From an optimization exercise on the open Yosys and OpenROAD flow, aimed at small area; shortcuts taken in it are not production practice.
The RTL was checked by simulation tests, not by an equivalence proof against the original design.
Some runs may be left out. An edit can pass the tests and still lose a function that they never use.

<file path="flow/config.mk">
export PLATFORM = sky130hd
export DESIGN_NAME = calc_cost_bt
export DESIGN_NICKNAME = calc_cost_bt
export VERILOG_FILES = /design/flow/design.v
export SDC_FILE = /design/flow/constraint.sdc
export NUM_CORES = 8
export LEC_CHECK = 0
export CAP_MARGIN = 20
export CORE_MARGIN = 2
export CORE_UTILIZATION = 60
export CTS_CLUSTER_DIAMETER = 100
export CTS_CLUSTER_SIZE = 20
export SLEW_MARGIN = 20
</file>
<file path="flow/constraint.sdc">
create_clock -name core_clock -period 12.0 [get_ports {clk}]
set_input_delay 2.4000 -clock core_clock [delete_from_list [all_inputs] [get_ports {clk}]]
set_output_delay 2.4000 -clock core_clock [all_outputs]
set_load 0.01 [all_outputs]
</file>
<file path="flow/design.v">
`timescale 1ns / 1ns  
`default_nettype none
module minmax3_0cycle #(parameter Width=8) (
	input wire [Width-1:0] i_d0,
	input wire [Width-1:0] i_d1,
	input wire [Width-1:0] i_d2,
	output wire [Width-1:0] o_min,
	output wire [Width-1:0] o_max
);
wire [Width-1:0] lo01 = (i_d0 > i_d1) ? i_d1 : i_d0;
wire [Width-1:0] hi01 = (i_d0 > i_d1) ? i_d0 : i_d1;
assign o_min = (lo01 > i_d2) ? i_d2 : lo01;
assign o_max = (hi01 > i_d2) ? hi01 : i_d2;
endmodule
module bt_lane (
	input wire [7:0] nu, u, nu1, nu0,
	input wire [6:0] nug, ug, ug1, ug0p1,
	input wire [7:0] v1, nv0, v,
	input wire [6:0] vg1, nvg0, nvg,
	output wire [7:0] cost
);
wire [8:0] sa = {1'b0, v1} + {1'b0, nu};            
wire [8:0] sb = {1'b0, u}  + {1'b0, nv0};           
wire [8:0] sc = {1'b0, v}  + {1'b0, nu1} + 9'd1;    
wire [8:0] sd = {1'b0, v}  + {1'b0, nu0};           
wire [5:0] c0 = ({6{~sa[8]}} & ~sa[7:2]) | ({6{~sb[8]}} & ~sb[7:2]);
wire [5:0] c1 = ({6{ sc[8]}} &  sc[7:2]) | ({6{~sd[8]}} & ~sd[7:2]);
wire [5:0] ci = (c0 >= c1) ? c1 : c0;
wire [7:0] ga = {1'b0, vg1}   + {1'b0, nug};        
wire [7:0] gb = {1'b0, ug}    + {1'b0, nvg0};       
wire [7:0] gc = {1'b0, ug1}   + {1'b0, nvg};        
wire [7:0] gd = {1'b0, ug0p1} + {1'b0, nvg};        
wire [6:0] g0 = ({7{~ga[7]}} & ~ga[6:0]) | ({7{~gb[7]}} & ~gb[6:0]);
wire [6:0] g1 = ({7{~gc[7]}} & ~gc[6:0]) | ({7{ gd[7]}} &  gd[6:0]);
wire [6:0] gi = (g0 >= g1) ? g1 : g0;
assign cost = {2'b0, ci} + {1'b0, gi};
endmodule
module bt_pair (
	input wire        rev,
	input wire [7:0]  nu, u, nu1, nu0,
	input wire [6:0]  nug, ug, ug1, ug0p1,
	input wire [44:0] e_lo,
	input wire [44:0] e_hi,
	output wire [7:0] o_lo,
	output wire [7:0] o_hi
);
wire [7:0] cost_lo, cost_hi;
bt_lane lane_lo (
	.nu(nu), .u(u), .nu1(nu1), .nu0(nu0), .nug(nug), .ug(ug), .ug1(ug1), .ug0p1(ug0p1),
	.v1(e_lo[44:37]), .nv0(e_lo[36:29]), .v(e_lo[28:21]),
	.vg1(e_lo[20:14]), .nvg0(e_lo[13:7]), .nvg(e_lo[6:0]),
	.cost(cost_lo)
);
bt_lane lane_hi (
	.nu(nu), .u(u), .nu1(nu1), .nu0(nu0), .nug(nug), .ug(ug), .ug1(ug1), .ug0p1(ug0p1),
	.v1(e_hi[44:37]), .nv0(e_hi[36:29]), .v(e_hi[28:21]),
	.vg1(e_hi[20:14]), .nvg0(e_hi[13:7]), .nvg(e_hi[6:0]),
	.cost(cost_hi)
);
assign o_lo = rev ? cost_lo : cost_hi;
assign o_hi = rev ? cost_hi : cost_lo;
endmodule
`timescale 1ns / 1ns  
`default_nettype none
module calc_cost_bt (
    input wire                     clk,
    input wire                     rst,
    input wire [11-1:0]   i_width,
    input wire             [7:0]   i_pixel_left_row0,
    input wire             [7:0]   i_pixel_left_row1,
    input wire             [7:0]   i_pixel_left_row2,
    input wire             [7:0]   i_pixel_right_row0,
    input wire             [7:0]   i_pixel_right_row1,
    input wire             [7:0]   i_pixel_right_row2,
    input wire                     i_rst_calc_cost,
    input wire                     i_reverse,
    input wire [8-1:0]   i_min_disp,
    input wire [8-1:0]   i_max_disp,
    output reg    [128*8-1:0]   o_data,
    output reg                     o_valid,
    output reg                     o_calc_cost_one_row_done
);
reg   [11-1:0] x;
reg               [2:0] delay_cycles;
reg                     go;
reg                     state;
localparam
Idle = 0,
Running = 1;
wire [11:0] x_valid_fwd = {4'd0, i_max_disp} + 12'd6;
wire [11:0] x_valid_rev = {4'd0, i_min_disp} + 128 + 5;
wire [11:0] x_end_fwd   = {1'b0, i_width} + 12'd7;
wire [11:0] x_end_rev   = {1'b0, i_width} + 128 + {4'd0, i_min_disp} - {4'd0, i_max_disp} + 6;
wire hit_valid = ({1'b0, x} == (i_reverse ? x_valid_rev : x_valid_fwd));
wire hit_end   = ({1'b0, x} == (i_reverse ? x_end_rev   : x_end_fwd));
always @(posedge clk)
if (rst) begin
    state                         <= Idle;
    x                             <= 0;
    o_valid                       <= 0;
    go                            <= 0;
    delay_cycles                  <= 0;
    o_calc_cost_one_row_done      <= 1;
end else begin
    if (state==Idle && i_rst_calc_cost) begin
        state                     <= Running;
        x                         <= 0;
        o_valid                   <= 0;
        go                        <= 1;
        o_calc_cost_one_row_done  <= 0;
        delay_cycles              <= 0;
    end
    if (state==Running) begin
        x                                 <= x+1;
        if (hit_valid) begin
            o_valid                   <= 1;
            go                        <= 0;
            delay_cycles              <= 1;
        end
        else if (delay_cycles>0&&delay_cycles < 4) begin
            delay_cycles              <= delay_cycles+1;
        end
        if (delay_cycles==2)
            go                        <= 1;
        if (hit_end) begin
            state                     <= Idle;
            go                        <= 0;
            o_calc_cost_one_row_done  <= 1;
        end
    end
end
wire [11:0] x12 = {1'b0, x};
wire edge_w    = (x12 <= 12'd3) || (x12 >= {1'b0, i_width} + 12'd4);
wire pad_left  = i_reverse ? (x12 <= {4'd0, i_min_disp} + 128 + 2) : edge_w;
wire pad_right = i_reverse ? edge_w :
                 ((x12 <= {4'd0, i_min_disp} + 12'd3) || (x12 >= {1'b0, i_width} + {4'd0, i_min_disp} + 12'd4));
wire [7:0] l_pix, l_pix0, l_pix1;
wire [6:0] l_grd, l_grd0, l_grd1;
wire [7:0] r_pix, r_pix0, r_pix1;
wire [6:0] r_grd, r_grd0, r_grd1;
bt_front front_l (
    .clk(clk), .go(go), .rev(i_reverse), .pad(pad_left),
    .i_row0(i_pixel_left_row0), .i_row1(i_pixel_left_row1), .i_row2(i_pixel_left_row2),
    .o_pix(l_pix), .o_pix0(l_pix0), .o_pix1(l_pix1),
    .o_grd(l_grd), .o_grd0(l_grd0), .o_grd1(l_grd1)
);
bt_front front_r (
    .clk(clk), .go(go), .rev(i_reverse), .pad(pad_right),
    .i_row0(i_pixel_right_row0), .i_row1(i_pixel_right_row1), .i_row2(i_pixel_right_row2),
    .o_pix(r_pix), .o_pix0(r_pix0), .o_pix1(r_pix1),
    .o_grd(r_grd), .o_grd0(r_grd0), .o_grd1(r_grd1)
);
reg [7:0] nu, u, nu1, nu0;
reg [6:0] nug, ug, ug1, ug0p1;
reg [44:0] right_buffer [0:128-1];
integer ii;
always @(posedge clk) begin
    if (go) begin
        nu    <= ~l_pix;
        u     <= l_pix;
        nu1   <= ~l_pix1;
        nu0   <= ~l_pix0;
        nug   <= ~l_grd;
        ug    <= l_grd;
        ug1   <= l_grd1;
        ug0p1 <= l_grd0 + 7'd1;
        for (ii = 0; ii < 128-1; ii = ii+1)
            right_buffer[ii] <= right_buffer[ii+1];
        right_buffer[128-1] <= {r_pix1, ~r_pix0, r_pix, r_grd1, ~r_grd0, ~r_grd};
    end
end
wire [7:0] lane_out [0:128-1];
genvar gi;
generate for (gi = 0; gi < 128/2; gi = gi + 1) begin : g_pair
    bt_pair pair (
        .rev(i_reverse),
        .nu(nu), .u(u), .nu1(nu1), .nu0(nu0),
        .nug(nug), .ug(ug), .ug1(ug1), .ug0p1(ug0p1),
        .e_lo(right_buffer[gi]), .e_hi(right_buffer[128-1-gi]),
        .o_lo(lane_out[gi]), .o_hi(lane_out[128-1-gi])
    );
end endgenerate
always @(posedge clk) begin
    if (go)
        for (ii = 0; ii < 128; ii = ii+1)
            o_data[(128-1-ii)*8 +: 8] <= lane_out[ii];
end
endmodule
module bt_front (
    input wire        clk,
    input wire        go,
    input wire        rev,
    input wire        pad,
    input wire [7:0]  i_row0,
    input wire [7:0]  i_row1,
    input wire [7:0]  i_row2,
    output wire [7:0] o_pix,
    output wire [7:0] o_pix0,
    output wire [7:0] o_pix1,
    output wire [6:0] o_grd,
    output wire [6:0] o_grd0,
    output wire [6:0] o_grd1
);
reg  [7:0] row1_d1, row1_d2, pix_d3, pix_d4, pix_d5;
reg  [9:0] col_d1, col_d2;
reg  [6:0] grd_pre, grd_0, grd_1, grd_2;
wire [9:0] col = {2'b0, i_row0} + {1'b0, i_row1, 1'b0} + {2'b0, i_row2};
wire signed [10:0] sob = rev ? ({1'b0, col_d2} - {1'b0, col}) : ({1'b0, col} - {1'b0, col_d2});
wire [6:0] sob_clip = (sob < -11'sd63) ? 7'd0 : (sob > 11'sd63) ? 7'd126 : sob[6:0] + 7'd63;
always @(posedge clk) begin
    if (go) begin
        row1_d1 <= i_row1;
        row1_d2 <= row1_d1;
        col_d1  <= col;
        col_d2  <= col_d1;
        grd_pre <= sob_clip;
        pix_d3  <= pad ? 8'h3f : row1_d2;
        grd_0   <= pad ? 7'h3f : grd_pre;
        pix_d4  <= pix_d3;
        pix_d5  <= pix_d4;
        grd_1   <= grd_0;
        grd_2   <= grd_1;
    end
end
wire [8:0] pix_l = {1'b0, pix_d3} + {1'b0, pix_d4};
wire [8:0] pix_r = {1'b0, pix_d4} + {1'b0, pix_d5};
wire [7:0] grd_l = {1'b0, grd_0} + {1'b0, grd_1};
wire [7:0] grd_r = {1'b0, grd_1} + {1'b0, grd_2};
minmax3_0cycle #(8) mm_pix (
    .i_d0(pix_l[8:1]), .i_d1(pix_r[8:1]), .i_d2(pix_d4),
    .o_min(o_pix0), .o_max(o_pix1)
);
minmax3_0cycle #(7) mm_grd (
    .i_d0(grd_l[7:1]), .i_d1(grd_r[7:1]), .i_d2(grd_1),
    .o_min(o_grd0), .o_max(o_grd1)
);
assign o_pix = pix_d4;
assign o_grd = grd_1;
endmodule
</file>
<file path="flow/flow/run.sh">
#!/bin/bash
# Own layout flow: the standard flow (standard.sh) unchanged, except that synthesis reads
# the 64 disparity-lane pairs (module bt_pair) as a hand-mapped sky130 netlist written by
# flow/gen_pair.py, which implements the same function as the RTL's bt_pair, instead of
# synthesising them from the RTL. The rest of the design (all registers included) is
# synthesised from the RTL as usual, and floorplan, power grid, placement, CTS and routing are
# standard.sh's own, except that the port buffers standard.sh puts on every input and output
# are the platform's smallest buffer (sky130_fd_sc_hd__buf_1).
set -euo pipefail
W=$(pwd)
python3 flow/gen_pair.py "$W/bt_pair_cells.v" > "$W/gen_pair.log" 2>&1
python3 - "$W" > "$W/prep.log" 2>&1 <<'PY'
import re, sys
w = sys.argv[1]
src = open(f'{w}/design.v').read()
m = re.search(r'^module bt_pair\b.*?^endmodule\b[^\n]*\n', src, re.S | re.M)
assert m, 'module bt_pair not found in design.v'
out = src[:m.start()] + src[m.end():] + '\n' + open(f'{w}/bt_pair_cells.v').read()
open(f'{w}/design_hm.v', 'w').write(out)
print('design_hm.v: bt_pair replaced by the cell netlist')
PY
{
  cat "$W/config.mk"
  echo "export VERILOG_FILES = $W/design_hm.v"
  echo "export BUFFER_PORTS_ARGS = -buffer_cell sky130_fd_sc_hd__buf_1"
} > "$W/config_hm.mk"
sed "s#DESIGN_CONFIG=[^ ]*#DESIGN_CONFIG=$W/config_hm.mk#" "$W/standard.sh" > "$W/standard_hm.sh"
bash "$W/standard_hm.sh" "$@" > "$W/flow.log" 2>&1
</file>
<file path="flow/flow/gen_pair.py">
#!/usr/bin/env python3
"""Writes bt_pair_cells.v: module bt_pair (same ports and function as rtl/minmax3_0cycle.sv)
as a netlist of sky130_fd_sc_hd cells. Usage: gen_pair.py OUT.v"""
import sys

P = 'sky130_fd_sc_hd__'
lines = []
cnt = [0]


def cell(kind, **pins):
    cnt[0] += 1
    conn = ', '.join(f'.{k}({v})' for k, v in pins.items())
    lines.append(f'  {P}{kind} c{cnt[0]} ({conn});')


wires = []


def w(name, width=1):
    wires.append((name, width))
    return name


def add_chain(pfx, a, b, n, cin, need_sum_from):
    """ripple a+b+cin over bits 0..n-1 (a, b lists of net names); cin in {0,1}.
    Returns (sums dict bit->net for bits >= need_sum_from, carry_out net)."""
    sums = {}
    c = None
    for k in range(n):
        s = w(f'{pfx}_s{k}') if k >= need_sum_from else None
        co = w(f'{pfx}_c{k+1}')
        if k == 0:
            if cin == 0:
                if s:
                    cell('ha_1', A=a[0], B=b[0], SUM=s, COUT=co)
                else:
                    cell('and2_1', A=a[0], B=b[0], X=co)
            else:
                if s:
                    cell('xnor2_1', A=a[0], B=b[0], Y=s)
                cell('or2_1', A=a[0], B=b[0], X=co)
        else:
            if s:
                cell('fa_1', A=a[k], B=b[k], CIN=c, SUM=s, COUT=co)
            else:
                cell('maj3_1', A=a[k], B=b[k], C=c, X=co)
        c = co
        if s:
            sums[k] = s
    return sums, c


def bits(name, n):
    return [f'{name}[{k}]' for k in range(n)]


def lane(p, e):
    """cost of one lane; e = entry bus name. Returns list of 8 (net, inverted?)"""
    v1 = [f'{e}[{37+k}]' for k in range(8)]
    nv0 = [f'{e}[{29+k}]' for k in range(8)]
    v = [f'{e}[{21+k}]' for k in range(8)]
    vg1 = [f'{e}[{14+k}]' for k in range(7)]
    nvg0 = [f'{e}[{7+k}]' for k in range(7)]
    nvg = [f'{e}[{k}]' for k in range(7)]
    # intensity: a = v1+nu, b = u+nv0, c = v+nu1+1, d = v+nu0
    sa, ca = add_chain(p + 'ia', v1, bits('nu', 8), 8, 0, 2)
    sb, cb = add_chain(p + 'ib', bits('u', 8), nv0, 8, 0, 2)
    sc, cc = add_chain(p + 'ic', v, bits('nu1', 8), 8, 1, 2)
    sd, cd = add_chain(p + 'id', v, bits('nu0', 8), 8, 0, 2)
    c0 = []
    nc1 = []
    for k in range(6):
        x = w(f'{p}c0_{k}')
        cell('o22ai_1', A1=ca, A2=sa[k+2], B1=cb, B2=sb[k+2], Y=x)   # (~ca&~sa)|(~cb&~sb)
        c0.append(x)
        y = w(f'{p}nc1_{k}')
        cell('a2bb2oi_1', A1_N=cd, A2_N=sd[k+2], B1=cc, B2=sc[k+2], Y=y)  # ~((~cd&~sd)|(cc&sc))
        nc1.append(y)
    # ge = c0 >= c1 = carry(c0 + ~c1 + 1)
    k1 = w(f'{p}ik1')
    cell('or2_1', A=c0[0], B=nc1[0], X=k1)
    kk = k1
    for j in range(1, 6):
        nk = w(f'{p}ik{j+1}')
        cell('maj3_1', A=c0[j], B=nc1[j], C=kk, X=nk)
        kk = nk
    nge = w(f'{p}inge')
    cell('inv_1', A=kk, Y=nge)
    nci = []
    for k in range(6):
        x = w(f'{p}nci_{k}')
        # ~((ge & c1) | (~ge & c0))
        cell('a2bb2oi_1', A1_N=nge, A2_N=nc1[k], B1=nge, B2=c0[k], Y=x)
        nci.append(x)
    # gradient: a = vg1+nug, b = ug+nvg0, c = ug1+nvg, d = ug0p1+nvg
    ga, qa = add_chain(p + 'ga', vg1, bits('nug', 7), 7, 0, 0)
    gb, qb = add_chain(p + 'gb', bits('ug', 7), nvg0, 7, 0, 0)
    gc, qc = add_chain(p + 'gc', bits('ug1', 7), nvg, 7, 0, 0)
    gd, qd = add_chain(p + 'gd', bits('ug0p1', 7), nvg, 7, 0, 0)
    g0 = []
    ng1 = []
    for k in range(7):
        x = w(f'{p}g0_{k}')
        cell('o22ai_1', A1=qa, A2=ga[k], B1=qb, B2=gb[k], Y=x)
        g0.append(x)
        y = w(f'{p}ng1_{k}')
        cell('a2bb2oi_1', A1_N=qc, A2_N=gc[k], B1=qd, B2=gd[k], Y=y)
        ng1.append(y)
    k1 = w(f'{p}gk1')
    cell('or2_1', A=g0[0], B=ng1[0], X=k1)
    kk = k1
    for j in range(1, 7):
        nk = w(f'{p}gk{j+1}')
        cell('maj3_1', A=g0[j], B=ng1[j], C=kk, X=nk)
        kk = nk
    ngg = w(f'{p}gnge')
    cell('inv_1', A=kk, Y=ngg)
    ngi = []
    for k in range(7):
        x = w(f'{p}ngi_{k}')
        cell('a2bb2oi_1', A1_N=ngg, A2_N=ng1[k], B1=ngg, B2=g0[k], Y=x)
        ngi.append(x)
    out = []
    s0 = w(f'{p}s0')
    cell('xor2_1', A=nci[0], B=ngi[0], X=s0)
    out.append((s0, False))
    nk = w(f'{p}ak1')
    cell('or2_1', A=nci[0], B=ngi[0], X=nk)
    for j in range(1, 6):
        s = w(f'{p}ns{j}')
        nk2 = w(f'{p}ak{j+1}')
        cell('fa_1', A=nci[j], B=ngi[j], CIN=nk, SUM=s, COUT=nk2)
        out.append((s, True))
        nk = nk2
    s6 = w(f'{p}s6')
    cell('xor2_1', A=ngi[6], B=nk, X=s6)
    s7 = w(f'{p}s7')
    cell('nor2_1', A=ngi[6], B=nk, Y=s7)
    out.append((s6, False))
    out.append((s7, False))
    return out


lo = lane('L', 'e_lo')
hi = lane('H', 'e_hi')
# o_lo = rev ? cost_lo : cost_hi ; o_hi = rev ? cost_hi : cost_lo
for k in range(8):
    (nl, il), (nh, ih) = lo[k], hi[k]
    assert il == ih
    if il:
        cell('mux2i_1', A0=nh, A1=nl, S='rev', Y=f'o_lo[{k}]')
        cell('mux2i_1', A0=nl, A1=nh, S='rev', Y=f'o_hi[{k}]')
    else:
        cell('mux2_1', A0=nh, A1=nl, S='rev', X=f'o_lo[{k}]')
        cell('mux2_1', A0=nl, A1=nh, S='rev', X=f'o_hi[{k}]')

hdr = '''// generated by gen/gen_pair.py: bt_pair as sky130_fd_sc_hd cells
module bt_pair (
	input wire        rev,
	input wire [7:0]  nu, u, nu1, nu0,
	input wire [6:0]  nug, ug, ug1, ug0p1,
	input wire [44:0] e_lo,
	input wire [44:0] e_hi,
	output wire [7:0] o_lo,
	output wire [7:0] o_hi
);
'''
with open(sys.argv[1], 'w') as f:
    f.write(hdr)
    for n, _ in wires:
        f.write(f'  wire {n};\n')
    f.write('\n'.join(lines) + '\nendmodule\n')
print(f'{cnt[0]} cells', file=sys.stderr)
</file>
<file path="flow/standard.sh">
#!/bin/bash
# synth_recipe.tcl (not shown) runs the flow's synth.tcl, then flattens the netlist and writes it again
# the make line also repeats each setting of config.mk as NAME=value (left out here)
make -C /OpenROAD-flow-scripts/flow DESIGN_CONFIG=/design/flow/config.mk WORK_HOME=/design/flow/orfs CLKGATE_MAP_FILE= SYNTH_SCRIPT=/design/flow/synth_recipe.tcl "${@:-finish}"
</file>
==> flow_metrics.tcl, run 1 <==
set metrics [dict create \
    ant_nets 0 \
    muxShareOfSynthArea_pct 2.62 \
    utilization_pct 64.5 \
    synth-simple-area-share_pct 1.94 \
    synth_compound_area_share_pct 9.63 \
    drtIter0Drc 32400 \
    wl_per_cell_um 37.0 \
    place_area_um2 466000 \
    setup_viol_count_final 0 \
    reg2reg_from "nu0[1]$_DFFE_PP_" \
    synthAdderAreaFrac_pct 37.3 \
    grt.total_usage_pct 37.4 \
    first_global_vias 263000 \
    synth_top_family_by_area "adder cells" \
    synth.avg_cell_area_um2 17.4 \
    period_needed_ns 10.46 \
    hold_class "flop to flop" \
    maxCapViolations 0 \
    drcViolationCount 0 \
    finalSetupTns_ns 0 \
    synthCells 25600 \
    dieWidth_um 865 \
    finalCritPeriodShare_pct 87.2 \
    fin_ws_ns 1.54 \
    worst_pin_slew_ns 1.27 \
    ctsHoldBuffers 0 \
    postCtsResizedCells 0 \
    outcome "no timing/DRC/antenna violations" \
    cts_tree "yes" \
    rows 316 \
    crit_start "nu0[1]$_DFFE_PP_" \
    cp_max_fo 56 \
    io_buffers 1104 \
    dp_cells 36900 \
    synth_ff_type "edfxtp_1" \
    hold_slack_ns 0.399 \
]
## run 1: cell type report
cell class / instances / area, um2
antenna: 22 / 55.1
sequential: 7015 / 210000
clock buffer: 429 / 10400
inverter: 467 / 1750
tap: 9858 / 12300
multi-input combinational: 18000 / 232000
timing repair buffer: 1495 / 8880
fill: 52600 / 263000
clock inverter: 57 / 613
## run 1: per-layer routing
layer  wire (um)  part of all wire, %  vias up  global-route usage (%)
met2      620000                   45    13800                    55.9
met1      550000                   40   138000                    54.6
met3      149000                   11     2353                    9.52
met4       63000                  4.6        8                    13.1
li1            -                    -   102000                       -
met5          53               0.0038        -                       0
## run 1: flip-flops by register name, indices dropped and copies added (netlist names), 10 cells and up
signal and cells:
x 11, front_r.col_d2 10, front_l.col_d1 10, front_l.col_d2 10, front_r.col_d1 10, o_data 1024, right_buffer 5760
## run 1: Yosys cell counts (88+ instances only)
library cell,count
edfxtp_1,6997
fa_1,6821
a2bb2oi_1,3328
maj3_1,1920
o22ai_1,1669
ha_1,804
mux2i_1,686
or2_1,514
inv_1,465
and2_1,396
mux2_1,384
xor2_1,297
nor2_1,229
a21oi_1,119
o21ai_0,107
xnor2_1,97
nand2_1,88
## run 1: cell families after synthesis
logic type / after synthesis
adder cells (fa/ha/maj): 9545
flip-flops: 7015
AO/OA/AOI/OAI: 5491
AND/OR/NAND/NOR: 1502
multiplexers: 1113
buffers and inverters: 521
XOR/XNOR: 396
## run 1: worst max-delay path: stages, from the launching register on
cell       delay [ns]
edfxtp_1         0.82
buf_12           0.37
maj3_1           0.59
fa_1             0.40
fa_1             0.39
fa_1             0.41
fa_1             0.42
fa_1             0.40
fa_1             0.47
a2bb2oi_1        0.20
or2_1            0.23
maj3_1           0.36
maj3_1           0.36
maj3_1           0.37
maj3_1           0.37
maj3_1           0.35
inv_1            0.25
a2bb2oi_1        0.28
or2_1            0.34
fa_1             0.39
fa_1             0.40
fa_1             0.40
fa_1             0.40
fa_1             0.45
xor2_1           0.19
mux2_1           0.32
==> run_1/clock_map.png <==
Scale: 1 px per um.
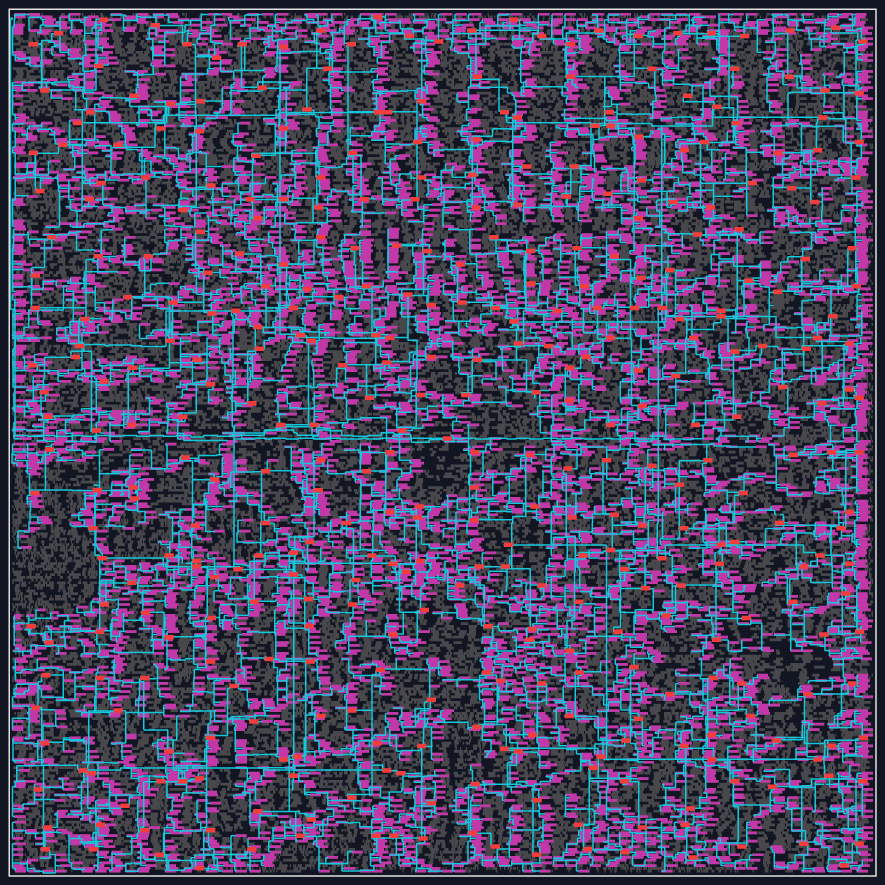
[magenta] flip-flops | count: 7,015
[cyan] clock wires | length: 82.5 mm
[red] cells driving clock nets | count: 400
routed clock nets: 401
flops lie: all over the die
Worst Skew: 0.0682 ns
worst-skew pair later-pin latency: 1.14 ns

==> run_1/metal_stack.png <==
Scale: 1 px per um. Two of the layers only.
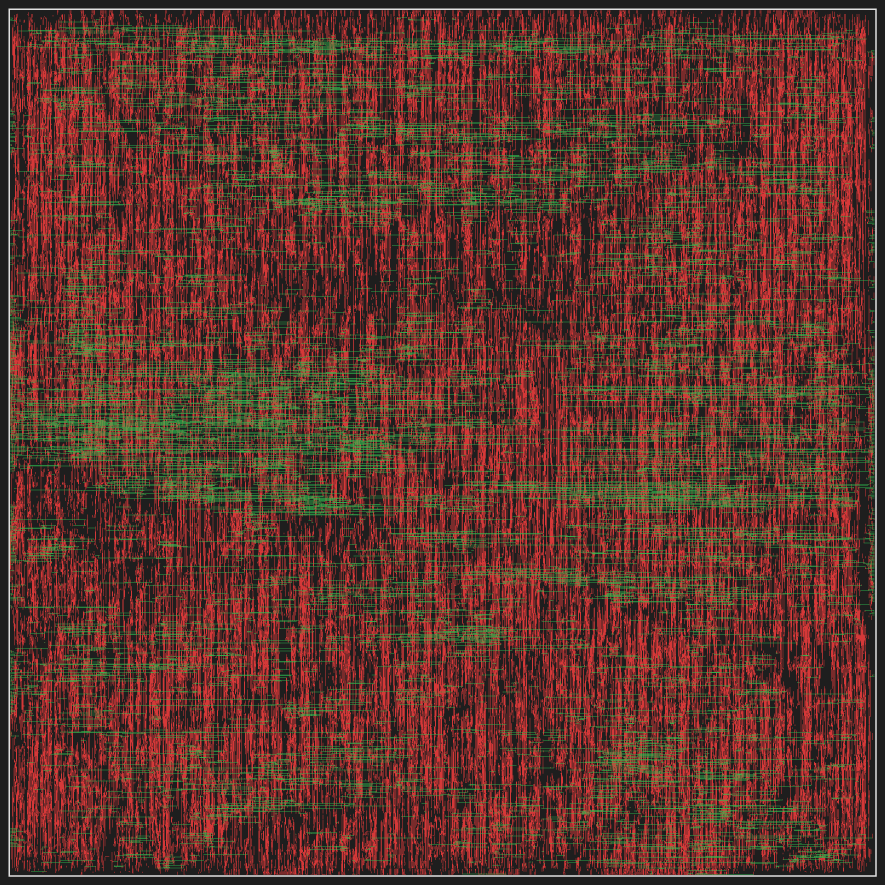
| colour | layer | wire length |
|---|---|---|
| green | met3 | 149 mm |
| red | met2 | 620 mm |

==> run_1/pdn.png <==
Scale: 0.5 px per um. Pins as bars on the die edge.
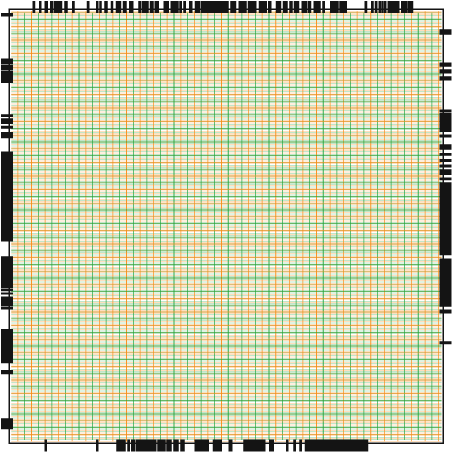
| colour | net |
|---|---|
| green | VDD |
| orange | VSS |
met4 straps: 63
met1 rails: 317
met5 straps: 63

==> run 2: changes to the inputs <==
--- a/flow/flow/run.sh
+++ b/flow/flow/run.sh
@@ -4,8 +4,7 @@
 # flow/gen_pair.py, which implements the same function as the RTL's bt_pair, instead of
 # synthesising them from the RTL. The rest of the design (all registers included) is
 # synthesised from the RTL as usual, and floorplan, power grid, placement, CTS and routing are
-# standard.sh's own, except that the port buffers standard.sh puts on every input and output
-# are the platform's smallest buffer (sky130_fd_sc_hd__buf_1).
+# standard.sh's own.
 set -euo pipefail
 W=$(pwd)
 python3 flow/gen_pair.py "$W/bt_pair_cells.v" > "$W/gen_pair.log" 2>&1
@@ -19,10 +18,6 @@
 open(f'{w}/design_hm.v', 'w').write(out)
 print('design_hm.v: bt_pair replaced by the cell netlist')
 PY
-{
-  cat "$W/config.mk"
-  echo "export VERILOG_FILES = $W/design_hm.v"
-  echo "export BUFFER_PORTS_ARGS = -buffer_cell sky130_fd_sc_hd__buf_1"
-} > "$W/config_hm.mk"
+{ cat "$W/config.mk"; echo "export VERILOG_FILES = $W/design_hm.v"; } > "$W/config_hm.mk"
 sed "s#DESIGN_CONFIG=[^ ]*#DESIGN_CONFIG=$W/config_hm.mk#" "$W/standard.sh" > "$W/standard_hm.sh"
 bash "$W/standard_hm.sh" "$@" > "$W/flow.log" 2>&1
--- a/flow/config.mk
+++ b/flow/config.mk
@@ -7,7 +7,5 @@
 export LEC_CHECK = 0
 export CAP_MARGIN = 20
 export CORE_MARGIN = 2
-export CORE_UTILIZATION = 60
-export CTS_CLUSTER_DIAMETER = 100
-export CTS_CLUSTER_SIZE = 20
+export CORE_UTILIZATION = 40
 export SLEW_MARGIN = 20
==> run_2/pdn.png <==
Scale: 0.5 px per um. Pins as bars on the die edge.
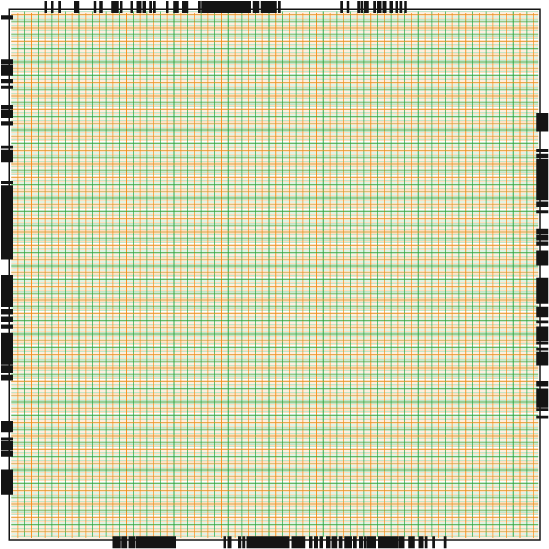
| colour | net |
|---|---|
| orange | VSS |
| green | VDD |
met4 straps: 77
met1 rails: 388
rows: 387
die height: 1060 um
die width: 1060 um
core box area: 1,110,000 um2

==> run 2 against run 1 <==
Compared with the run above: critical endpoint is now o_data[6]$_DFFE_PP_; highest routed layer unchanged; critical path depth rose by 1; flip-flop and latch count unchanged; first-iteration DRC count down 8.5%; still clean; via count increased by 1.7%; final cell count up 17%; clock-buffer cell count is 492 higher.
==> flow_metrics.tcl, run 2 <==
set metrics [dict create \
    io_buffers 1104 \
    reg_top3 "right_buffer x5760, o_data x1024, x x11" \
    dp_cells 41900 \
    grt.total_usage_pct 28.8 \
    met3_usage_pct 6.92 \
    drt-met1-wl_um 608000 \
    n_fill_cell 95300 \
    largest_register "right_buffer" \
    grt-busiest-layer "met2" \
    cp_max_fo 30 \
    outcome "no timing/DRC/antenna violations" \
    rows 387 \
    first_global_vias 274000 \
    utilization_pct 45.8 \
    setup_viol_count_final 0 \
    wl_per_cell_um 37.0 \
    drcViolationCount 0 \
    post-synth-top-count-cell "edfxtp_1" \
    hold_class "flop to flop" \
    critPathBufInv 2 \
    ctsHoldBuffers 0 \
    synthTopCellsByCount "6,997 x edfxtp_1, 6,821 x fa_1, 3,328 x a2bb2oi_1" \
    ant_nets 0 \
    worst_pin_slew_ns 1.35 \
    fin_ws_ns 1.32 \
    synth.avg_cell_area_um2 17.4 \
    grt_use_met2_pct 46.2 \
]
==> run_2/clock_map.png <==
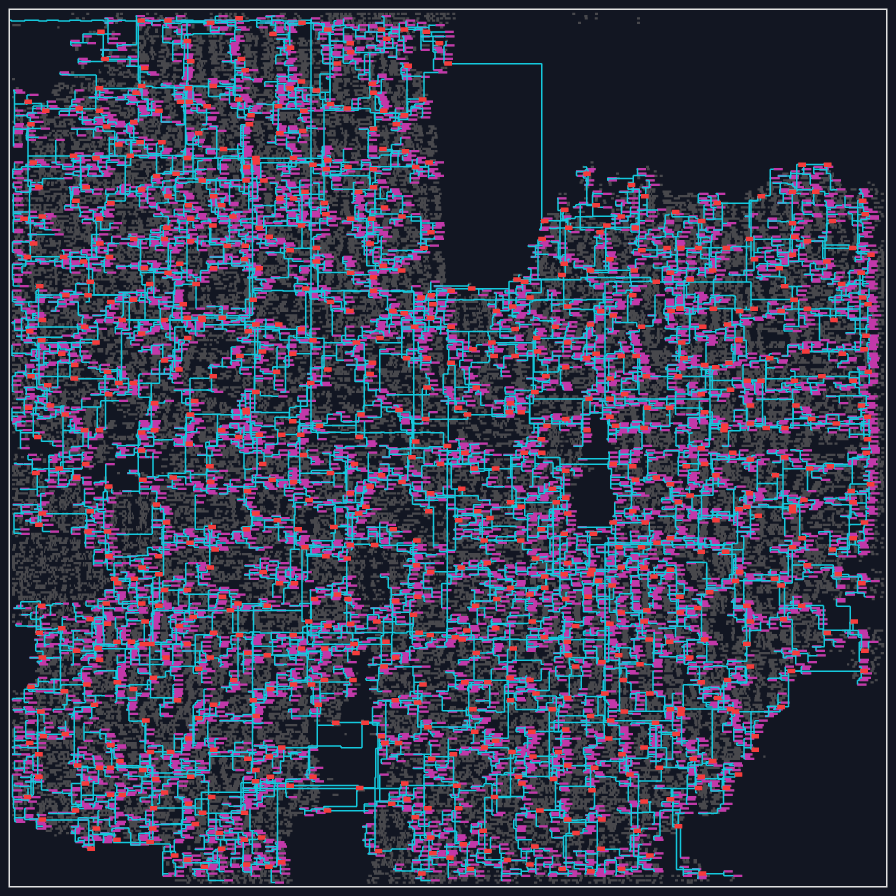
[red] cells driving clock nets | count: 805
[cyan] clock wires | length: 101 mm
[magenta] flip-flops | count: 7,015
flops lie: all over the die
routed clock nets: 806
Worst Skew: 0.112 ns
worst-skew pair later-pin latency: 1.22 ns

## run 2: cell counts after synthesis
No cell type changed its count.
## run 2: logic make-up after synthesis
family | count (synthesis) | synth area share (%)
compound gates | 5491 | 9.63
buf+inv | 521 | 0.450
simple gates | 1502 | 1.94
fa+ha+maj | 9545 | 37.3
xor+xnor | 396 | 0.783
flops | 7015 | 47.3
mux | 1113 | 2.62
## run 2: cell type report
cell class | instances | area, um2 | area share [%]
diodes | 234 | 586 | 0.115
repair buffers | 1586 | 16800 | 3.30
well taps | 14800 | 18500 | 3.64
multi-input cells | 18000 | 233000 | 45.8
clock buffers | 921 | 20700 | 4.07
inverters | 467 | 1750 | 0.345
clock inverters | 569 | 6760 | 1.33
flip-flops and latches | 7015 | 210000 | 41.4
## run 2: final timing paths
path	cells after the start	startpoint	slack, ns	endpoint
max	26	nu0[0]$_DFFE_PP_	1.32	o_data[6]$_DFFE_PP_
min	0	front_r.col_d1[8]$_DFFE_PP_	0.39	front_r.col_d2[8]$_DFFE_PP_
min reg2reg	0	front_r.col_d1[8]$_DFFE_PP_	0.39	front_r.col_d2[8]$_DFFE_PP_
max reg2reg	26	nu0[0]$_DFFE_PP_	1.32	o_data[6]$_DFFE_PP_
## run 2: worst reg2reg max path: stages (launching register included)
cell and delay [ns]:
edfxtp_1 0.73, buf_4 0.52, and2_1 0.28, maj3_1 0.37
fa_1 0.40, fa_1 0.39, fa_1 0.39, fa_1 0.40
fa_1 0.40, fa_1 0.48, a2bb2oi_1 0.21, or2_1 0.22
maj3_1 0.37, maj3_1 0.37, maj3_1 0.37, maj3_1 0.37
maj3_1 0.37, inv_1 0.28, a2bb2oi_1 0.19, or2_1 0.29
fa_1 0.42, fa_1 0.40, fa_1 0.40, fa_1 0.56
fa_1 0.61, xor2_1 0.22, mux2_1 0.33
==> run 3: a larger rewrite; changed files in full <==
removed: flow/flow/gen_pair.py
==> flow/design.v <==
`timescale 1ns / 1ns  
`default_nettype none
module c_fa (input wire a, input wire b, input wire ci, output wire s, output wire co);
assign s  = a ^ b ^ ci;
assign co = (a & b) | (a & ci) | (b & ci);
endmodule
module c_ha (input wire a, input wire b, output wire s, output wire co);
assign s  = a ^ b;
assign co = a & b;
endmodule
module c_maj3 (input wire a, input wire b, input wire c, output wire y);
assign y = (a & b) | (a & c) | (b & c);
endmodule
module c_o22ai (input wire a1, input wire a2, input wire b1, input wire b2, output wire y);
assign y = ~((a1 | a2) & (b1 | b2));
endmodule
module c_a2bb2oi (input wire a1_n, input wire a2_n, input wire b1, input wire b2, output wire y);
assign y = ~((~a1_n & ~a2_n) | (b1 & b2));
endmodule
module c_and2 (input wire a, input wire b, output wire y);
assign y = a & b;
endmodule
module c_or2 (input wire a, input wire b, output wire y);
assign y = a | b;
endmodule
module c_xor2 (input wire a, input wire b, output wire y);
assign y = a ^ b;
endmodule
module c_nor2 (input wire a, input wire b, output wire y);
assign y = ~(a | b);
endmodule
module c_inv (input wire a, output wire y);
assign y = ~a;
endmodule
module c_mux2 (input wire a0, input wire a1, input wire s, output wire y);
assign y = s ? a1 : a0;
endmodule
module c_mux2i (input wire a0, input wire a1, input wire s, output wire y);
assign y = ~(s ? a1 : a0);
endmodule
module bt_addc #(parameter W = 8, parameter LO = 0, parameter CI1 = 0) (
	input wire  [W-1:0]  a,
	input wire  [W-1:0]  b,
	output wire [W-1:LO] s,
	output wire          co
);
wire [W:1] c;
genvar k;
generate
	if (LO == 0) begin : g_lo0
		c_ha u0 (.a(a[0]), .b(b[0]), .s(s[0]), .co(c[1]));
	end else begin : g_lo2
		if (CI1 == 0) begin : g_c0
			c_and2 u0 (.a(a[0]), .b(b[0]), .y(c[1]));
		end else begin : g_c1
			c_or2 u0 (.a(a[0]), .b(b[0]), .y(c[1]));
		end
		c_maj3 u1 (.a(a[1]), .b(b[1]), .c(c[1]), .y(c[2]));
	end
	for (k = (LO == 0 ? 1 : 2); k < W; k = k + 1) begin : g_fa
		c_fa u (.a(a[k]), .b(b[k]), .ci(c[k]), .s(s[k]), .co(c[k+1]));
	end
endgenerate
assign co = c[W];
endmodule
module bt_lane (
	input wire [7:0] nu, u, nu1, nu0,
	input wire [6:0] nug, ug, ug1, ug0p1,
	input wire [7:0] v1, nv0, v,
	input wire [6:0] vg1, nvg0, nvg,
	output wire [7:0] costx
);
genvar k;
wire [7:2] sa, sb, sc, sd;
wire ca, cb, cc, cd;
bt_addc #(8, 2, 0) i_a (.a(v1), .b(nu),  .s(sa), .co(ca));    
bt_addc #(8, 2, 0) i_b (.a(u),  .b(nv0), .s(sb), .co(cb));    
bt_addc #(8, 2, 1) i_c (.a(v),  .b(nu1), .s(sc), .co(cc));    
bt_addc #(8, 2, 0) i_d (.a(v),  .b(nu0), .s(sd), .co(cd));    
wire [5:0] c0, nc1;
generate for (k = 0; k < 6; k = k + 1) begin : g_ic
	c_o22ai   u0 (.a1(ca), .a2(sa[k+2]), .b1(cb), .b2(sb[k+2]), .y(c0[k]));
	c_a2bb2oi u1 (.a1_n(cd), .a2_n(sd[k+2]), .b1(cc), .b2(sc[k+2]), .y(nc1[k]));
end endgenerate
wire [6:1] ik;
c_or2 u_ik1 (.a(c0[0]), .b(nc1[0]), .y(ik[1]));
generate for (k = 1; k < 6; k = k + 1) begin : g_ik
	c_maj3 u (.a(c0[k]), .b(nc1[k]), .c(ik[k]), .y(ik[k+1]));
end endgenerate
wire inge;
c_inv u_inge (.a(ik[6]), .y(inge));
wire [5:0] nci;
generate for (k = 0; k < 6; k = k + 1) begin : g_ici
	c_a2bb2oi u (.a1_n(inge), .a2_n(nc1[k]), .b1(inge), .b2(c0[k]), .y(nci[k]));
end endgenerate
wire [6:0] ga, gb, gc, gd;
wire qa, qb, qc, qd;
bt_addc #(7, 0, 0) g_a (.a(vg1),   .b(nug),  .s(ga), .co(qa));   
bt_addc #(7, 0, 0) g_b (.a(ug),    .b(nvg0), .s(gb), .co(qb));   
bt_addc #(7, 0, 0) g_c (.a(ug1),   .b(nvg),  .s(gc), .co(qc));   
bt_addc #(7, 0, 0) g_d (.a(ug0p1), .b(nvg),  .s(gd), .co(qd));   
wire [6:0] g0, ng1;
generate for (k = 0; k < 7; k = k + 1) begin : g_gc
	c_o22ai   u0 (.a1(qa), .a2(ga[k]), .b1(qb), .b2(gb[k]), .y(g0[k]));
	c_a2bb2oi u1 (.a1_n(qc), .a2_n(gc[k]), .b1(qd), .b2(gd[k]), .y(ng1[k]));
end endgenerate
wire [7:1] gk;
c_or2 u_gk1 (.a(g0[0]), .b(ng1[0]), .y(gk[1]));
generate for (k = 1; k < 7; k = k + 1) begin : g_gk
	c_maj3 u (.a(g0[k]), .b(ng1[k]), .c(gk[k]), .y(gk[k+1]));
end endgenerate
wire gnge;
c_inv u_gnge (.a(gk[7]), .y(gnge));
wire [6:0] ngi;
generate for (k = 0; k < 7; k = k + 1) begin : g_gci
	c_a2bb2oi u (.a1_n(gnge), .a2_n(ng1[k]), .b1(gnge), .b2(g0[k]), .y(ngi[k]));
end endgenerate
wire [6:1] ak;
wire [5:1] ns;
c_xor2 u_s0  (.a(nci[0]), .b(ngi[0]), .y(costx[0]));
c_or2  u_ak1 (.a(nci[0]), .b(ngi[0]), .y(ak[1]));
generate for (k = 1; k < 6; k = k + 1) begin : g_ad
	c_fa u (.a(nci[k]), .b(ngi[k]), .ci(ak[k]), .s(ns[k]), .co(ak[k+1]));
end endgenerate
c_xor2 u_s6 (.a(ngi[6]), .b(ak[6]), .y(costx[6]));
c_nor2 u_s7 (.a(ngi[6]), .b(ak[6]), .y(costx[7]));
assign costx[5:1] = ns;
endmodule
module bt_pair (
	input wire        rev,
	input wire [7:0]  nu, u, nu1, nu0,
	input wire [6:0]  nug, ug, ug1, ug0p1,
	input wire [44:0] e_lo,
	input wire [44:0] e_hi,
	output wire [7:0] o_lo,
	output wire [7:0] o_hi
);
wire [7:0] x_lo, x_hi;    
bt_lane lane_lo (
	.nu(nu), .u(u), .nu1(nu1), .nu0(nu0), .nug(nug), .ug(ug), .ug1(ug1), .ug0p1(ug0p1),
	.v1(e_lo[44:37]), .nv0(e_lo[36:29]), .v(e_lo[28:21]),
	.vg1(e_lo[20:14]), .nvg0(e_lo[13:7]), .nvg(e_lo[6:0]),
	.costx(x_lo)
);
bt_lane lane_hi (
	.nu(nu), .u(u), .nu1(nu1), .nu0(nu0), .nug(nug), .ug(ug), .ug1(ug1), .ug0p1(ug0p1),
	.v1(e_hi[44:37]), .nv0(e_hi[36:29]), .v(e_hi[28:21]),
	.vg1(e_hi[20:14]), .nvg0(e_hi[13:7]), .nvg(e_hi[6:0]),
	.costx(x_hi)
);
genvar k;
generate for (k = 0; k < 8; k = k + 1) begin : g_mux
	if (k >= 1 && k <= 5) begin : g_inv
		c_mux2i m_lo (.a0(x_hi[k]), .a1(x_lo[k]), .s(rev), .y(o_lo[k]));
		c_mux2i m_hi (.a0(x_lo[k]), .a1(x_hi[k]), .s(rev), .y(o_hi[k]));
	end else begin : g_buf
		c_mux2 m_lo (.a0(x_hi[k]), .a1(x_lo[k]), .s(rev), .y(o_lo[k]));
		c_mux2 m_hi (.a0(x_lo[k]), .a1(x_hi[k]), .s(rev), .y(o_hi[k]));
	end
end endgenerate
endmodule
module bt_minmax #(parameter W = 8) (
	input wire [W-1:0]  l, c, r,
	input wire          gt_lc, gt_cr,
	output wire [W-1:0] o_min, o_max
);
function automatic [8:0] add8(input [7:0] a, input [7:0] b, input ci);
	integer k;
	reg cy;
	begin
		cy = ci;
		for (k = 0; k < 8; k = k + 1) begin
			add8[k] = a[k] ^ b[k] ^ cy;
			cy = (a[k] & b[k]) | (a[k] & cy) | (b[k] & cy);
		end
		add8[8] = cy;
	end
endfunction
wire [7:0] r8 = r;
wire [7:0] l8 = l;
wire [8:0] d_rl = add8(r8, ~l8, 1'b1);                 
wire       ge_rl = d_rl[8];
wire [W-1:0] mn = (!gt_lc && ge_rl) ? l : (gt_cr ? r : c);
wire [W-1:0] mx = (gt_lc && !ge_rl) ? l : (gt_cr ? c : r);
wire [8:0] smin = add8(c, mn, 1'b0);
wire [8:0] smax = add8(c, mx, 1'b0);
assign o_min = smin[W:1];
assign o_max = smax[W:1];
endmodule
`timescale 1ns / 1ns  
`default_nettype none
module calc_cost_bt (
    input wire                     clk,
    input wire                     rst,
    input wire [11-1:0]   i_width,
    input wire             [7:0]   i_pixel_left_row0,
    input wire             [7:0]   i_pixel_left_row1,
    input wire             [7:0]   i_pixel_left_row2,
    input wire             [7:0]   i_pixel_right_row0,
    input wire             [7:0]   i_pixel_right_row1,
    input wire             [7:0]   i_pixel_right_row2,
    input wire                     i_rst_calc_cost,
    input wire                     i_reverse,
    input wire [8-1:0]   i_min_disp,
    input wire [8-1:0]   i_max_disp,
    output reg    [128*8-1:0]   o_data,
    output reg                     o_valid,
    output reg                     o_calc_cost_one_row_done
);
reg   [11-1:0] x;
reg                     go;
reg    [2:0] delay_cycles;
reg          state;
function automatic ge12(input [11:0] a, input [11:0] b);
    integer k;
    reg c;
    begin
        c = 1'b1;
        for (k = 0; k < 12; k = k + 1)
            c = (a[k] & ~b[k]) | (a[k] & c) | (~b[k] & c);
        ge12 = c;
    end
endfunction
function automatic [11:0] add12(input [11:0] a, input [11:0] b, input ci);
    integer k;
    reg c;
    begin
        c = ci;
        for (k = 0; k < 12; k = k + 1) begin
            add12[k] = a[k] ^ b[k] ^ c;
            c = (a[k] & b[k]) | (a[k] & c) | (b[k] & c);
        end
    end
endfunction
wire [11:0] w12  = {1'b0, i_width};
wire [11:0] mn12 = {4'd0, i_min_disp};
wire [11:0] mx12 = {4'd0, i_max_disp};
wire [11:0] x12  = {1'b0, x};
wire [11:0] w_p4     = add12(w12, 12'd4, 1'b0);
wire [11:0] w_mn     = add12(w12, mn12, 1'b0);
wire [11:0] w_mn_p4  = add12(w_mn, 12'd4, 1'b0);
wire [11:0] t_valid  = i_reverse ? add12(mn12, 12'd133, 1'b0) : add12(mx12, 12'd6, 1'b0);
wire [11:0] t_end    = i_reverse ? add12(add12(w_mn, ~mx12, 1'b1), 12'd134, 1'b0) : add12(w12, 12'd7, 1'b0);
wire hit_valid = (x12 == t_valid);
wire hit_end   = (x12 == t_end);
always @(posedge clk)
if (rst) begin
    state                         <= 1'b0;
    x                             <= 0;
    o_valid                       <= 0;
    go                            <= 0;
    delay_cycles                  <= 0;
    o_calc_cost_one_row_done      <= 1;
end else begin
    if (!state && i_rst_calc_cost) begin
        state                     <= 1'b1;
        x                         <= 0;
        o_valid                   <= 0;
        go                        <= 1;
        o_calc_cost_one_row_done  <= 0;
        delay_cycles              <= 0;
    end
    if (state) begin
        x                                 <= x+1;
        if (hit_valid) begin
            o_valid                   <= 1;
            go                        <= 0;
            delay_cycles              <= 1;
        end
        else if (delay_cycles>0&&delay_cycles < 4) begin
            delay_cycles              <= delay_cycles+1;
        end
        if (delay_cycles==2)
            go                        <= 1;
        if (hit_end) begin
            state                     <= 1'b0;
            go                        <= 0;
            o_calc_cost_one_row_done  <= 1;
        end
    end
end
wire x_le3     = (x[10:2] == 9'd0);
wire edge_w    = x_le3 || ge12(x12, w_p4);
wire pad_left  = i_reverse ? !ge12(x12, add12(mn12, 12'd131, 1'b0)) : edge_w;
wire pad_right = i_reverse ? edge_w :
                   (!ge12(x12, add12(mn12, 12'd4, 1'b0)) || ge12(x12, w_mn_p4));
wire [7:0] l_pix, l_pix0, l_pix1, l_pix_d;
wire [6:0] l_grd, l_grd0, l_grd1, l_grd_d;
wire [7:0] r_pix, r_pix0, r_pix1, r_pix_d;
wire [6:0] r_grd, r_grd0, r_grd1, r_grd_d;
bt_front front_l (
    .clk(clk), .go(go), .rev(i_reverse), .pad(pad_left),
    .i_row0(i_pixel_left_row0), .i_row1(i_pixel_left_row1), .i_row2(i_pixel_left_row2),
    .o_pix(l_pix), .o_pix0(l_pix0), .o_pix1(l_pix1), .o_pix_d(l_pix_d),
    .o_grd(l_grd), .o_grd0(l_grd0), .o_grd1(l_grd1), .o_grd_d(l_grd_d)
);
bt_front front_r (
    .clk(clk), .go(go), .rev(i_reverse), .pad(pad_right),
    .i_row0(i_pixel_right_row0), .i_row1(i_pixel_right_row1), .i_row2(i_pixel_right_row2),
    .o_pix(r_pix), .o_pix0(r_pix0), .o_pix1(r_pix1), .o_pix_d(r_pix_d),
    .o_grd(r_grd), .o_grd0(r_grd0), .o_grd1(r_grd1), .o_grd_d(r_grd_d)
);
reg  [7:0] nu, nu1, nu0;
reg  [6:0] nug, ug1, ug0p1;
wire [7:0] u  = l_pix_d;
wire [6:0] ug = l_grd_d;
reg  [44:0] right_buffer [0:128-2];
reg   [7:0] rb_v1, rb_nv0;
reg   [6:0] rb_vg1, rb_nvg0, rb_nvg;
wire [44:0] rb_head = {rb_v1, rb_nv0, r_pix_d, rb_vg1, rb_nvg0, rb_nvg};
integer ii;
always @(posedge clk) begin
    if (go) begin
        nu    <= ~l_pix;
        nu1   <= ~l_pix1;
        nu0   <= ~l_pix0;
        nug   <= ~l_grd;
        ug1   <= l_grd1;
        ug0p1 <= l_grd0 + 7'd1;
        for (ii = 0; ii < 128-2; ii = ii+1)
            right_buffer[ii] <= right_buffer[ii+1];
        right_buffer[128-2] <= rb_head;
        rb_v1   <= r_pix1;
        rb_nv0  <= ~r_pix0;
        rb_vg1  <= r_grd1;
        rb_nvg0 <= ~r_grd0;
        rb_nvg  <= ~r_grd;
    end
end
wire [7:0] lane_out [0:128-1];
genvar gi;
generate for (gi = 0; gi < 128/2; gi = gi + 1) begin : g_pair
    bt_pair pair (
        .rev(i_reverse),
        .nu(nu), .u(u), .nu1(nu1), .nu0(nu0),
        .nug(nug), .ug(ug), .ug1(ug1), .ug0p1(ug0p1),
        .e_lo(right_buffer[gi]), .e_hi(gi == 0 ? rb_head : right_buffer[128-1-gi]),
        .o_lo(lane_out[gi]), .o_hi(lane_out[128-1-gi])
    );
end endgenerate
always @(posedge clk) begin
    if (go)
        for (ii = 0; ii < 128; ii = ii+1)
            o_data[(128-1-ii)*8 +: 8] <= lane_out[ii];
end
endmodule
module bt_front (
    input wire        clk,
    input wire        go,
    input wire        rev,
    input wire        pad,
    input wire [7:0]  i_row0,
    input wire [7:0]  i_row1,
    input wire [7:0]  i_row2,
    output wire [7:0] o_pix,
    output wire [7:0] o_pix0,
    output wire [7:0] o_pix1,
    output wire [6:0] o_grd,
    output wire [6:0] o_grd0,
    output wire [6:0] o_grd1,
    output wire [7:0] o_pix_d,
    output wire [6:0] o_grd_d
);
reg  [7:0] row1_d1, row1_d2, pix_d3, pix_d4, pix_d5;
reg  [9:0] col_d1, col_d2;
reg  [6:0] grd_pre, grd_0, grd_1, grd_2;
reg        pix_gt45, grd_gt12;
function automatic [11:0] add11(input [10:0] a, input [10:0] b, input ci);
    integer k;
    reg cy;
    begin
        cy = ci;
        for (k = 0; k < 11; k = k + 1) begin
            add11[k] = a[k] ^ b[k] ^ cy;
            cy = (a[k] & b[k]) | (a[k] & cy) | (b[k] & cy);
        end
        add11[11] = cy;
    end
endfunction
wire [11:0] s02 = add11({3'd0, i_row0}, {3'd0, i_row2}, 1'b0);
wire [11:0] shi = add11({2'd0, s02[8:1]}, {3'd0, i_row1}, 1'b0);
wire [9:0]  col = {shi[8:0], s02[0]};
wire [11:0] d = add11({1'b0, col}, ~{1'b0, col_d2}, 1'b1);
wire [10:0] e = d[10:0] ^ {11{rev}};
wire e_hi_zero = (e[9:6] == 4'b0000);
wire e_hi_ones = (e[9:6] == 4'b1111);
wire sat_hi = !e[10] && (!e_hi_zero || (rev && (e[5:0] == 6'h3f)));
wire sat_lo =  e[10] && (!e_hi_ones || (!rev && (e[5:0] == 6'h00)));
wire [11:0] mid = add11({4'd0, e[6:0]}, 11'd63, rev);
wire [6:0] sob_clip = sat_lo ? 7'd0 : (sat_hi ? 7'd126 : mid[6:0]);
always @(posedge clk) begin
    if (go) begin
        row1_d1  <= i_row1;
        row1_d2  <= row1_d1;
        col_d1   <= col;
        col_d2   <= col_d1;
        grd_pre  <= sob_clip;
        pix_d3   <= pad ? 8'h3f : row1_d2;
        grd_0    <= pad ? 7'h3f : grd_pre;
        pix_d4   <= pix_d3;
        pix_d5   <= pix_d4;
        grd_1    <= grd_0;
        grd_2    <= grd_1;
        pix_gt45 <= pix_gt34;
        grd_gt12 <= grd_gt01;
    end
end
wire [11:0] d43 = add11({3'd0, pix_d4}, ~{3'd0, pix_d3}, 1'b1);    
wire pix_gt34 = !d43[11];
wire [11:0] d10 = add11({4'd0, grd_1}, ~{4'd0, grd_0}, 1'b1);    
wire grd_gt01 = !d10[11];
bt_minmax #(8) mm_pix (
    .l(pix_d3), .c(pix_d4), .r(pix_d5), .gt_lc(pix_gt34), .gt_cr(pix_gt45),
    .o_min(o_pix0), .o_max(o_pix1)
);
bt_minmax #(7) mm_grd (
    .l(grd_0), .c(grd_1), .r(grd_2), .gt_lc(grd_gt01), .gt_cr(grd_gt12),
    .o_min(o_grd0), .o_max(o_grd1)
);
assign o_pix   = pix_d4;
assign o_grd   = grd_1;
assign o_pix_d = pix_d5;
assign o_grd_d = grd_2;
endmodule
==> flow/flow/run.sh <==
#!/bin/bash
# Own layout flow: the standard flow (standard.sh, with config.mk's settings) with two
# changes that leave the netlist's logic and registers as the standard synthesis makes them:
#  1. after the standard synthesis, the gates of the disparity lanes that Yosys/ABC sized up
#     (a2bb2oi_2, maj3_2, mux2_4) are put back to their smallest size (drive strength only);
#  2. the port buffers that placement puts on every input and output are the platform's
#     smallest buffer (sky130_fd_sc_hd__buf_1).
# Floorplan, power grid, placement, CTS and routing are otherwise standard.sh's own.
set -euo pipefail
W=$(pwd)
R=$W/orfs/results/sky130hd/calc_cost_bt/base
{
  cat "$W/config.mk"
  echo "export BUFFER_PORTS_ARGS = -buffer_cell sky130_fd_sc_hd__buf_1"
} > "$W/config_own.mk"
sed "s#DESIGN_CONFIG=[^ ]*#DESIGN_CONFIG=$W/config_own.mk#" "$W/standard.sh" > "$W/standard_own.sh"
# 1. standard synthesis
bash "$W/standard_own.sh" synth > "$W/synth.log" 2>&1
# drive strengths of the lane gates
python3 - "$R/1_2_yosys.v" > "$W/resize.log" 2>&1 <<'PY'
import re, sys
p = sys.argv[1]
src = open(p).read()
swap = {'a2bb2oi_2': 'a2bb2oi_1', 'maj3_2': 'maj3_1', 'mux2_4': 'mux2_1'}
count = {}
def sub(m):
    cell = m.group(2)
    count[cell] = count.get(cell, 0) + 1
    return m.group(1) + 'sky130_fd_sc_hd__' + swap[cell] + m.group(3)
pat = re.compile(r'^(\s*)sky130_fd_sc_hd__(' + '|'.join(swap) + r')(\s)', re.M)
out = pat.sub(sub, src)
open(p, 'w').write(out)
print('resized:', count)
PY
rm -f "$R/1_synth.odb" "$R/1_synth.sdc"
# 2. the rest of the standard flow
bash "$W/standard_own.sh" "$@" > "$W/flow.log" 2>&1
==> flow/config.mk <==
export PLATFORM = sky130hd
export DESIGN_NAME = calc_cost_bt
export DESIGN_NICKNAME = calc_cost_bt
export VERILOG_FILES = /design/flow/design.v
export SDC_FILE = /design/flow/constraint.sdc
export NUM_CORES = 8
export LEC_CHECK = 0
export CAP_MARGIN = 20
export CORE_MARGIN = 2
export CORE_UTILIZATION = 60
export CTS_CLUSTER_DIAMETER = 100
export CTS_CLUSTER_SIZE = 20
export SLEW_MARGIN = 20
export SYNTH_HIERARCHICAL = 1
export SYNTH_MINIMUM_KEEP_SIZE = 0
==> run_3/pdn.png <==
Scale: 0.5 px per um. Pins as bars on the die edge.
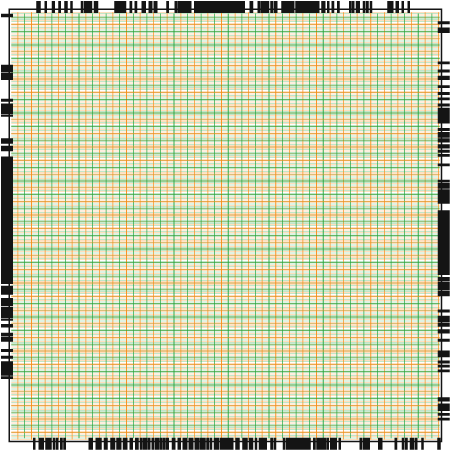
| colour | net |
|---|---|
| green | VDD |
| orange | VSS |
signal pins: 1,105
met1 rails: 315
rows: 314
met4 straps: 63
met5 straps: 62
core box area: 732,000 um2
die height: 861 um
die width: 861 um

==> run 3 against run 2 <==
Compared with the run above: still clean; area after synthesis decreased by 0.85%; clock-buffer cell count decreased by 497; wire length decreased by 12%; final cell count decreased by 15%; die area decreased by 34%; register-to-register slack improved by 0.22 ns; flip-flop and latch count increased by 4.
==> flow_metrics.tcl, run 3 <==
set metrics [dict create \
    path_class "flop to flop" \
    dp_cells 36400 \
    cp_max_fo 33 \
    ctsHoldBuffers 0 \
    utilization_pct 64.8 \
    ff2ff_setup_slack_ns 1.54 \
    largest_register "right_buffer" \
    synthCells 25100 \
    final_cells 36900 \
    crit_path_end_kind "flop" \
    outcome "no timing/DRC/antenna violations" \
    first_global_vias 260000 \
    worst_pin_slew_ns 1.24 \
    start_kind "flop" \
    ys_warn_count 12 \
    grt.total_usage_pct 38.8 \
    io_buffers 1104 \
    clock_path_buffers 4 \
    largest_register_ffs 5715 \
    antenna_found_initial 55 \
    clock_skew_ns 0.0650 \
    grt_max_degree 190 \
    dieArea_um2 742000 \
    final_common_cell "edfxtp_1" \
    crit_arrival_ns 11.33 \
    hold_class "flop to flop" \
    synth.avg_cell_area_um2 17.6 \
    viasPerCell 6.87 \
    slew_viol_final 0 \
    reg_top3 "right_buffer x5715, o_data x1024, x x11" \
    wl_um 1420000 \
    postCtsResizedCells 0 \
    htree_levels 5 \
    clock_latency_ns 1.16 \
    drive_gt1_share_pct 3.57 \
    rows 314 \
    areaGrowthSynthToFinish_pct 7.44 \
    fmax_mhz 95.6 \
    setup_viol_count_final 0 \
    place_congestion 1.00 \
    ant_nets 0 \
    finalSetupTns_ns 0 \
    drcViolationCount 0 \
    period_needed_ns 10.46 \
    critPathBufInv 3 \
    overflow 0 \
    wl_per_cell_um 38.5 \
    place_hpwl_um 1060000 \
]
==> run_3/metal_stack.png <==
Scale: 1 px per um. Two of the layers only.
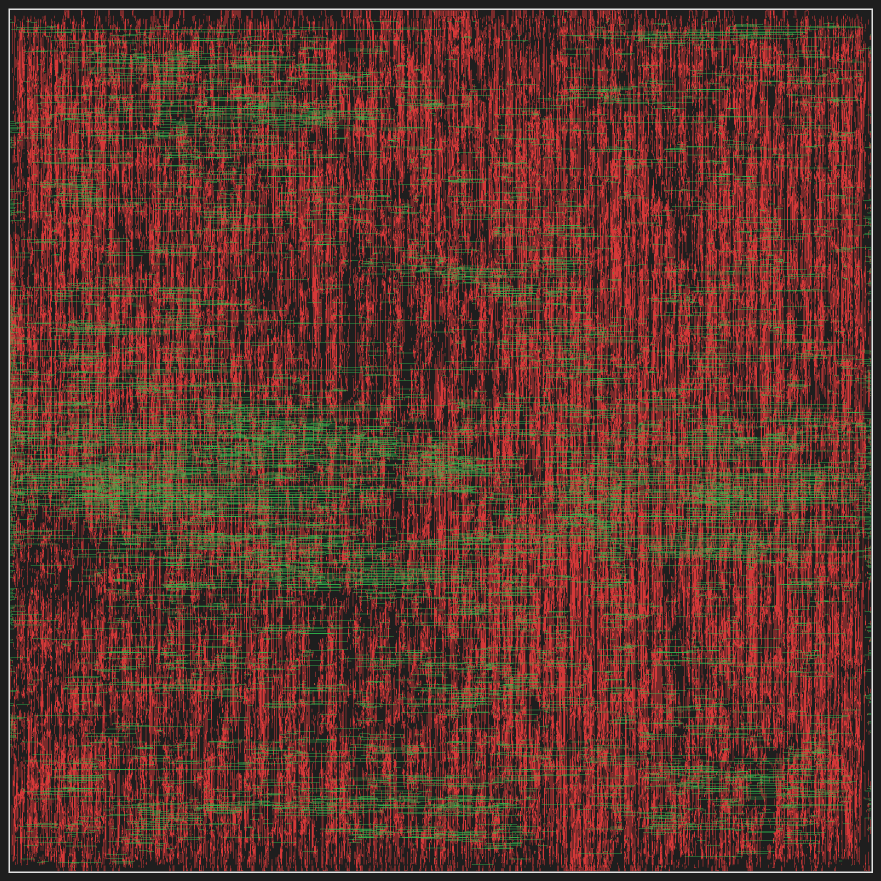
| colour | layer | wire length |
|---|---|---|
| green | met3 | 146 mm |
| red | met2 | 649 mm |

## run 3: layout make-up
cell class | instances | area [um2]
fillers | 51700 | 258000
diodes | 34 | 85.1
flip-flops and latches | 7019 | 211000
well taps | 9796 | 12300
multi-input cells | 17400 | 228000
repair buffers | 1531 | 9470
clock buffers | 424 | 10300
clock inverters | 54 | 756
inverters | 607 | 2280
## run 3: metal layers
| layer | GRT usage, % | share of wire (%) | vias up |
|---|---|---|---|
| li1 | - | - | 100000 |
| met4 | 19.4 | 6.5 | 28 |
| met5 | 0 | 0.014 | - |
| met1 | 53.2 | 38 | 136000 |
| met3 | 9.50 | 10 | 3208 |
| met2 | 59.0 | 46 | 14200 |
## run 3: worst paths after layout
kind | from | endpoint | depth (start not counted)
worst min register to register | right_buffer[39][29]$_DFFE_PP_ | right_buffer[38][29]$_DFFE_PP_ | 0
worst max-delay path | ug1[1]$_DFFE_PP_ | o_data[30]$_DFFE_PP_ | 26
worst min-delay path | right_buffer[39][29]$_DFFE_PP_ | right_buffer[38][29]$_DFFE_PP_ | 0
worst max register to register | ug1[1]$_DFFE_PP_ | o_data[30]$_DFFE_PP_ | 26
## run 3: through the flow
stage / hold WS, ns / setup WS (ns) / instance area [um2]
CTS: 0.416 / 1.68 / 474000
global route: 0.426 / 1.25 / 474000
global placement: 0.401 / 1.75 / 463000
floorplan: 0.400 / -37.01 / 441000
detailed placement: 0.407 / 1.67 / 463000
finish: 0.422 / 1.54 / 474000
==> run 4: changes to the inputs <==
--- a/flow/design.v
+++ b/flow/design.v
@@ -23,8 +23,8 @@
 module c_or2 (input wire a, input wire b, output wire y);
 assign y = a | b;
 endmodule
-module c_xor2 (input wire a, input wire b, output wire y);
-assign y = a ^ b;
+module c_xnor2 (input wire a, input wire b, output wire y);
+assign y = ~(a ^ b);
 endmodule
 module c_nor2 (input wire a, input wire b, output wire y);
 assign y = ~(a | b);
@@ -117,12 +117,12 @@
 end endgenerate
 wire [6:1] ak;
 wire [5:1] ns;
-c_xor2 u_s0  (.a(nci[0]), .b(ngi[0]), .y(costx[0]));
+c_xnor2 u_s0 (.a(nci[0]), .b(ngi[0]), .y(costx[0]));
 c_or2  u_ak1 (.a(nci[0]), .b(ngi[0]), .y(ak[1]));
 generate for (k = 1; k < 6; k = k + 1) begin : g_ad
 	c_fa u (.a(nci[k]), .b(ngi[k]), .ci(ak[k]), .s(ns[k]), .co(ak[k+1]));
 end endgenerate
-c_xor2 u_s6 (.a(ngi[6]), .b(ak[6]), .y(costx[6]));
+c_xnor2 u_s6 (.a(ngi[6]), .b(ak[6]), .y(costx[6]));
 c_nor2 u_s7 (.a(ngi[6]), .b(ak[6]), .y(costx[7]));
 assign costx[5:1] = ns;
 endmodule
@@ -150,7 +150,7 @@
 );
 genvar k;
 generate for (k = 0; k < 8; k = k + 1) begin : g_mux
-	if (k >= 1 && k <= 5) begin : g_inv
+	if (k <= 6) begin : g_inv
 		c_mux2i m_lo (.a0(x_hi[k]), .a1(x_lo[k]), .s(rev), .y(o_lo[k]));
 		c_mux2i m_hi (.a0(x_lo[k]), .a1(x_hi[k]), .s(rev), .y(o_hi[k]));
 	end else begin : g_buf
@@ -300,10 +300,12 @@
     .o_pix(r_pix), .o_pix0(r_pix0), .o_pix1(r_pix1), .o_pix_d(r_pix_d),
     .o_grd(r_grd), .o_grd0(r_grd0), .o_grd1(r_grd1), .o_grd_d(r_grd_d)
 );
-reg  [7:0] nu, nu1, nu0;
-reg  [6:0] nug, ug1, ug0p1;
-wire [7:0] u  = l_pix_d;
-wire [6:0] ug = l_grd_d;
+reg  [7:0] nu1, nu0;
+reg  [6:0] ug1, ug0p1;
+wire [7:0] u   = l_pix_d;
+wire [6:0] ug  = l_grd_d;
+wire [7:0] nu  = ~u;
+wire [6:0] nug = ~ug;
 reg  [44:0] right_buffer [0:128-2];
 reg   [7:0] rb_v1, rb_nv0;
 reg   [6:0] rb_vg1, rb_nvg0, rb_nvg;
@@ -311,10 +313,8 @@
 integer ii;
 always @(posedge clk) begin
     if (go) begin
-        nu    <= ~l_pix;
         nu1   <= ~l_pix1;
         nu0   <= ~l_pix0;
-        nug   <= ~l_grd;
         ug1   <= l_grd1;
         ug0p1 <= l_grd0 + 7'd1;
         for (ii = 0; ii < 128-2; ii = ii+1)
==> run_4/pdn.png <==
Scale: 0.5 px per um. Pins as bars on the die edge.
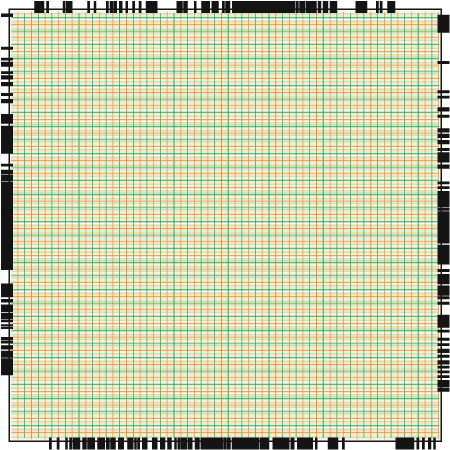
| colour | net |
|---|---|
| orange | VSS |
| green | VDD |
met4 straps: 63
met1 rails: 315
signal pins: 1,105
rows: 314
met5 straps: 62

==> run 4 against run 3 <==
Compared with the run above: still clean; cell area shrank 0.42%; flip-flop and latch count shrank 15; worst setup slack gained 0.22 ns; non-clock buffer count shrank 43; critical endpoint is now o_data[1014]$_DFFE_PP_; highest routed layer unchanged.
==> flow_metrics.tcl, run 4 <==
set metrics [dict create \
    clock_path_buffers 4 \
    viasPerCell 6.84 \
    slew_viol_final 0 \
    min_from "front_l.col_d1[7]$_DFFE_PP_" \
    synth.avg_cell_area_um2 17.6 \
    fmax_mhz 97.6 \
    die_h_um 861 \
    ys_warn_count 12 \
    io_buffers 1104 \
    dieArea_um2 741000 \
    drive_gt1_share_pct 3.38 \
    first_global_vias 260000 \
    ant_nets 0 \
    fin_ws_ns 1.75 \
    reg2reg_to "o_data[1014]$_DFFE_PP_" \
    utilization_pct 64.6 \
    clock_latency_ns 1.14 \
    clock_skew_ns 0.0570 \
    path_class "flop to flop" \
    largest_register "right_buffer" \
    place_congestion 0.968 \
    reg_top3 "right_buffer x5715, o_data x1024, x x11" \
    hold_class "flop to flop" \
    final_common_cell "edfxtp_1" \
    hold_depth 0 \
    dieWidth_um 861 \
    post-route-cell-area_um2 472000 \
    drcViolationCount 0 \
    grt_max_degree 194 \
    cp_max_fo 45 \
    outcome "no timing/DRC/antenna violations" \
    antenna_found_initial 48 \
    areaGrowthSynthToFinish_pct 7.16 \
    place_area_um2 461000 \
    wl_um 1390000 \
    wl_per_cell_um 37.8 \
]
==> run_4/cts_layout.png <==
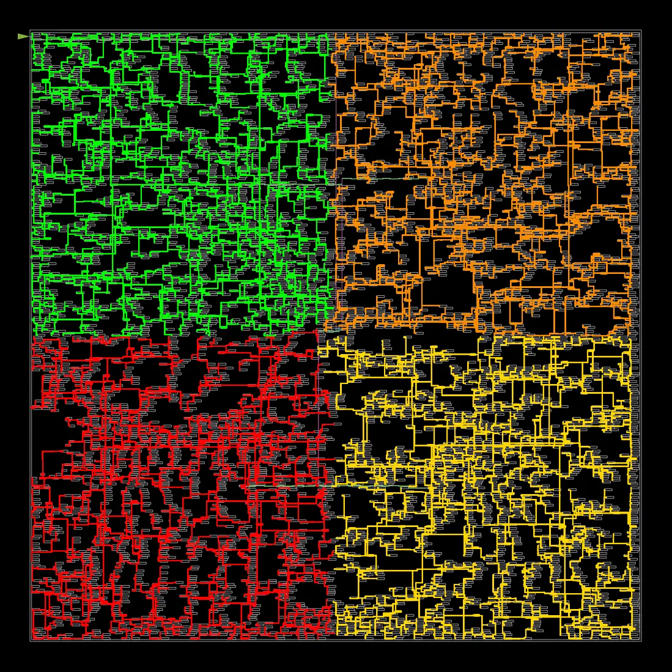
H-tree levels: 5
Root Buffer: clkbuf_16
Num CTS Buffers: 395

run 4: worst max-delay path, cell delays in order, from the launching register on:
cell	delay, ns
edfxtp_1	0.66
buf_12	0.29
ha_1	0.43
fa_1	0.38
fa_1	0.39
fa_1	0.41
fa_1	0.41
fa_1	0.40
fa_1	0.50
a2bb2oi_1	0.18
or2_1	0.25
maj3_1	0.36
maj3_1	0.36
maj3_1	0.37
maj3_1	0.36
maj3_1	0.37
maj3_1	0.36
inv_1	0.29
a2bb2oi_1	0.29
or2_1	0.31
fa_1	0.38
fa_1	0.39
fa_1	0.39
fa_1	0.38
fa_1	0.45
xnor2_1	0.25
mux2i_1	0.11
run 4: how the worst max path moves through the flow:
stage	endpoint	slack (ns)	startpoint	cells after the start
6_report	o_data[1014]$_DFFE_PP_	1.75	ug1[0]$_DFFE_PP_	26
4_1_cts	o_data[6]$_DFFE_PP_	1.97	ug1[1]$_DFFE_PP_	26
5_1_grt	o_data[302]$_DFFE_PP_	1.60	nu0[0]$_DFFE_PP_	26
3_5_place_dp	o_data[1014]$_DFFE_PP_	1.93	ug1[1]$_DFFE_PP_	26
2_1_floorplan	go$_SDFF_PP0_	-37.34	go$_SDFF_PP0_	4
3_3_place_gp	o_data[302]$_DFFE_PP_	2.12	nu0[0]$_DFFE_PP_	26
run 4: layout make-up:
cell class | instances | area [um2]
diodes | 20 | 50.0
multi-input cells | 17400 | 228000
clock inverters | 56 | 644
repair buffers | 1488 | 8570
well taps | 9796 | 12300
flip-flops and latches | 7004 | 210000
fillers | 51600 | 259000
inverters | 603 | 2370
clock buffers | 419 | 10000
run 4: per-layer routing:
metal / part of all wire (%) / wire length [um] / GRT usage (%)
met5: 0.0031 / 43 / 0
met4: 6.2 / 85800 / 17.8
met3: 9.3 / 130000 / 8.15
met2: 47 / 658000 / 60.1
met1: 37 / 519000 / 51.5
run 4: per-stage QoR:
step	hold slack [ns]	std cells
2_1_floorplan	0.400	25100
3_3_place_gp	0.400	36300
3_5_place_dp	0.405	36300
4_1_cts	0.417	36800
5_1_grt	0.420	36800
6_report	0.413	36800
==> run 5: changes to the inputs <==
--- a/flow/design.v
+++ b/flow/design.v
@@ -26,17 +26,12 @@
 module c_xnor2 (input wire a, input wire b, output wire y);
 assign y = ~(a ^ b);
 endmodule
-module c_nor2 (input wire a, input wire b, output wire y);
-assign y = ~(a | b);
-endmodule
 module c_inv (input wire a, output wire y);
 assign y = ~a;
 endmodule
-module c_mux2 (input wire a0, input wire a1, input wire s, output wire y);
-assign y = s ? a1 : a0;
-endmodule
-module c_mux2i (input wire a0, input wire a1, input wire s, output wire y);
-assign y = ~(s ? a1 : a0);
+module c_a222oi (input wire a1, input wire a2, input wire b1, input wire b2, input wire c1,
+                 input wire c2, output wire y);
+assign y = ~((a1 & a2) | (b1 & b2) | (c1 & c2));
 endmodule
 module bt_addc #(parameter W = 8, parameter LO = 0, parameter CI1 = 0) (
 	input wire  [W-1:0]  a,
@@ -68,7 +63,7 @@
 	input wire [6:0] nug, ug, ug1, ug0p1,
 	input wire [7:0] v1, nv0, v,
 	input wire [6:0] vg1, nvg0, nvg,
-	output wire [7:0] costx
+	output wire [7:0] ncost
 );
 genvar k;
 wire [7:2] sa, sb, sc, sd;
@@ -117,46 +112,50 @@
 end endgenerate
 wire [6:1] ak;
 wire [5:1] ns;
-c_xnor2 u_s0 (.a(nci[0]), .b(ngi[0]), .y(costx[0]));
+c_xnor2 u_s0 (.a(nci[0]), .b(ngi[0]), .y(ncost[0]));
 c_or2  u_ak1 (.a(nci[0]), .b(ngi[0]), .y(ak[1]));
 generate for (k = 1; k < 6; k = k + 1) begin : g_ad
 	c_fa u (.a(nci[k]), .b(ngi[k]), .ci(ak[k]), .s(ns[k]), .co(ak[k+1]));
 end endgenerate
-c_xnor2 u_s6 (.a(ngi[6]), .b(ak[6]), .y(costx[6]));
-c_nor2 u_s7 (.a(ngi[6]), .b(ak[6]), .y(costx[7]));
-assign costx[5:1] = ns;
+c_xnor2 u_s6 (.a(ngi[6]), .b(ak[6]), .y(ncost[6]));
+c_or2   u_s7 (.a(ngi[6]), .b(ak[6]), .y(ncost[7]));
+assign ncost[5:1] = ns;
 endmodule
 module bt_pair (
-	input wire        rev,
+	input wire        hold,
+	input wire        s_lr,
+	input wire        s_rl,
 	input wire [7:0]  nu, u, nu1, nu0,
 	input wire [6:0]  nug, ug, ug1, ug0p1,
 	input wire [44:0] e_lo,
 	input wire [44:0] e_hi,
-	output wire [7:0] o_lo,
-	output wire [7:0] o_hi
+	input wire [7:0]  q_lo,
+	input wire [7:0]  q_hi,
+	output wire [7:0] d_lo,
+	output wire [7:0] d_hi
 );
-wire [7:0] x_lo, x_hi;    
+wire [7:0] nx_lo, nx_hi;    
 bt_lane lane_lo (
 	.nu(nu), .u(u), .nu1(nu1), .nu0(nu0), .nug(nug), .ug(ug), .ug1(ug1), .ug0p1(ug0p1),
 	.v1(e_lo[44:37]), .nv0(e_lo[36:29]), .v(e_lo[28:21]),
 	.vg1(e_lo[20:14]), .nvg0(e_lo[13:7]), .nvg(e_lo[6:0]),
-	.costx(x_lo)
+	.ncost(nx_lo)
 );
 bt_lane lane_hi (
 	.nu(nu), .u(u), .nu1(nu1), .nu0(nu0), .nug(nug), .ug(ug), .ug1(ug1), .ug0p1(ug0p1),
 	.v1(e_hi[44:37]), .nv0(e_hi[36:29]), .v(e_hi[28:21]),
 	.vg1(e_hi[20:14]), .nvg0(e_hi[13:7]), .nvg(e_hi[6:0]),
-	.costx(x_hi)
+	.ncost(nx_hi)
 );
+wire [7:0] nq_lo, nq_hi;
 genvar k;
-generate for (k = 0; k < 8; k = k + 1) begin : g_mux
-	if (k <= 6) begin : g_inv
-		c_mux2i m_lo (.a0(x_hi[k]), .a1(x_lo[k]), .s(rev), .y(o_lo[k]));
-		c_mux2i m_hi (.a0(x_lo[k]), .a1(x_hi[k]), .s(rev), .y(o_hi[k]));
-	end else begin : g_buf
-		c_mux2 m_lo (.a0(x_hi[k]), .a1(x_lo[k]), .s(rev), .y(o_lo[k]));
-		c_mux2 m_hi (.a0(x_lo[k]), .a1(x_hi[k]), .s(rev), .y(o_hi[k]));
-	end
+generate for (k = 0; k < 8; k = k + 1) begin : g_out
+	c_inv    i_lo (.a(q_lo[k]), .y(nq_lo[k]));
+	c_inv    i_hi (.a(q_hi[k]), .y(nq_hi[k]));
+	c_a222oi m_lo (.a1(nq_lo[k]), .a2(hold), .b1(nx_lo[k]), .b2(s_lr), .c1(nx_hi[k]), .c2(s_rl),
+	               .y(d_lo[k]));
+	c_a222oi m_hi (.a1(nq_hi[k]), .a2(hold), .b1(nx_hi[k]), .b2(s_lr), .c1(nx_lo[k]), .c2(s_rl),
+	               .y(d_hi[k]));
 end endgenerate
 endmodule
 module bt_minmax #(parameter W = 8) (
@@ -327,21 +326,24 @@
         rb_nvg  <= ~r_grd;
     end
 end
-wire [7:0] lane_out [0:128-1];
+wire [7:0] lane_next [0:128-1];
+wire       o_hold = !go;
+wire       o_s_lr = go && i_reverse;
+wire       o_s_rl = go && !i_reverse;
 genvar gi;
 generate for (gi = 0; gi < 128/2; gi = gi + 1) begin : g_pair
     bt_pair pair (
-        .rev(i_reverse),
+        .hold(o_hold), .s_lr(o_s_lr), .s_rl(o_s_rl),
         .nu(nu), .u(u), .nu1(nu1), .nu0(nu0),
         .nug(nug), .ug(ug), .ug1(ug1), .ug0p1(ug0p1),
         .e_lo(right_buffer[gi]), .e_hi(gi == 0 ? rb_head : right_buffer[128-1-gi]),
-        .o_lo(lane_out[gi]), .o_hi(lane_out[128-1-gi])
+        .q_lo(o_data[(128-1-gi)*8 +: 8]), .q_hi(o_data[gi*8 +: 8]),
+        .d_lo(lane_next[gi]), .d_hi(lane_next[128-1-gi])
     );
 end endgenerate
 always @(posedge clk) begin
-    if (go)
-        for (ii = 0; ii < 128; ii = ii+1)
-            o_data[(128-1-ii)*8 +: 8] <= lane_out[ii];
+    for (ii = 0; ii < 128; ii = ii+1)
+        o_data[(128-1-ii)*8 +: 8] <= lane_next[ii];
 end
 endmodule
 module bt_front (
==> run_5/cts_layout.png <==
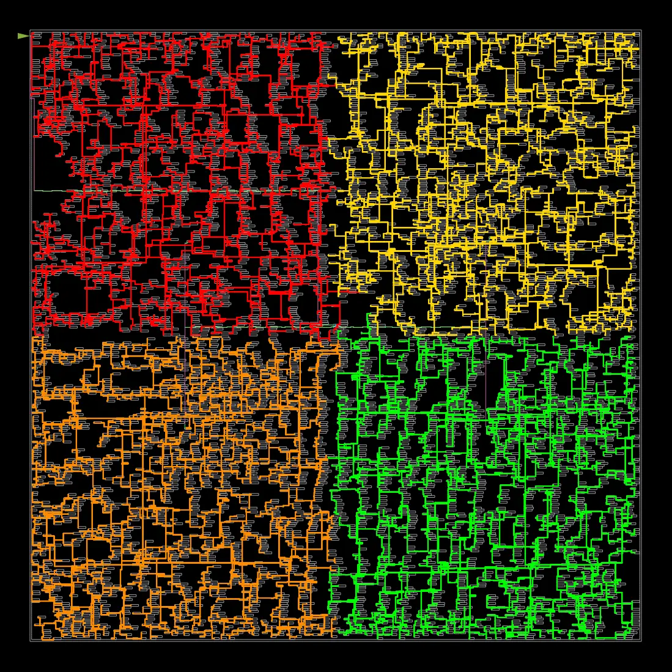
CTS Sinks: 7,004
sequential cell count: 7,004

==> run 5 against run 4 <==
Compared with the run above: utilization increased by 0.19 points; sequential share of layout area down 1.7 points; clock-buffer cell count up 239; highest routed layer unchanged.
==> flow_metrics.tcl, run 5 <==
set metrics [dict create \
    outcome "no timing/DRC/antenna violations" \
    use_met1_pct 56.6 \
    drive_gt1_share_pct 3.47 \
    syn-num-nets 33700 \
    reg2reg_from "nu0[0]$_DFFE_PP_" \
    first_global_vias 265000 \
    antenna_found_initial 39 \
    hold_slack_ns 0.425 \
    clock_skew_ns 0.0585 \
    io_pins 1105 \
    start_util_pct 60.2 \
    min_from "front_r.col_d1[3]$_DFFE_PP_" \
    hold_class "flop to flop" \
    final_common_cell "fa_1" \
    clock_path_buffers 4 \
    grt_use_met2_pct 54.9 \
    htree_levels 5 \
    drcViolationCount 0 \
    final_nets 35600 \
    cts_setup_buffers 0 \
    crit_path_end_kind "flop" \
    dieWidth_um 855 \
    wl_per_cell_um 37.0 \
    cp_max_fo 55 \
    path_class "flop to flop" \
    crit_start "nu0[0]$_DFFE_PP_" \
    dp_cells 37200 \
    place_congestion 0.969 \
    die_h_um 855 \
    cts-root-buf "clkbuf_16" \
    met3_usage_pct 11.2 \
    fin_ws_ns 1.48 \
    vias 262000 \
    slew_viol_final 0 \
    largest_register "right_buffer" \
    cts_buffers 393 \
    ys_warn_count 12 \
    dieArea_um2 730000 \
    fmax_mhz 95.1 \
    start_kind "flop" \
    io_buffers 1104 \
    required_ns 12.99 \
    clock_latency_ns 1.14 \
    ctsHoldBuffers 0 \
    grt_max_degree 197 \
    period_needed_ns 10.52 \
    core_um2 721000 \
    final_cells 37900 \
    viasPerCell 6.92 \
    synth.avg_cell_area_um2 16.7 \
    path_clk_slew_ns 0.09 \
    grt-busiest-layer "met1" \
    ant_nets 0 \
    rows 312 \
    final_cell_mix "6,881 x fa_1, 5,962 x edfxtp_1, 3,332 x a2bb2oi_1, 1,953 x maj3_1, 1,678 x o22ai_1" \
    areaGrowthSynthToFinish_pct 7.57 \
    reg_top3 "right_buffer x5715, o_data x1024, x x11" \
]
==> run_5/metal_stack.png <==
Scale: 1 px per um. Two of the layers only.
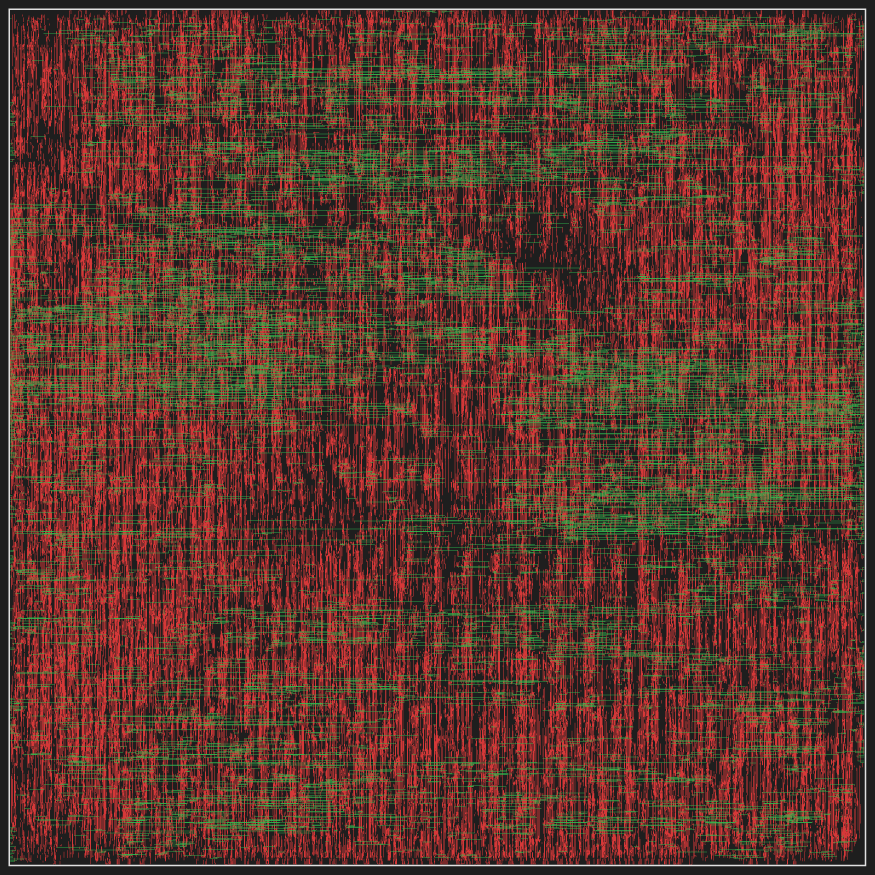
| colour | layer | wire length |
|---|---|---|
| red | met2 | 597 mm |
| green | met3 | 169 mm |
gr usage total: 38.9%
Routed WL: 1,400,000 um

==> run 5: changes by cell type in the layout (fill, tap and decap cells not counted), moves of 128 or more <==
cell and change:
dfxtp_1 +1024, edfxtp_1 -1024, a222oi_1 +1023, inv_1 +1020
mux2i_1 -897, clkbuf_1 +232, or2_1 +129, mux2_1 -128
nor2_1 -128
==> run 5: critical path: stages (launching register included) <==
cell       delay, ns
edfxtp_1        0.43
buf_12          0.23
buf_4           0.63
and2_1          0.30
maj3_1          0.36
fa_1            0.38
fa_1            0.39
fa_1            0.40
fa_1            0.41
fa_1            0.40
fa_1            0.48
a2bb2oi_1       0.18
or2_1           0.24
maj3_1          0.36
maj3_1          0.37
maj3_1          0.37
maj3_1          0.37
maj3_1          0.36
inv_1           0.25
a2bb2oi_1       0.26
or2_1           0.29
fa_1            0.38
fa_1            0.39
fa_1            0.41
fa_1            0.39
fa_1            0.51
or2_1           0.29
a222oi_1        0.29
==> run 5: final cells by class <==
| cell class | instances | area (um2) |
|---|---|---|
| clock inverters | 47 | 652 |
| well taps | 9577 | 12000 |
| multi-input cells | 17400 | 228000 |
| flip-flops and latches | 7004 | 200000 |
| fillers | 51800 | 254000 |
| inverters | 1627 | 6220 |
| repair buffers | 1545 | 9200 |
| diodes | 25 | 62.6 |
| clock buffers | 658 | 11000 |
==> run 5: layer usage <==
| layer | routed length, um | vias up | share of wire, % |
|---|---|---|---|
| met4 | 83100 | 10 | 5.9 |
| met2 | 597000 | 16100 | 43 |
| li1 | - | 105000 | - |
| met5 | 72 | - | 0.0051 |
| met3 | 169000 | 2585 | 12 |
| met1 | 551000 | 139000 | 39 |
==> run 5: through the flow <==
step                      util, %  cell area, um2
after floorplan                 -          434000
after global placement       63.1          455000
after detailed placement     63.1          455000
after CTS                    64.7          467000
after global routing         64.7          467000
final                        64.7          467000
==> run 5: final timing paths <==
path                            endpoint  cells after the start  slack [ns]
min reg2reg  front_r.col_d2[3]$_DFFE_PP_                      0        0.42
min          front_r.col_d2[3]$_DFFE_PP_                      0        0.42
max reg2reg          o_data[599]$_DFF_P_                     27        1.48
max                  o_data[599]$_DFF_P_                     27        1.48
==> run 6: changes to the inputs <==
--- a/flow/design.v
+++ b/flow/design.v
@@ -42,22 +42,45 @@
 wire [W:1] c;
 genvar k;
 generate
-	if (LO == 0) begin : g_lo0
+	if (LO == 0 && CI1 == 0) begin : g_b0_ha
 		c_ha u0 (.a(a[0]), .b(b[0]), .s(s[0]), .co(c[1]));
-	end else begin : g_lo2
-		if (CI1 == 0) begin : g_c0
-			c_and2 u0 (.a(a[0]), .b(b[0]), .y(c[1]));
-		end else begin : g_c1
-			c_or2 u0 (.a(a[0]), .b(b[0]), .y(c[1]));
-		end
-		c_maj3 u1 (.a(a[1]), .b(b[1]), .c(c[1]), .y(c[2]));
+	end else if (LO == 0) begin : g_b0_xn
+		c_xnor2 u0 (.a(a[0]), .b(b[0]), .y(s[0]));
+		c_or2   u1 (.a(a[0]), .b(b[0]), .y(c[1]));
+	end else if (CI1 == 0) begin : g_b0_and
+		c_and2 u0 (.a(a[0]), .b(b[0]), .y(c[1]));
+	end else begin : g_b0_or
+		c_or2 u0 (.a(a[0]), .b(b[0]), .y(c[1]));
 	end
-	for (k = (LO == 0 ? 1 : 2); k < W; k = k + 1) begin : g_fa
-		c_fa u (.a(a[k]), .b(b[k]), .ci(c[k]), .s(s[k]), .co(c[k+1]));
+	for (k = 1; k < W; k = k + 1) begin : g_bit
+		if (k < LO) begin : g_maj
+			c_maj3 u (.a(a[k]), .b(b[k]), .c(c[k]), .y(c[k+1]));
+		end else begin : g_fa
+			c_fa u (.a(a[k]), .b(b[k]), .ci(c[k]), .s(s[k]), .co(c[k+1]));
+		end
 	end
 endgenerate
 assign co = c[W];
 endmodule
+module bt_ge #(parameter W = 8) (
+	input wire [W-1:0] a,
+	input wire [W-1:0] b,
+	output wire        ge
+);
+wire [W-1:0] nb;
+wire [W:1]   c;
+genvar k;
+generate
+	for (k = 0; k < W; k = k + 1) begin : g_inv
+		c_inv u (.a(b[k]), .y(nb[k]));
+	end
+	c_or2 u0 (.a(a[0]), .b(nb[0]), .y(c[1]));
+	for (k = 1; k < W; k = k + 1) begin : g_maj
+		c_maj3 u (.a(a[k]), .b(nb[k]), .c(c[k]), .y(c[k+1]));
+	end
+endgenerate
+assign ge = c[W];
+endmodule
 module bt_lane (
 	input wire [7:0] nu, u, nu1, nu0,
 	input wire [6:0] nug, ug, ug1, ug0p1,
@@ -163,28 +186,16 @@
 	input wire          gt_lc, gt_cr,
 	output wire [W-1:0] o_min, o_max
 );
-function automatic [8:0] add8(input [7:0] a, input [7:0] b, input ci);
-	integer k;
-	reg cy;
-	begin
-		cy = ci;
-		for (k = 0; k < 8; k = k + 1) begin
-			add8[k] = a[k] ^ b[k] ^ cy;
-			cy = (a[k] & b[k]) | (a[k] & cy) | (b[k] & cy);
-		end
-		add8[8] = cy;
-	end
-endfunction
-wire [7:0] r8 = r;
-wire [7:0] l8 = l;
-wire [8:0] d_rl = add8(r8, ~l8, 1'b1);                 
-wire       ge_rl = d_rl[8];
+wire ge_rl;                                             
+bt_ge #(W) u_rl (.a(r), .b(l), .ge(ge_rl));
 wire [W-1:0] mn = (!gt_lc && ge_rl) ? l : (gt_cr ? r : c);
 wire [W-1:0] mx = (gt_lc && !ge_rl) ? l : (gt_cr ? c : r);
-wire [8:0] smin = add8(c, mn, 1'b0);
-wire [8:0] smax = add8(c, mx, 1'b0);
-assign o_min = smin[W:1];
-assign o_max = smax[W:1];
+wire [W-1:1] smin, smax;
+wire cmin, cmax;
+bt_addc #(W, 1, 0) u_mn (.a(c), .b(mn), .s(smin), .co(cmin));
+bt_addc #(W, 1, 0) u_mx (.a(c), .b(mx), .s(smax), .co(cmax));
+assign o_min = {cmin, smin};
+assign o_max = {cmax, smax};
 endmodule
 `timescale 1ns / 1ns  
 `default_nettype none
@@ -367,29 +378,32 @@
 reg  [9:0] col_d1, col_d2;
 reg  [6:0] grd_pre, grd_0, grd_1, grd_2;
 reg        pix_gt45, grd_gt12;
-function automatic [11:0] add11(input [10:0] a, input [10:0] b, input ci);
-    integer k;
-    reg cy;
-    begin
-        cy = ci;
-        for (k = 0; k < 11; k = k + 1) begin
-            add11[k] = a[k] ^ b[k] ^ cy;
-            cy = (a[k] & b[k]) | (a[k] & cy) | (b[k] & cy);
-        end
-        add11[11] = cy;
-    end
-endfunction
-wire [11:0] s02 = add11({3'd0, i_row0}, {3'd0, i_row2}, 1'b0);
-wire [11:0] shi = add11({2'd0, s02[8:1]}, {3'd0, i_row1}, 1'b0);
-wire [9:0]  col = {shi[8:0], s02[0]};
-wire [11:0] d = add11({1'b0, col}, ~{1'b0, col_d2}, 1'b1);
-wire [10:0] e = d[10:0] ^ {11{rev}};
+wire [7:0] s02;
+wire       c02;
+bt_addc #(8, 0, 0) u_s02 (.a(i_row0), .b(i_row2), .s(s02), .co(c02));
+wire [7:0] s_hi;
+wire       c_hi;
+bt_addc #(8, 0, 0) u_col (.a({c02, s02[7:1]}), .b(i_row1), .s(s_hi), .co(c_hi));
+wire [9:0] col = {c_hi, s_hi, s02[0]};
+wire [9:0] ncol_d2 = ~col_d2;
+wire [9:0] d;
+wire       cd;                                          
+bt_addc #(10, 0, 1) u_sob (.a(col), .b(ncol_d2), .s(d), .co(cd));
+wire [10:0] e = {~cd, d} ^ {11{rev}};
 wire e_hi_zero = (e[9:6] == 4'b0000);
 wire e_hi_ones = (e[9:6] == 4'b1111);
 wire sat_hi = !e[10] && (!e_hi_zero || (rev && (e[5:0] == 6'h3f)));
 wire sat_lo =  e[10] && (!e_hi_ones || (!rev && (e[5:0] == 6'h00)));
-wire [11:0] mid = add11({4'd0, e[6:0]}, 11'd63, rev);
-wire [6:0] sob_clip = sat_lo ? 7'd0 : (sat_hi ? 7'd126 : mid[6:0]);
+wire [6:0] mc;                                          
+wire [6:0] mid;
+assign mc[0] = rev;
+genvar k;
+generate for (k = 0; k < 6; k = k + 1) begin : g_mid
+    assign mid[k]  = ~(e[k] ^ mc[k]);
+    assign mc[k+1] = e[k] | mc[k];
+end endgenerate
+assign mid[6] = e[6] ^ mc[6];
+wire [6:0] sob_clip = sat_lo ? 7'd0 : (sat_hi ? 7'd126 : mid);
 always @(posedge clk) begin
     if (go) begin
         row1_d1  <= i_row1;
@@ -407,10 +421,11 @@
         grd_gt12 <= grd_gt01;
     end
 end
-wire [11:0] d43 = add11({3'd0, pix_d4}, ~{3'd0, pix_d3}, 1'b1);    
-wire pix_gt34 = !d43[11];
-wire [11:0] d10 = add11({4'd0, grd_1}, ~{4'd0, grd_0}, 1'b1);    
-wire grd_gt01 = !d10[11];
+wire pix_ge43, grd_ge10;
+bt_ge #(8) u_p43 (.a(pix_d4), .b(pix_d3), .ge(pix_ge43));
+bt_ge #(7) u_g10 (.a(grd_1), .b(grd_0), .ge(grd_ge10));
+wire pix_gt34 = !pix_ge43;
+wire grd_gt01 = !grd_ge10;
 bt_minmax #(8) mm_pix (
     .l(pix_d3), .c(pix_d4), .r(pix_d5), .gt_lc(pix_gt34), .gt_cr(pix_gt45),
     .o_min(o_pix0), .o_max(o_pix1)
==> run_6/cell_classes.png <==
Scale: 1 px per um.
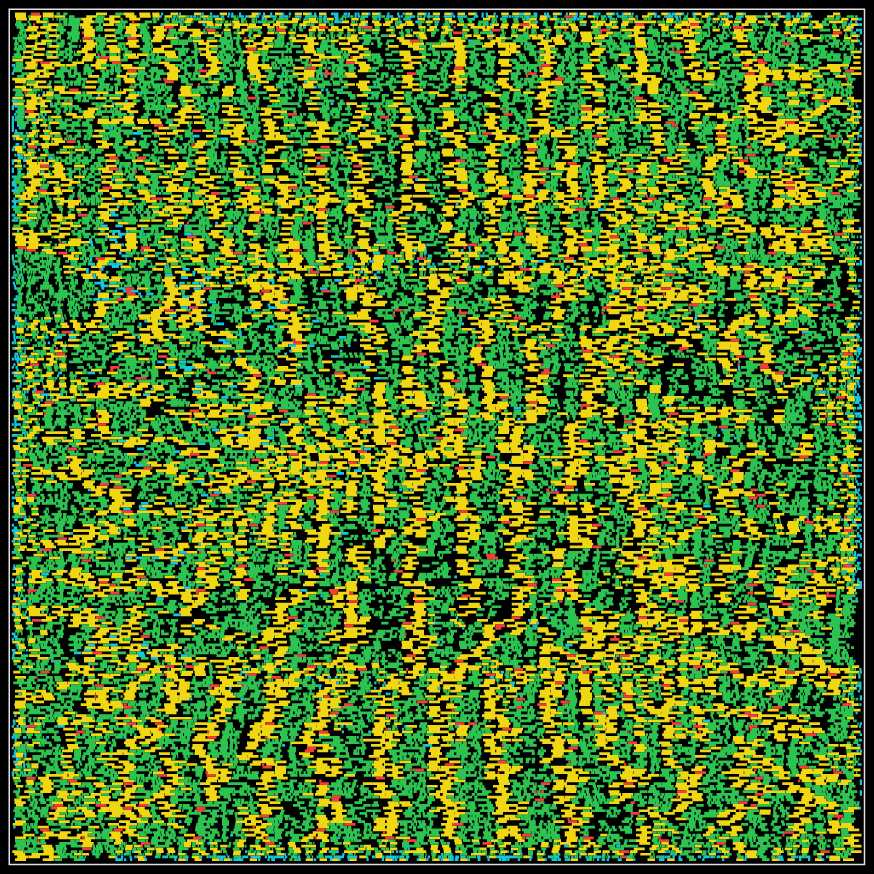
| colour | class | cells |
|---|---|---|
| cyan | other buffers and delay cells | 1,484 |
| yellow | flip-flops | 7,004 |
| red | clock drivers and dummy loads | 692 |
| green | all other logic | 18,735 |

==> run 6 against run 5 <==
Compared with the run above: still clean; critical path depth unchanged; cell area fell by 0.36%; area after synthesis down 0.21%; maximum frequency increased by 1.2%; clock skew is 0.0051 ns higher; wire length increased by 1.3%; final cell count decreased by 1.0%; critical path type unchanged; largest cell class unchanged; highest routed layer unchanged.
==> flow_metrics.tcl, run 6 <==
set metrics [dict create \
    clock_path_buffers 4 \
    ys_warn_count 10 \
    wl_per_cell_um 37.8 \
    required_ns 13.01 \
    vias 262000 \
    die_h_um 854 \
    clock_skew_ns 0.0636 \
    antenna_found_initial 43 \
    clock_latency_ns 1.14 \
    drcViolationCount 0 \
    path_common_cell "fa_1" \
    wl_um 1420000 \
    io_pins 1105 \
    start_kind "flop" \
    cts-root-buf "clkbuf_16" \
    worst-path-stages 27 \
    ant_nets 0 \
    period_needed_ns 10.39 \
    rr_worst_depth 27 \
    htree_levels 5 \
    place_congestion 0.980 \
    reg_top3 "right_buffer x5715, o_data x1024, x x11" \
    path_class "flop to flop" \
    post-route-cell-area_um2 465000 \
    final_nets 35200 \
    final_cell_mix "6,897 x fa_1, 5,962 x edfxtp_1, 3,329 x a2bb2oi_1, 1,979 x maj3_1, 1,673 x o22ai_1" \
    largest_register "right_buffer" \
    dieArea_um2 729000 \
    viasPerCell 6.99 \
    max_stage_delay_ns 0.50 \
    utilization_pct 64.6 \
    outcome "no timing/DRC/antenna violations" \
    ctsHoldBuffers 0 \
    n_fill_cell 51400 \
    critPathBufInv 3 \
    place_area_um2 454000 \
    final_common_cell "fa_1" \
    io_buffers 1104 \
    slew_viol_final 0 \
    hold_depth 0 \
    core_um2 721000 \
    hold_class "flop to flop" \
    areaGrowthSynthToFinish_pct 7.41 \
    start_util_pct 60.1 \
]
==> run_6/cts_layout.png <==
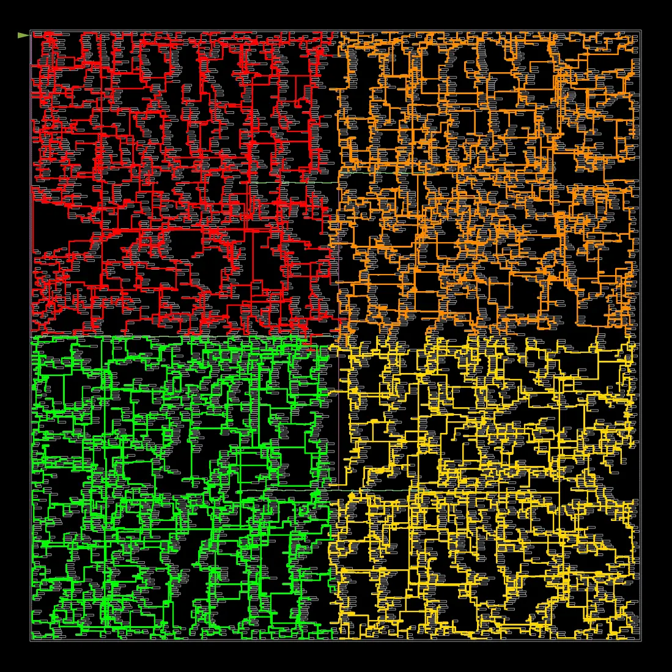
Num CTS Buffers: 396

run 6: layer usage:
layer | wire length, um | global-route usage [%]
met5 | 132 | 0
met4 | 64700 | 13.9
met3 | 194000 | 12.6
met2 | 589000 | 53.8
met1 | 571000 | 59.8
run 6: path summary, 6_finish.rpt:
check	start	endpoint	slack, ns
max	ug1[0]$_DFFE_PP_	o_data[399]$_DFF_P_	1.61
min	right_buffer[1][29]$_DFFE_PP_	right_buffer[0][29]$_DFFE_PP_	0.42
max reg2reg	ug1[0]$_DFFE_PP_	o_data[399]$_DFF_P_	1.61
min reg2reg	right_buffer[1][29]$_DFFE_PP_	right_buffer[0][29]$_DFFE_PP_	0.42
run 6: worst reg2reg max path, cell delays in order (launching register included):
cell and delay (ns):
edfxtp_1 0.39, buf_4 0.39, buf_12 0.41, ha_1 0.70, fa_1 0.39, fa_1 0.40
fa_1 0.39, fa_1 0.39, fa_1 0.40, fa_1 0.50, a2bb2oi_1 0.19, or2_1 0.25
maj3_1 0.36, maj3_1 0.37, maj3_1 0.36, maj3_1 0.36, maj3_1 0.36, maj3_1 0.35
inv_1 0.30, a2bb2oi_1 0.16, or2_1 0.26, fa_1 0.39, fa_1 0.41, fa_1 0.41
fa_1 0.42, fa_1 0.41, or2_1 0.27, a222oi_1 0.32
run 6: area by class of cell:
type                       instances  area [um2]  share of cell area, %
antenna                           18        45.0                0.00968
clock buffer                     648       11000                   2.37
clock inverter                    44         572                  0.123
inverter                        1501        5750                   1.24
multi-input combinational      17200      227000                   48.9
sequential                      7004      200000                   43.0
tap                             9577       12000                   2.57
timing repair buffer            1484        8630                   1.85
run 6: stage by stage:
stage                     setup slack [ns]  std cells  hold slack, ns
after detailed placement              1.83      36800           0.405
after CTS                             1.75      37500           0.423
after floorplan                    -214.01      25800           0.400
after global placement                1.97      36800           0.401
final                                 1.61      37500           0.416
after global routing                  1.44      37500           0.428
==> run 7: changes to the inputs <==
--- a/flow/flow/run.sh
+++ b/flow/flow/run.sh
@@ -4,7 +4,8 @@
 #  1. after the standard synthesis, the gates of the disparity lanes that Yosys/ABC sized up
 #     (a2bb2oi_2, maj3_2, mux2_4) are put back to their smallest size (drive strength only);
 #  2. the port buffers that placement puts on every input and output are the platform's
-#     smallest buffer (sky130_fd_sc_hd__buf_1).
+#     smallest buffer (sky130_fd_sc_hd__buf_1);
+#  3. clock tree synthesis does not add dummy loads to balance the leaf clusters.
 # Floorplan, power grid, placement, CTS and routing are otherwise standard.sh's own.
 set -euo pipefail
 W=$(pwd)
@@ -12,6 +13,7 @@
 {
   cat "$W/config.mk"
   echo "export BUFFER_PORTS_ARGS = -buffer_cell sky130_fd_sc_hd__buf_1"
+  echo "export CTS_ARGS = -sink_clustering_enable -repair_clock_nets -sink_clustering_size 20 -sink_clustering_max_diameter 100 -dont_use_dummy_load"
 } > "$W/config_own.mk"
 sed "s#DESIGN_CONFIG=[^ ]*#DESIGN_CONFIG=$W/config_own.mk#" "$W/standard.sh" > "$W/standard_own.sh"
 # 1. standard synthesis
==> run_7/clock_map.png <==
Scale: 1 px per um.
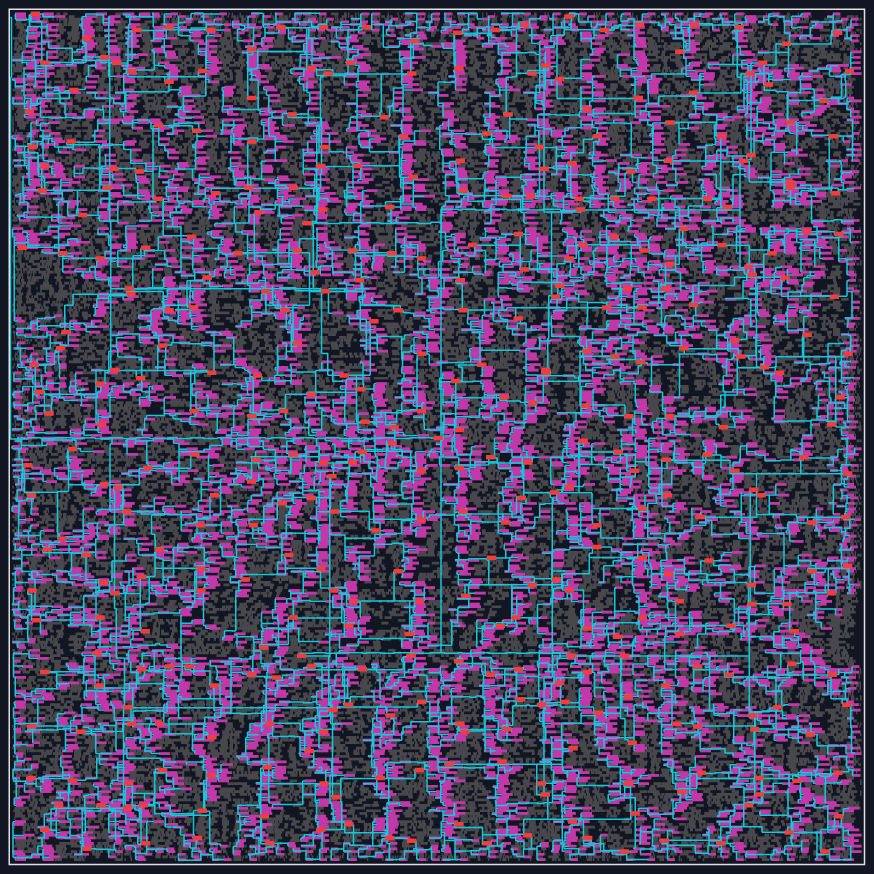
[magenta] flip-flops | count: 7,004
[cyan] clock wires | length: 80.5 mm
[red] cells driving clock nets | count: 396
routed clock nets: 397
flops lie: all over the die

==> run 7 against run 6 <==
Compared with the run above: still clean; critical path depth did not move; utilization fell by 0.23 points; final cell count fell by 0.77%; wire length barely moved; die area did not move; worst hold slack got worse by 0.018 ns; via count barely moved; critical endpoint is now o_data[447]$_DFF_P_.
==> flow_metrics.tcl, run 7 <==
set metrics [dict create \
    outcome "no timing/DRC/antenna violations" \
    hold_depth 0 \
    period_needed_ns 10.40 \
    final_cell_mix "6,897 x fa_1, 5,962 x edfxtp_1, 3,329 x a2bb2oi_1, 1,979 x maj3_1, 1,673 x o22ai_1" \
    final_cells 37200 \
    critPathBufInv 3 \
    core_um2 721000 \
    slew_viol_final 0 \
    regArea_um2 200000 \
    reg2reg_to "o_data[447]$_DFF_P_" \
    start_util_pct 60.1 \
    n_fill_cell 51400 \
    place_ws_ns 1.83 \
    hold_slack_ns 0.398 \
    place_area_um2 454000 \
    dieArea_um2 729000 \
    holdPathEnd "right_buffer[0][29]$_DFFE_PP_" \
    largest_register "right_buffer" \
    clock_path_buffers 4 \
    io_pins 1105 \
    die_h_um 854 \
    hold_class "flop to flop" \
]
==> run_7/metal_stack.png <==
Scale: 1 px per um. Two of the layers only.
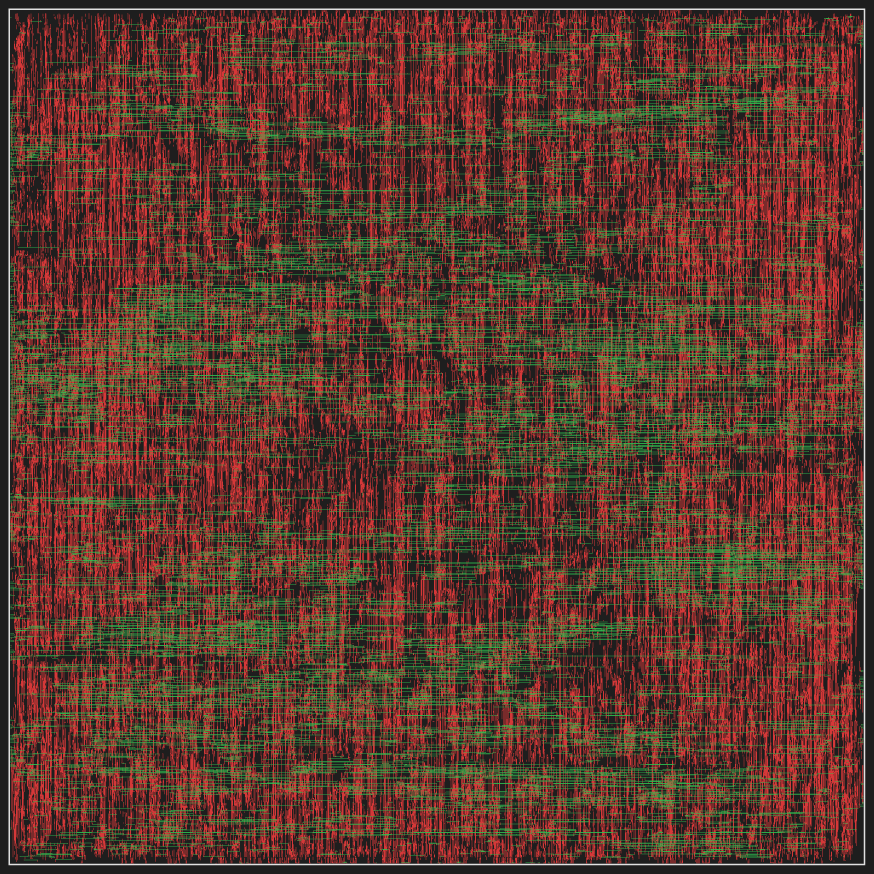
| colour | layer | wire length |
|---|---|---|
| green | met3 | 196 mm |
| red | met2 | 588 mm |
Routed WL: 1,420,000 um
drt wl/cell: 38.1 um
gr usage total: 39.3%
vias: 262,000

run 7: cell type report:
type / instances / share of cell area, %
clock buffer: 396 / 2.14
tap: 9577 / 2.58
multi-input combinational: 17200 / 49.1
antenna: 25 / 0.0135
timing repair buffer: 1484 / 1.86
sequential: 7004 / 43.1
inverter: 1501 / 1.24
run 7: metal layers:
layer  up-vias  track usage [%]  wire (um)
met1    139000             59.7     568000
met3      2459             12.6     196000
met5         -                0        138
met2     17900             53.9     588000
met4        22             13.7      64800
li1     103000                -          -
run 7: worst max-delay path by stage:
stage | from | endpoint | slack, ns | cells past startpoint
after detailed placement | ug1[0]$_DFFE_PP_ | o_data[447]$_DFF_P_ | 1.83 | 27
final | ug1[0]$_DFFE_PP_ | o_data[447]$_DFF_P_ | 1.60 | 27
after CTS | ug1[0]$_DFFE_PP_ | o_data[447]$_DFF_P_ | 1.75 | 27
after global routing | ug1[0]$_DFFE_PP_ | o_data[399]$_DFF_P_ | 1.45 | 27
after global placement | ug1[0]$_DFFE_PP_ | o_data[439]$_DFF_P_ | 1.97 | 27
after floorplan | go$_SDFF_PP0_ | o_data[0]$_DFF_P_ | -214.01 | 3
run 7: worst register-to-register path, stage by stage (launching register included):
cell and delay, ns:
edfxtp_1 0.39, buf_4 0.40, buf_12 0.42, ha_1 0.63, fa_1 0.38, fa_1 0.40, fa_1 0.42, fa_1 0.41
fa_1 0.40, fa_1 0.51, a2bb2oi_1 0.19, or2_1 0.26, maj3_1 0.36, maj3_1 0.37, maj3_1 0.37, maj3_1 0.37
maj3_1 0.39, maj3_1 0.41, inv_1 0.29, a2bb2oi_1 0.14, or2_1 0.27, fa_1 0.38, fa_1 0.39, fa_1 0.39
fa_1 0.43, fa_1 0.41, or2_1 0.26, a222oi_1 0.30
==> run 8: changes to the inputs <==
--- a/flow/flow/run.sh
+++ b/flow/flow/run.sh
@@ -1,11 +1,12 @@
 #!/bin/bash
-# Own layout flow: the standard flow (standard.sh, with config.mk's settings) with two
+# Own layout flow: the standard flow (standard.sh, with config.mk's settings) with three
 # changes that leave the netlist's logic and registers as the standard synthesis makes them:
 #  1. after the standard synthesis, the gates of the disparity lanes that Yosys/ABC sized up
 #     (a2bb2oi_2, maj3_2, mux2_4) are put back to their smallest size (drive strength only);
 #  2. the port buffers that placement puts on every input and output are the platform's
 #     smallest buffer (sky130_fd_sc_hd__buf_1);
-#  3. clock tree synthesis does not add dummy loads to balance the leaf clusters.
+#  3. clock tree synthesis builds the tree from clkbuf_8 (clkbuf_16 at the root), with leaf
+#     clusters of at most 14 registers within 80 um, and adds no dummy loads.
 # Floorplan, power grid, placement, CTS and routing are otherwise standard.sh's own.
 set -euo pipefail
 W=$(pwd)
@@ -13,7 +14,7 @@
 {
   cat "$W/config.mk"
   echo "export BUFFER_PORTS_ARGS = -buffer_cell sky130_fd_sc_hd__buf_1"
-  echo "export CTS_ARGS = -sink_clustering_enable -repair_clock_nets -sink_clustering_size 20 -sink_clustering_max_diameter 100 -dont_use_dummy_load"
+  echo "export CTS_ARGS = -sink_clustering_enable -repair_clock_nets -sink_clustering_size 14 -sink_clustering_max_diameter 80 -dont_use_dummy_load -buf_list sky130_fd_sc_hd__clkbuf_8 -root_buf sky130_fd_sc_hd__clkbuf_16"
 } > "$W/config_own.mk"
 sed "s#DESIGN_CONFIG=[^ ]*#DESIGN_CONFIG=$W/config_own.mk#" "$W/standard.sh" > "$W/standard_own.sh"
 # 1. standard synthesis
--- a/flow/config.mk
+++ b/flow/config.mk
@@ -8,8 +8,8 @@
 export CAP_MARGIN = 20
 export CORE_MARGIN = 2
 export CORE_UTILIZATION = 60
-export CTS_CLUSTER_DIAMETER = 100
-export CTS_CLUSTER_SIZE = 20
+export CTS_CLUSTER_DIAMETER = 80
+export CTS_CLUSTER_SIZE = 14
 export SLEW_MARGIN = 20
 export SYNTH_HIERARCHICAL = 1
 export SYNTH_MINIMUM_KEEP_SIZE = 0
==> run_8/clock_map.png <==
Scale: 1 px per um.
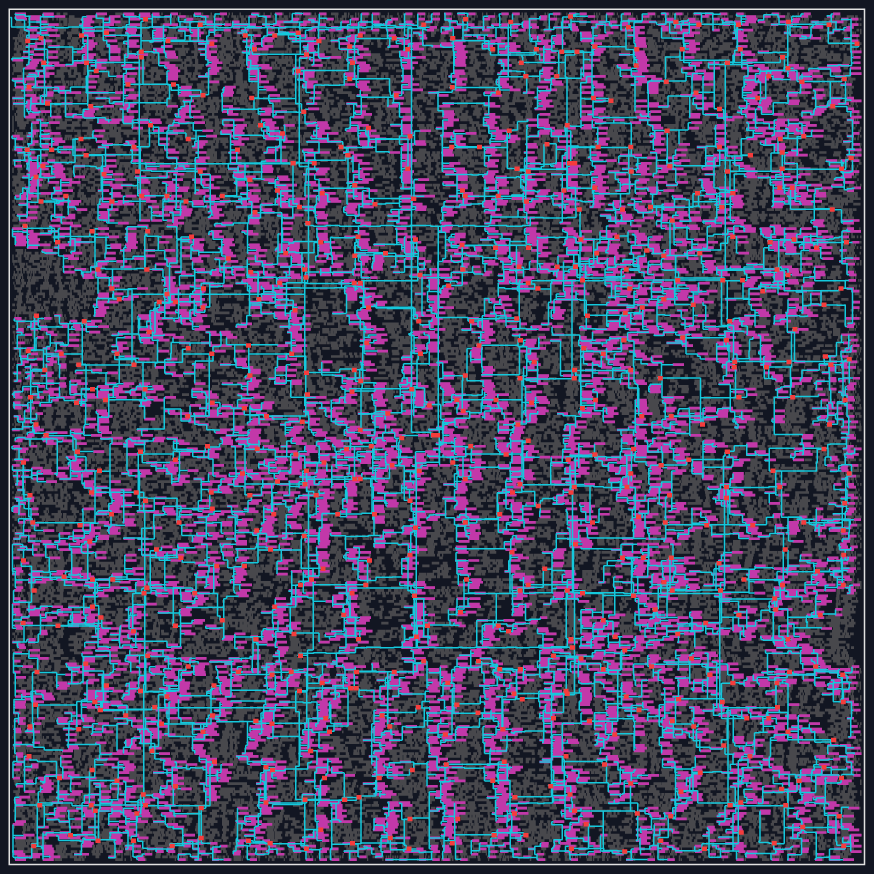
[magenta] flip-flops | count: 7,004
[cyan] clock wires | length: 85.0 mm
[red] cells driving clock nets | count: 595
routed clock nets: 596
flops lie: all over the die

==> run 8 against run 7 <==
Compared with the run above: worst hold slack gained 0.025 ns; non-clock buffer count grew 1; critical endpoint unchanged; die area unchanged; worst setup slack improved by 0.021 ns; utilization decreased by 0.23 points; global-route usage increased by 0.072 points.
==> flow_metrics.tcl, run 8 <==
set metrics [dict create \
    drtIter0Drc 42400 \
    critPathBufInv 3 \
    dieWidth_um 854 \
    grt.total_usage_pct 39.3 \
    vias 263000 \
    ant_nets 0 \
    required_ns 13.20 \
    dieArea_um2 729000 \
    outcome "no timing/DRC/antenna violations" \
    die_h_um 854 \
    postCtsResizedCells 0 \
    syn-num-nets 33400 \
    cp_top_family "adder cells" \
    largest_register "right_buffer" \
    final_cell_mix "6,897 x fa_1, 5,962 x edfxtp_1, 3,330 x a2bb2oi_1, 1,979 x maj3_1, 1,673 x o22ai_1" \
    crit_path_end_kind "flop" \
    wl_per_cell_um 37.9 \
    slew_viol_final 0 \
    start_util_pct 60.1 \
    clock_path_buffers 4 \
    wl_um 1420000 \
    period_needed_ns 10.38 \
    hold_class "flop to flop" \
    io_pins 1105 \
    netlist_area_um2 433000 \
    fmax_mhz 96.3 \
    areaGrowthSynthToFinish_pct 6.64 \
    crit_arrival_ns 11.58 \
    hold_slack_ns 0.423 \
    max_stage_delay_ns 0.51 \
    core_um2 721000 \
    drtPass1Iterations 17 \
    cts_buffers 595 \
    relSlewSlack_pct 18.1 \
    grt_max_degree 217 \
]
==> run_8/cell_classes.png <==
Scale: 1 px per um.
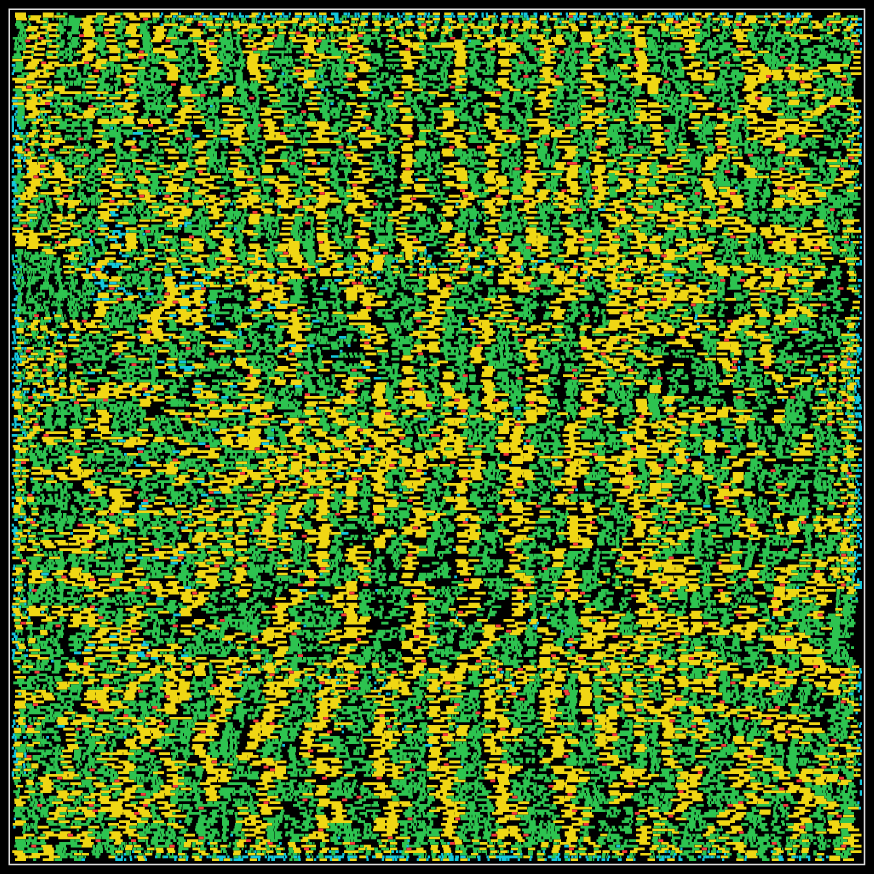
| colour | class | cells |
|---|---|---|
| yellow | flip-flops | 7,004 |
| green | all other logic | 18,735 |
| red | cells driving clock nets | 595 |
| cyan | other buffers and delay cells | 1,485 |

==> run 8: metal layers <==
metal / GRT usage [%] / routed length [um] / vias to the layer above
li1: - / - / 103000
met1: 59.7 / 571000 / 139000
met2: 53.8 / 588000 / 17900
met3: 12.7 / 195000 / 2597
met4: 14.1 / 65900 / 10
met5: 0.0525 / 136 / -
==> run 8: path summary, 6_finish.rpt <==
| path | startpoint | endpoint | slack [ns] | depth (start not counted) |
|---|---|---|---|---|
| hold reg to reg | front_r.row1_d1[2]$_DFFE_PP_ | front_r.row1_d2[2]$_DFFE_PP_ | 0.42 | 0 |
| hold / removal | front_r.row1_d1[2]$_DFFE_PP_ | front_r.row1_d2[2]$_DFFE_PP_ | 0.42 | 0 |
| setup / recovery | ug1[0]$_DFFE_PP_ | o_data[447]$_DFF_P_ | 1.62 | 27 |
| setup reg to reg | ug1[0]$_DFFE_PP_ | o_data[447]$_DFF_P_ | 1.62 | 27 |
==> run 8: through the flow <==
| step | instances | instance area (um2) | worst slack [ns] | utilization, % |
|---|---|---|---|---|
| after global routing | 37400 | 462000 | 1.40 | 64.1 |
| after CTS | 37400 | 462000 | 1.70 | 64.1 |
| final | 37400 | 462000 | 1.62 | 64.1 |
| after floorplan | 25800 | 433000 | -214.01 | - |
| after global placement | 36800 | 454000 | 1.97 | 63.0 |
| after detailed placement | 36800 | 454000 | 1.83 | 63.0 |
==> run 8: area by class of cell <==
cell class                 instances  area [um2]
clock buffer                     595        8200
tap                             9577       12000
timing repair buffer            1485        8660
sequential                      7004      200000
multi-input combinational      17200      227000
inverter                        1501        5750
fill                           51700      259000
antenna                           30        75.1
==> run 9: changes to the inputs <==
--- a/flow/design.v
+++ b/flow/design.v
@@ -17,6 +17,9 @@
 module c_a2bb2oi (input wire a1_n, input wire a2_n, input wire b1, input wire b2, output wire y);
 assign y = ~((~a1_n & ~a2_n) | (b1 & b2));
 endmodule
+module c_a22o (input wire a1, input wire a2, input wire b1, input wire b2, output wire y);
+assign y = (a1 & a2) | (b1 & b2);
+endmodule
 module c_and2 (input wire a, input wire b, output wire y);
 assign y = a & b;
 endmodule
@@ -33,6 +36,18 @@
                  input wire c2, output wire y);
 assign y = ~((a1 & a2) | (b1 & b2) | (c1 & c2));
 endmodule
+module bt_hold #(parameter W = 8) (
+	input wire         go,
+	input wire         ngo,
+	input wire [W-1:0] n,
+	input wire [W-1:0] q,
+	output wire [W-1:0] d
+);
+genvar k;
+generate for (k = 0; k < W; k = k + 1) begin : g_bit
+	c_a22o u (.a1(go), .a2(n[k]), .b1(ngo), .b2(q[k]), .y(d[k]));
+end endgenerate
+endmodule
 module bt_addc #(parameter W = 8, parameter LO = 0, parameter CI1 = 0) (
 	input wire  [W-1:0]  a,
 	input wire  [W-1:0]  b,
@@ -310,32 +325,34 @@
     .o_pix(r_pix), .o_pix0(r_pix0), .o_pix1(r_pix1), .o_pix_d(r_pix_d),
     .o_grd(r_grd), .o_grd0(r_grd0), .o_grd1(r_grd1), .o_grd_d(r_grd_d)
 );
-reg  [7:0] nu1, nu0;
-reg  [6:0] ug1, ug0p1;
-wire [7:0] u   = l_pix_d;
-wire [6:0] ug  = l_grd_d;
-wire [7:0] nu  = ~u;
-wire [6:0] nug = ~ug;
-reg  [44:0] right_buffer [0:128-2];
-reg   [7:0] rb_v1, rb_nv0;
-reg   [6:0] rb_vg1, rb_nvg0, rb_nvg;
-wire [44:0] rb_head = {rb_v1, rb_nv0, r_pix_d, rb_vg1, rb_nvg0, rb_nvg};
+wire ngo = !go;
+reg  [29:0] lp_q;                                       
+wire [29:0] lp_d;
+bt_hold #(30) h_lp (.go(go), .ngo(ngo), .n({~l_pix1, ~l_pix0, l_grd1, l_grd0 + 7'd1}),
+                    .q(lp_q), .d(lp_d));
+wire [7:0] nu1   = lp_q[29:22];
+wire [7:0] nu0   = lp_q[21:14];
+wire [6:0] ug1   = lp_q[13:7];
+wire [6:0] ug0p1 = lp_q[6:0];
+wire [7:0] u     = l_pix_d;
+wire [6:0] ug    = l_grd_d;
+wire [7:0] nu    = ~u;
+wire [6:0] nug   = ~ug;
+reg  [36:0] rbh_q;                                      
+wire [36:0] rbh_d;
+bt_hold #(37) h_rbh (.go(go), .ngo(ngo), .n({r_pix1, ~r_pix0, r_grd1, ~r_grd0, ~r_grd}),
+                     .q(rbh_q), .d(rbh_d));
+wire [44:0] rb_head = {rbh_q[36:21], r_pix_d, rbh_q[20:0]};
+reg  [45*(128-1)-1:0] right_buffer;
+wire [45*(128-1)-1:0] rb_d;
+bt_hold #(45*(128-1)) h_rb (.go(go), .ngo(ngo),
+                               .n({rb_head, right_buffer[45*(128-1)-1:45]}),
+                               .q(right_buffer), .d(rb_d));
 integer ii;
 always @(posedge clk) begin
-    if (go) begin
-        nu1   <= ~l_pix1;
-        nu0   <= ~l_pix0;
-        ug1   <= l_grd1;
-        ug0p1 <= l_grd0 + 7'd1;
-        for (ii = 0; ii < 128-2; ii = ii+1)
-            right_buffer[ii] <= right_buffer[ii+1];
-        right_buffer[128-2] <= rb_head;
-        rb_v1   <= r_pix1;
-        rb_nv0  <= ~r_pix0;
-        rb_vg1  <= r_grd1;
-        rb_nvg0 <= ~r_grd0;
-        rb_nvg  <= ~r_grd;
-    end
+    lp_q         <= lp_d;
+    rbh_q        <= rbh_d;
+    right_buffer <= rb_d;
 end
 wire [7:0] lane_next [0:128-1];
 wire       o_hold = !go;
@@ -347,7 +364,8 @@
         .hold(o_hold), .s_lr(o_s_lr), .s_rl(o_s_rl),
         .nu(nu), .u(u), .nu1(nu1), .nu0(nu0),
         .nug(nug), .ug(ug), .ug1(ug1), .ug0p1(ug0p1),
-        .e_lo(right_buffer[gi]), .e_hi(gi == 0 ? rb_head : right_buffer[128-1-gi]),
+        .e_lo(right_buffer[45*gi +: 45]),
+        .e_hi(gi == 0 ? rb_head : right_buffer[45*(128-1-gi) +: 45]),
         .q_lo(o_data[(128-1-gi)*8 +: 8]), .q_hi(o_data[gi*8 +: 8]),
         .d_lo(lane_next[gi]), .d_hi(lane_next[128-1-gi])
     );
==> run_9/pdn.png <==
Scale: 0.5 px per um. Pins as bars on the die edge.
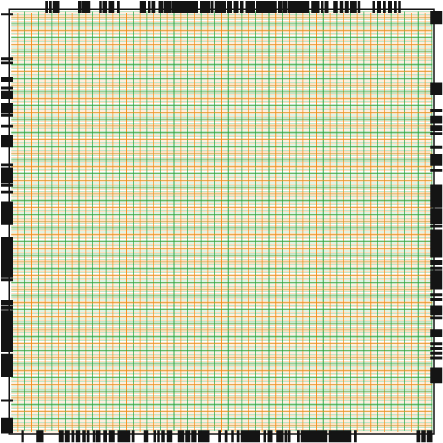
| colour | net |
|---|---|
| orange | VSS |
| green | VDD |
signal pins: 1,105
met1 rails: 310
die height: 847 um
die width: 847 um
core box area: 708,000 um2

==> run 9 against run 8 <==
Compared with the run above: still clean; die area down 1.7%; cell area down 1.4%; sequential share of layout area down 12 points; final cell count up 16%; wire length up 13%; clock skew up 0.053 ns; worst setup slack better by 0.066 ns; first-iteration DRC count down 4.6%; non-clock buffer count up 109; flip-flop and latch count unchanged; area after synthesis down 1.7%; critical path type unchanged.
==> flow_metrics.tcl, run 9 <==
set metrics [dict create \
    wl_um 1600000 \
    met3_usage_pct 11.9 \
    grt-busiest-layer "met2" \
    netlist_area_um2 426000 \
    fmax_mhz 97.0 \
    grt_max_degree 218 \
    vias 311000 \
    reg2reg_to "o_data[703]$_DFF_P_" \
    worst-path-stages 26 \
    post-route-cell-area_um2 456000 \
    wl_per_cell_um 37.1 \
    critPathBufInv 2 \
    hold_class "flop to flop" \
    required_ns 13.20 \
    relSlewSlack_pct 8.45 \
    drtIter0Drc 40400 \
    reg2reg_from "lp_q[7]$_DFF_P_" \
    outcome "no timing/DRC/antenna violations" \
    grt.total_usage_pct 44.2 \
    n_fill_cell 54100 \
    syn-num-nets 39100 \
    utilization_pct 64.4 \
    crit_arrival_ns 11.51 \
    drtPass1Iterations 20 \
    ant_nets 0 \
    period_needed_ns 10.31 \
    max_stage_delay_ns 0.68 \
]
==> run_9/clock_map.png <==
Scale: 1 px per um.
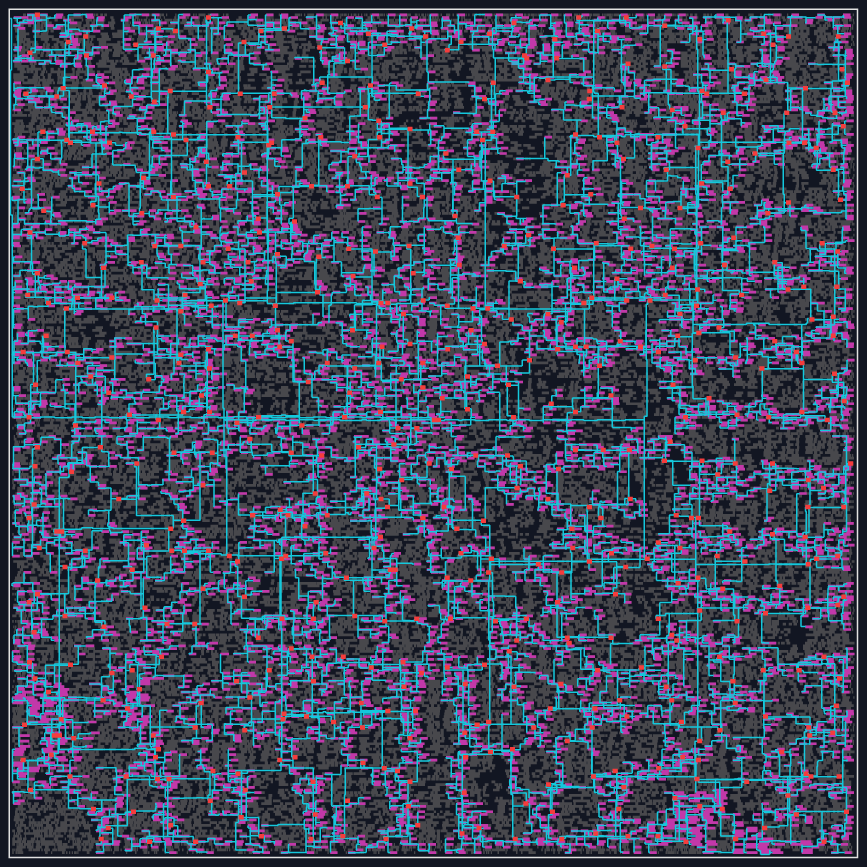
[cyan] clock wires | length: 85.2 mm
[red] cells driving clock nets | count: 598
[magenta] flip-flops | count: 7,004
flops lie: all over the die
routed clock nets: 599

==> run 9: worst min path at each step <==
stage,start,to,slack (ns),cells after the start
after global placement,front_r.col_d1[3]$_DFFE_PP_,front_r.col_d2[3]$_DFFE_PP_,0.40,0
after CTS,front_r.col_d1[4]$_DFFE_PP_,front_r.col_d2[4]$_DFFE_PP_,0.42,0
final,front_l.col_d1[6]$_DFFE_PP_,front_l.col_d2[6]$_DFFE_PP_,0.42,0
after global routing,front_r.col_d1[4]$_DFFE_PP_,front_r.col_d2[4]$_DFFE_PP_,0.44,0
after floorplan,front_l.col_d1[0]$_DFFE_PP_,front_l.col_d2[0]$_DFFE_PP_,0.40,0
after detailed placement,front_l.col_d1[3]$_DFFE_PP_,front_l.col_d2[3]$_DFFE_PP_,0.40,0
==> run 9: metrics by stage <==
| step | cells | hold slack (ns) |
|---|---|---|
| after floorplan | 31600 | 0.400 |
| after detailed placement | 42600 | 0.405 |
| final | 43200 | 0.421 |
| after global routing | 43200 | 0.436 |
| after CTS | 43200 | 0.425 |
| after global placement | 42600 | 0.401 |
==> run 9: final cells by class <==
cell class                      instances  area, um2  area share (%)
Multi-Input combinational cell      23000     278000            61.0
Timing Repair Buffer                 1594       9570            2.10
Sequential cell                      7004     142000            31.2
Tap cell                             9485      11900            2.60
Clock buffer                          598       8240            1.81
Antenna cell                           41        103          0.0225
Inverter                             1504       5760            1.26

[afterwards: timing with drivers on the ports]
In the flow no input, the clock included, has a driving cell. The finished layouts below were timed again as built, in two steps.
Step 1 sets driving cells, clkbuf_16 on the clock port and buf_2 on the other inputs (assumed; they add their load-dependent delay and slew).
Step 2 also shifts input and output timing later by t, the mid clock arrival at the registers, as if the neighbouring blocks saw the same clock.
Slacks: no drivers / after step 1 / after step 2; pairs: no drivers / after step 1.
run | t (ns) | setup slack, ns | clock arrival spread, ns | worst register clock-pin slew, ns | cell pins on the clock port's net
run 1 | 1.264 | 1.539 / 1.539 / 1.539 | 0.072 / 0.071 | 0.10 / 0.10 | 1
run 2 | 1.345 | 1.320 / 1.320 / 1.320 | 0.115 / 0.116 | 0.07 / 0.07 | 1
run 3 | 1.286 | 1.535 / 1.535 / 1.535 | 0.078 / 0.077 | 0.10 / 0.10 | 1
run 4 | 1.277 | 1.752 / 1.752 / 1.752 | 0.060 / 0.060 | 0.10 / 0.10 | 1
run 5 | 1.272 | 1.482 / 1.482 / 1.482 | 0.061 / 0.061 | 0.10 / 0.10 | 1
run 6 | 1.261 | 1.610 / 1.610 / 1.610 | 0.065 / 0.064 | 0.10 / 0.10 | 1
run 7 | 1.236 | 1.599 / 1.599 / 1.599 | 0.093 / 0.093 | 0.10 / 0.10 | 1
run 8 | 1.446 | 1.621 / 1.621 / 1.621 | 0.105 / 0.105 | 0.11 / 0.11 | 1
run 9 | 1.459 | 1.687 / 1.687 / 1.687 | 0.159 / 0.159 | 0.11 / 0.11 | 1
After both steps every run listed still meets setup and hold.
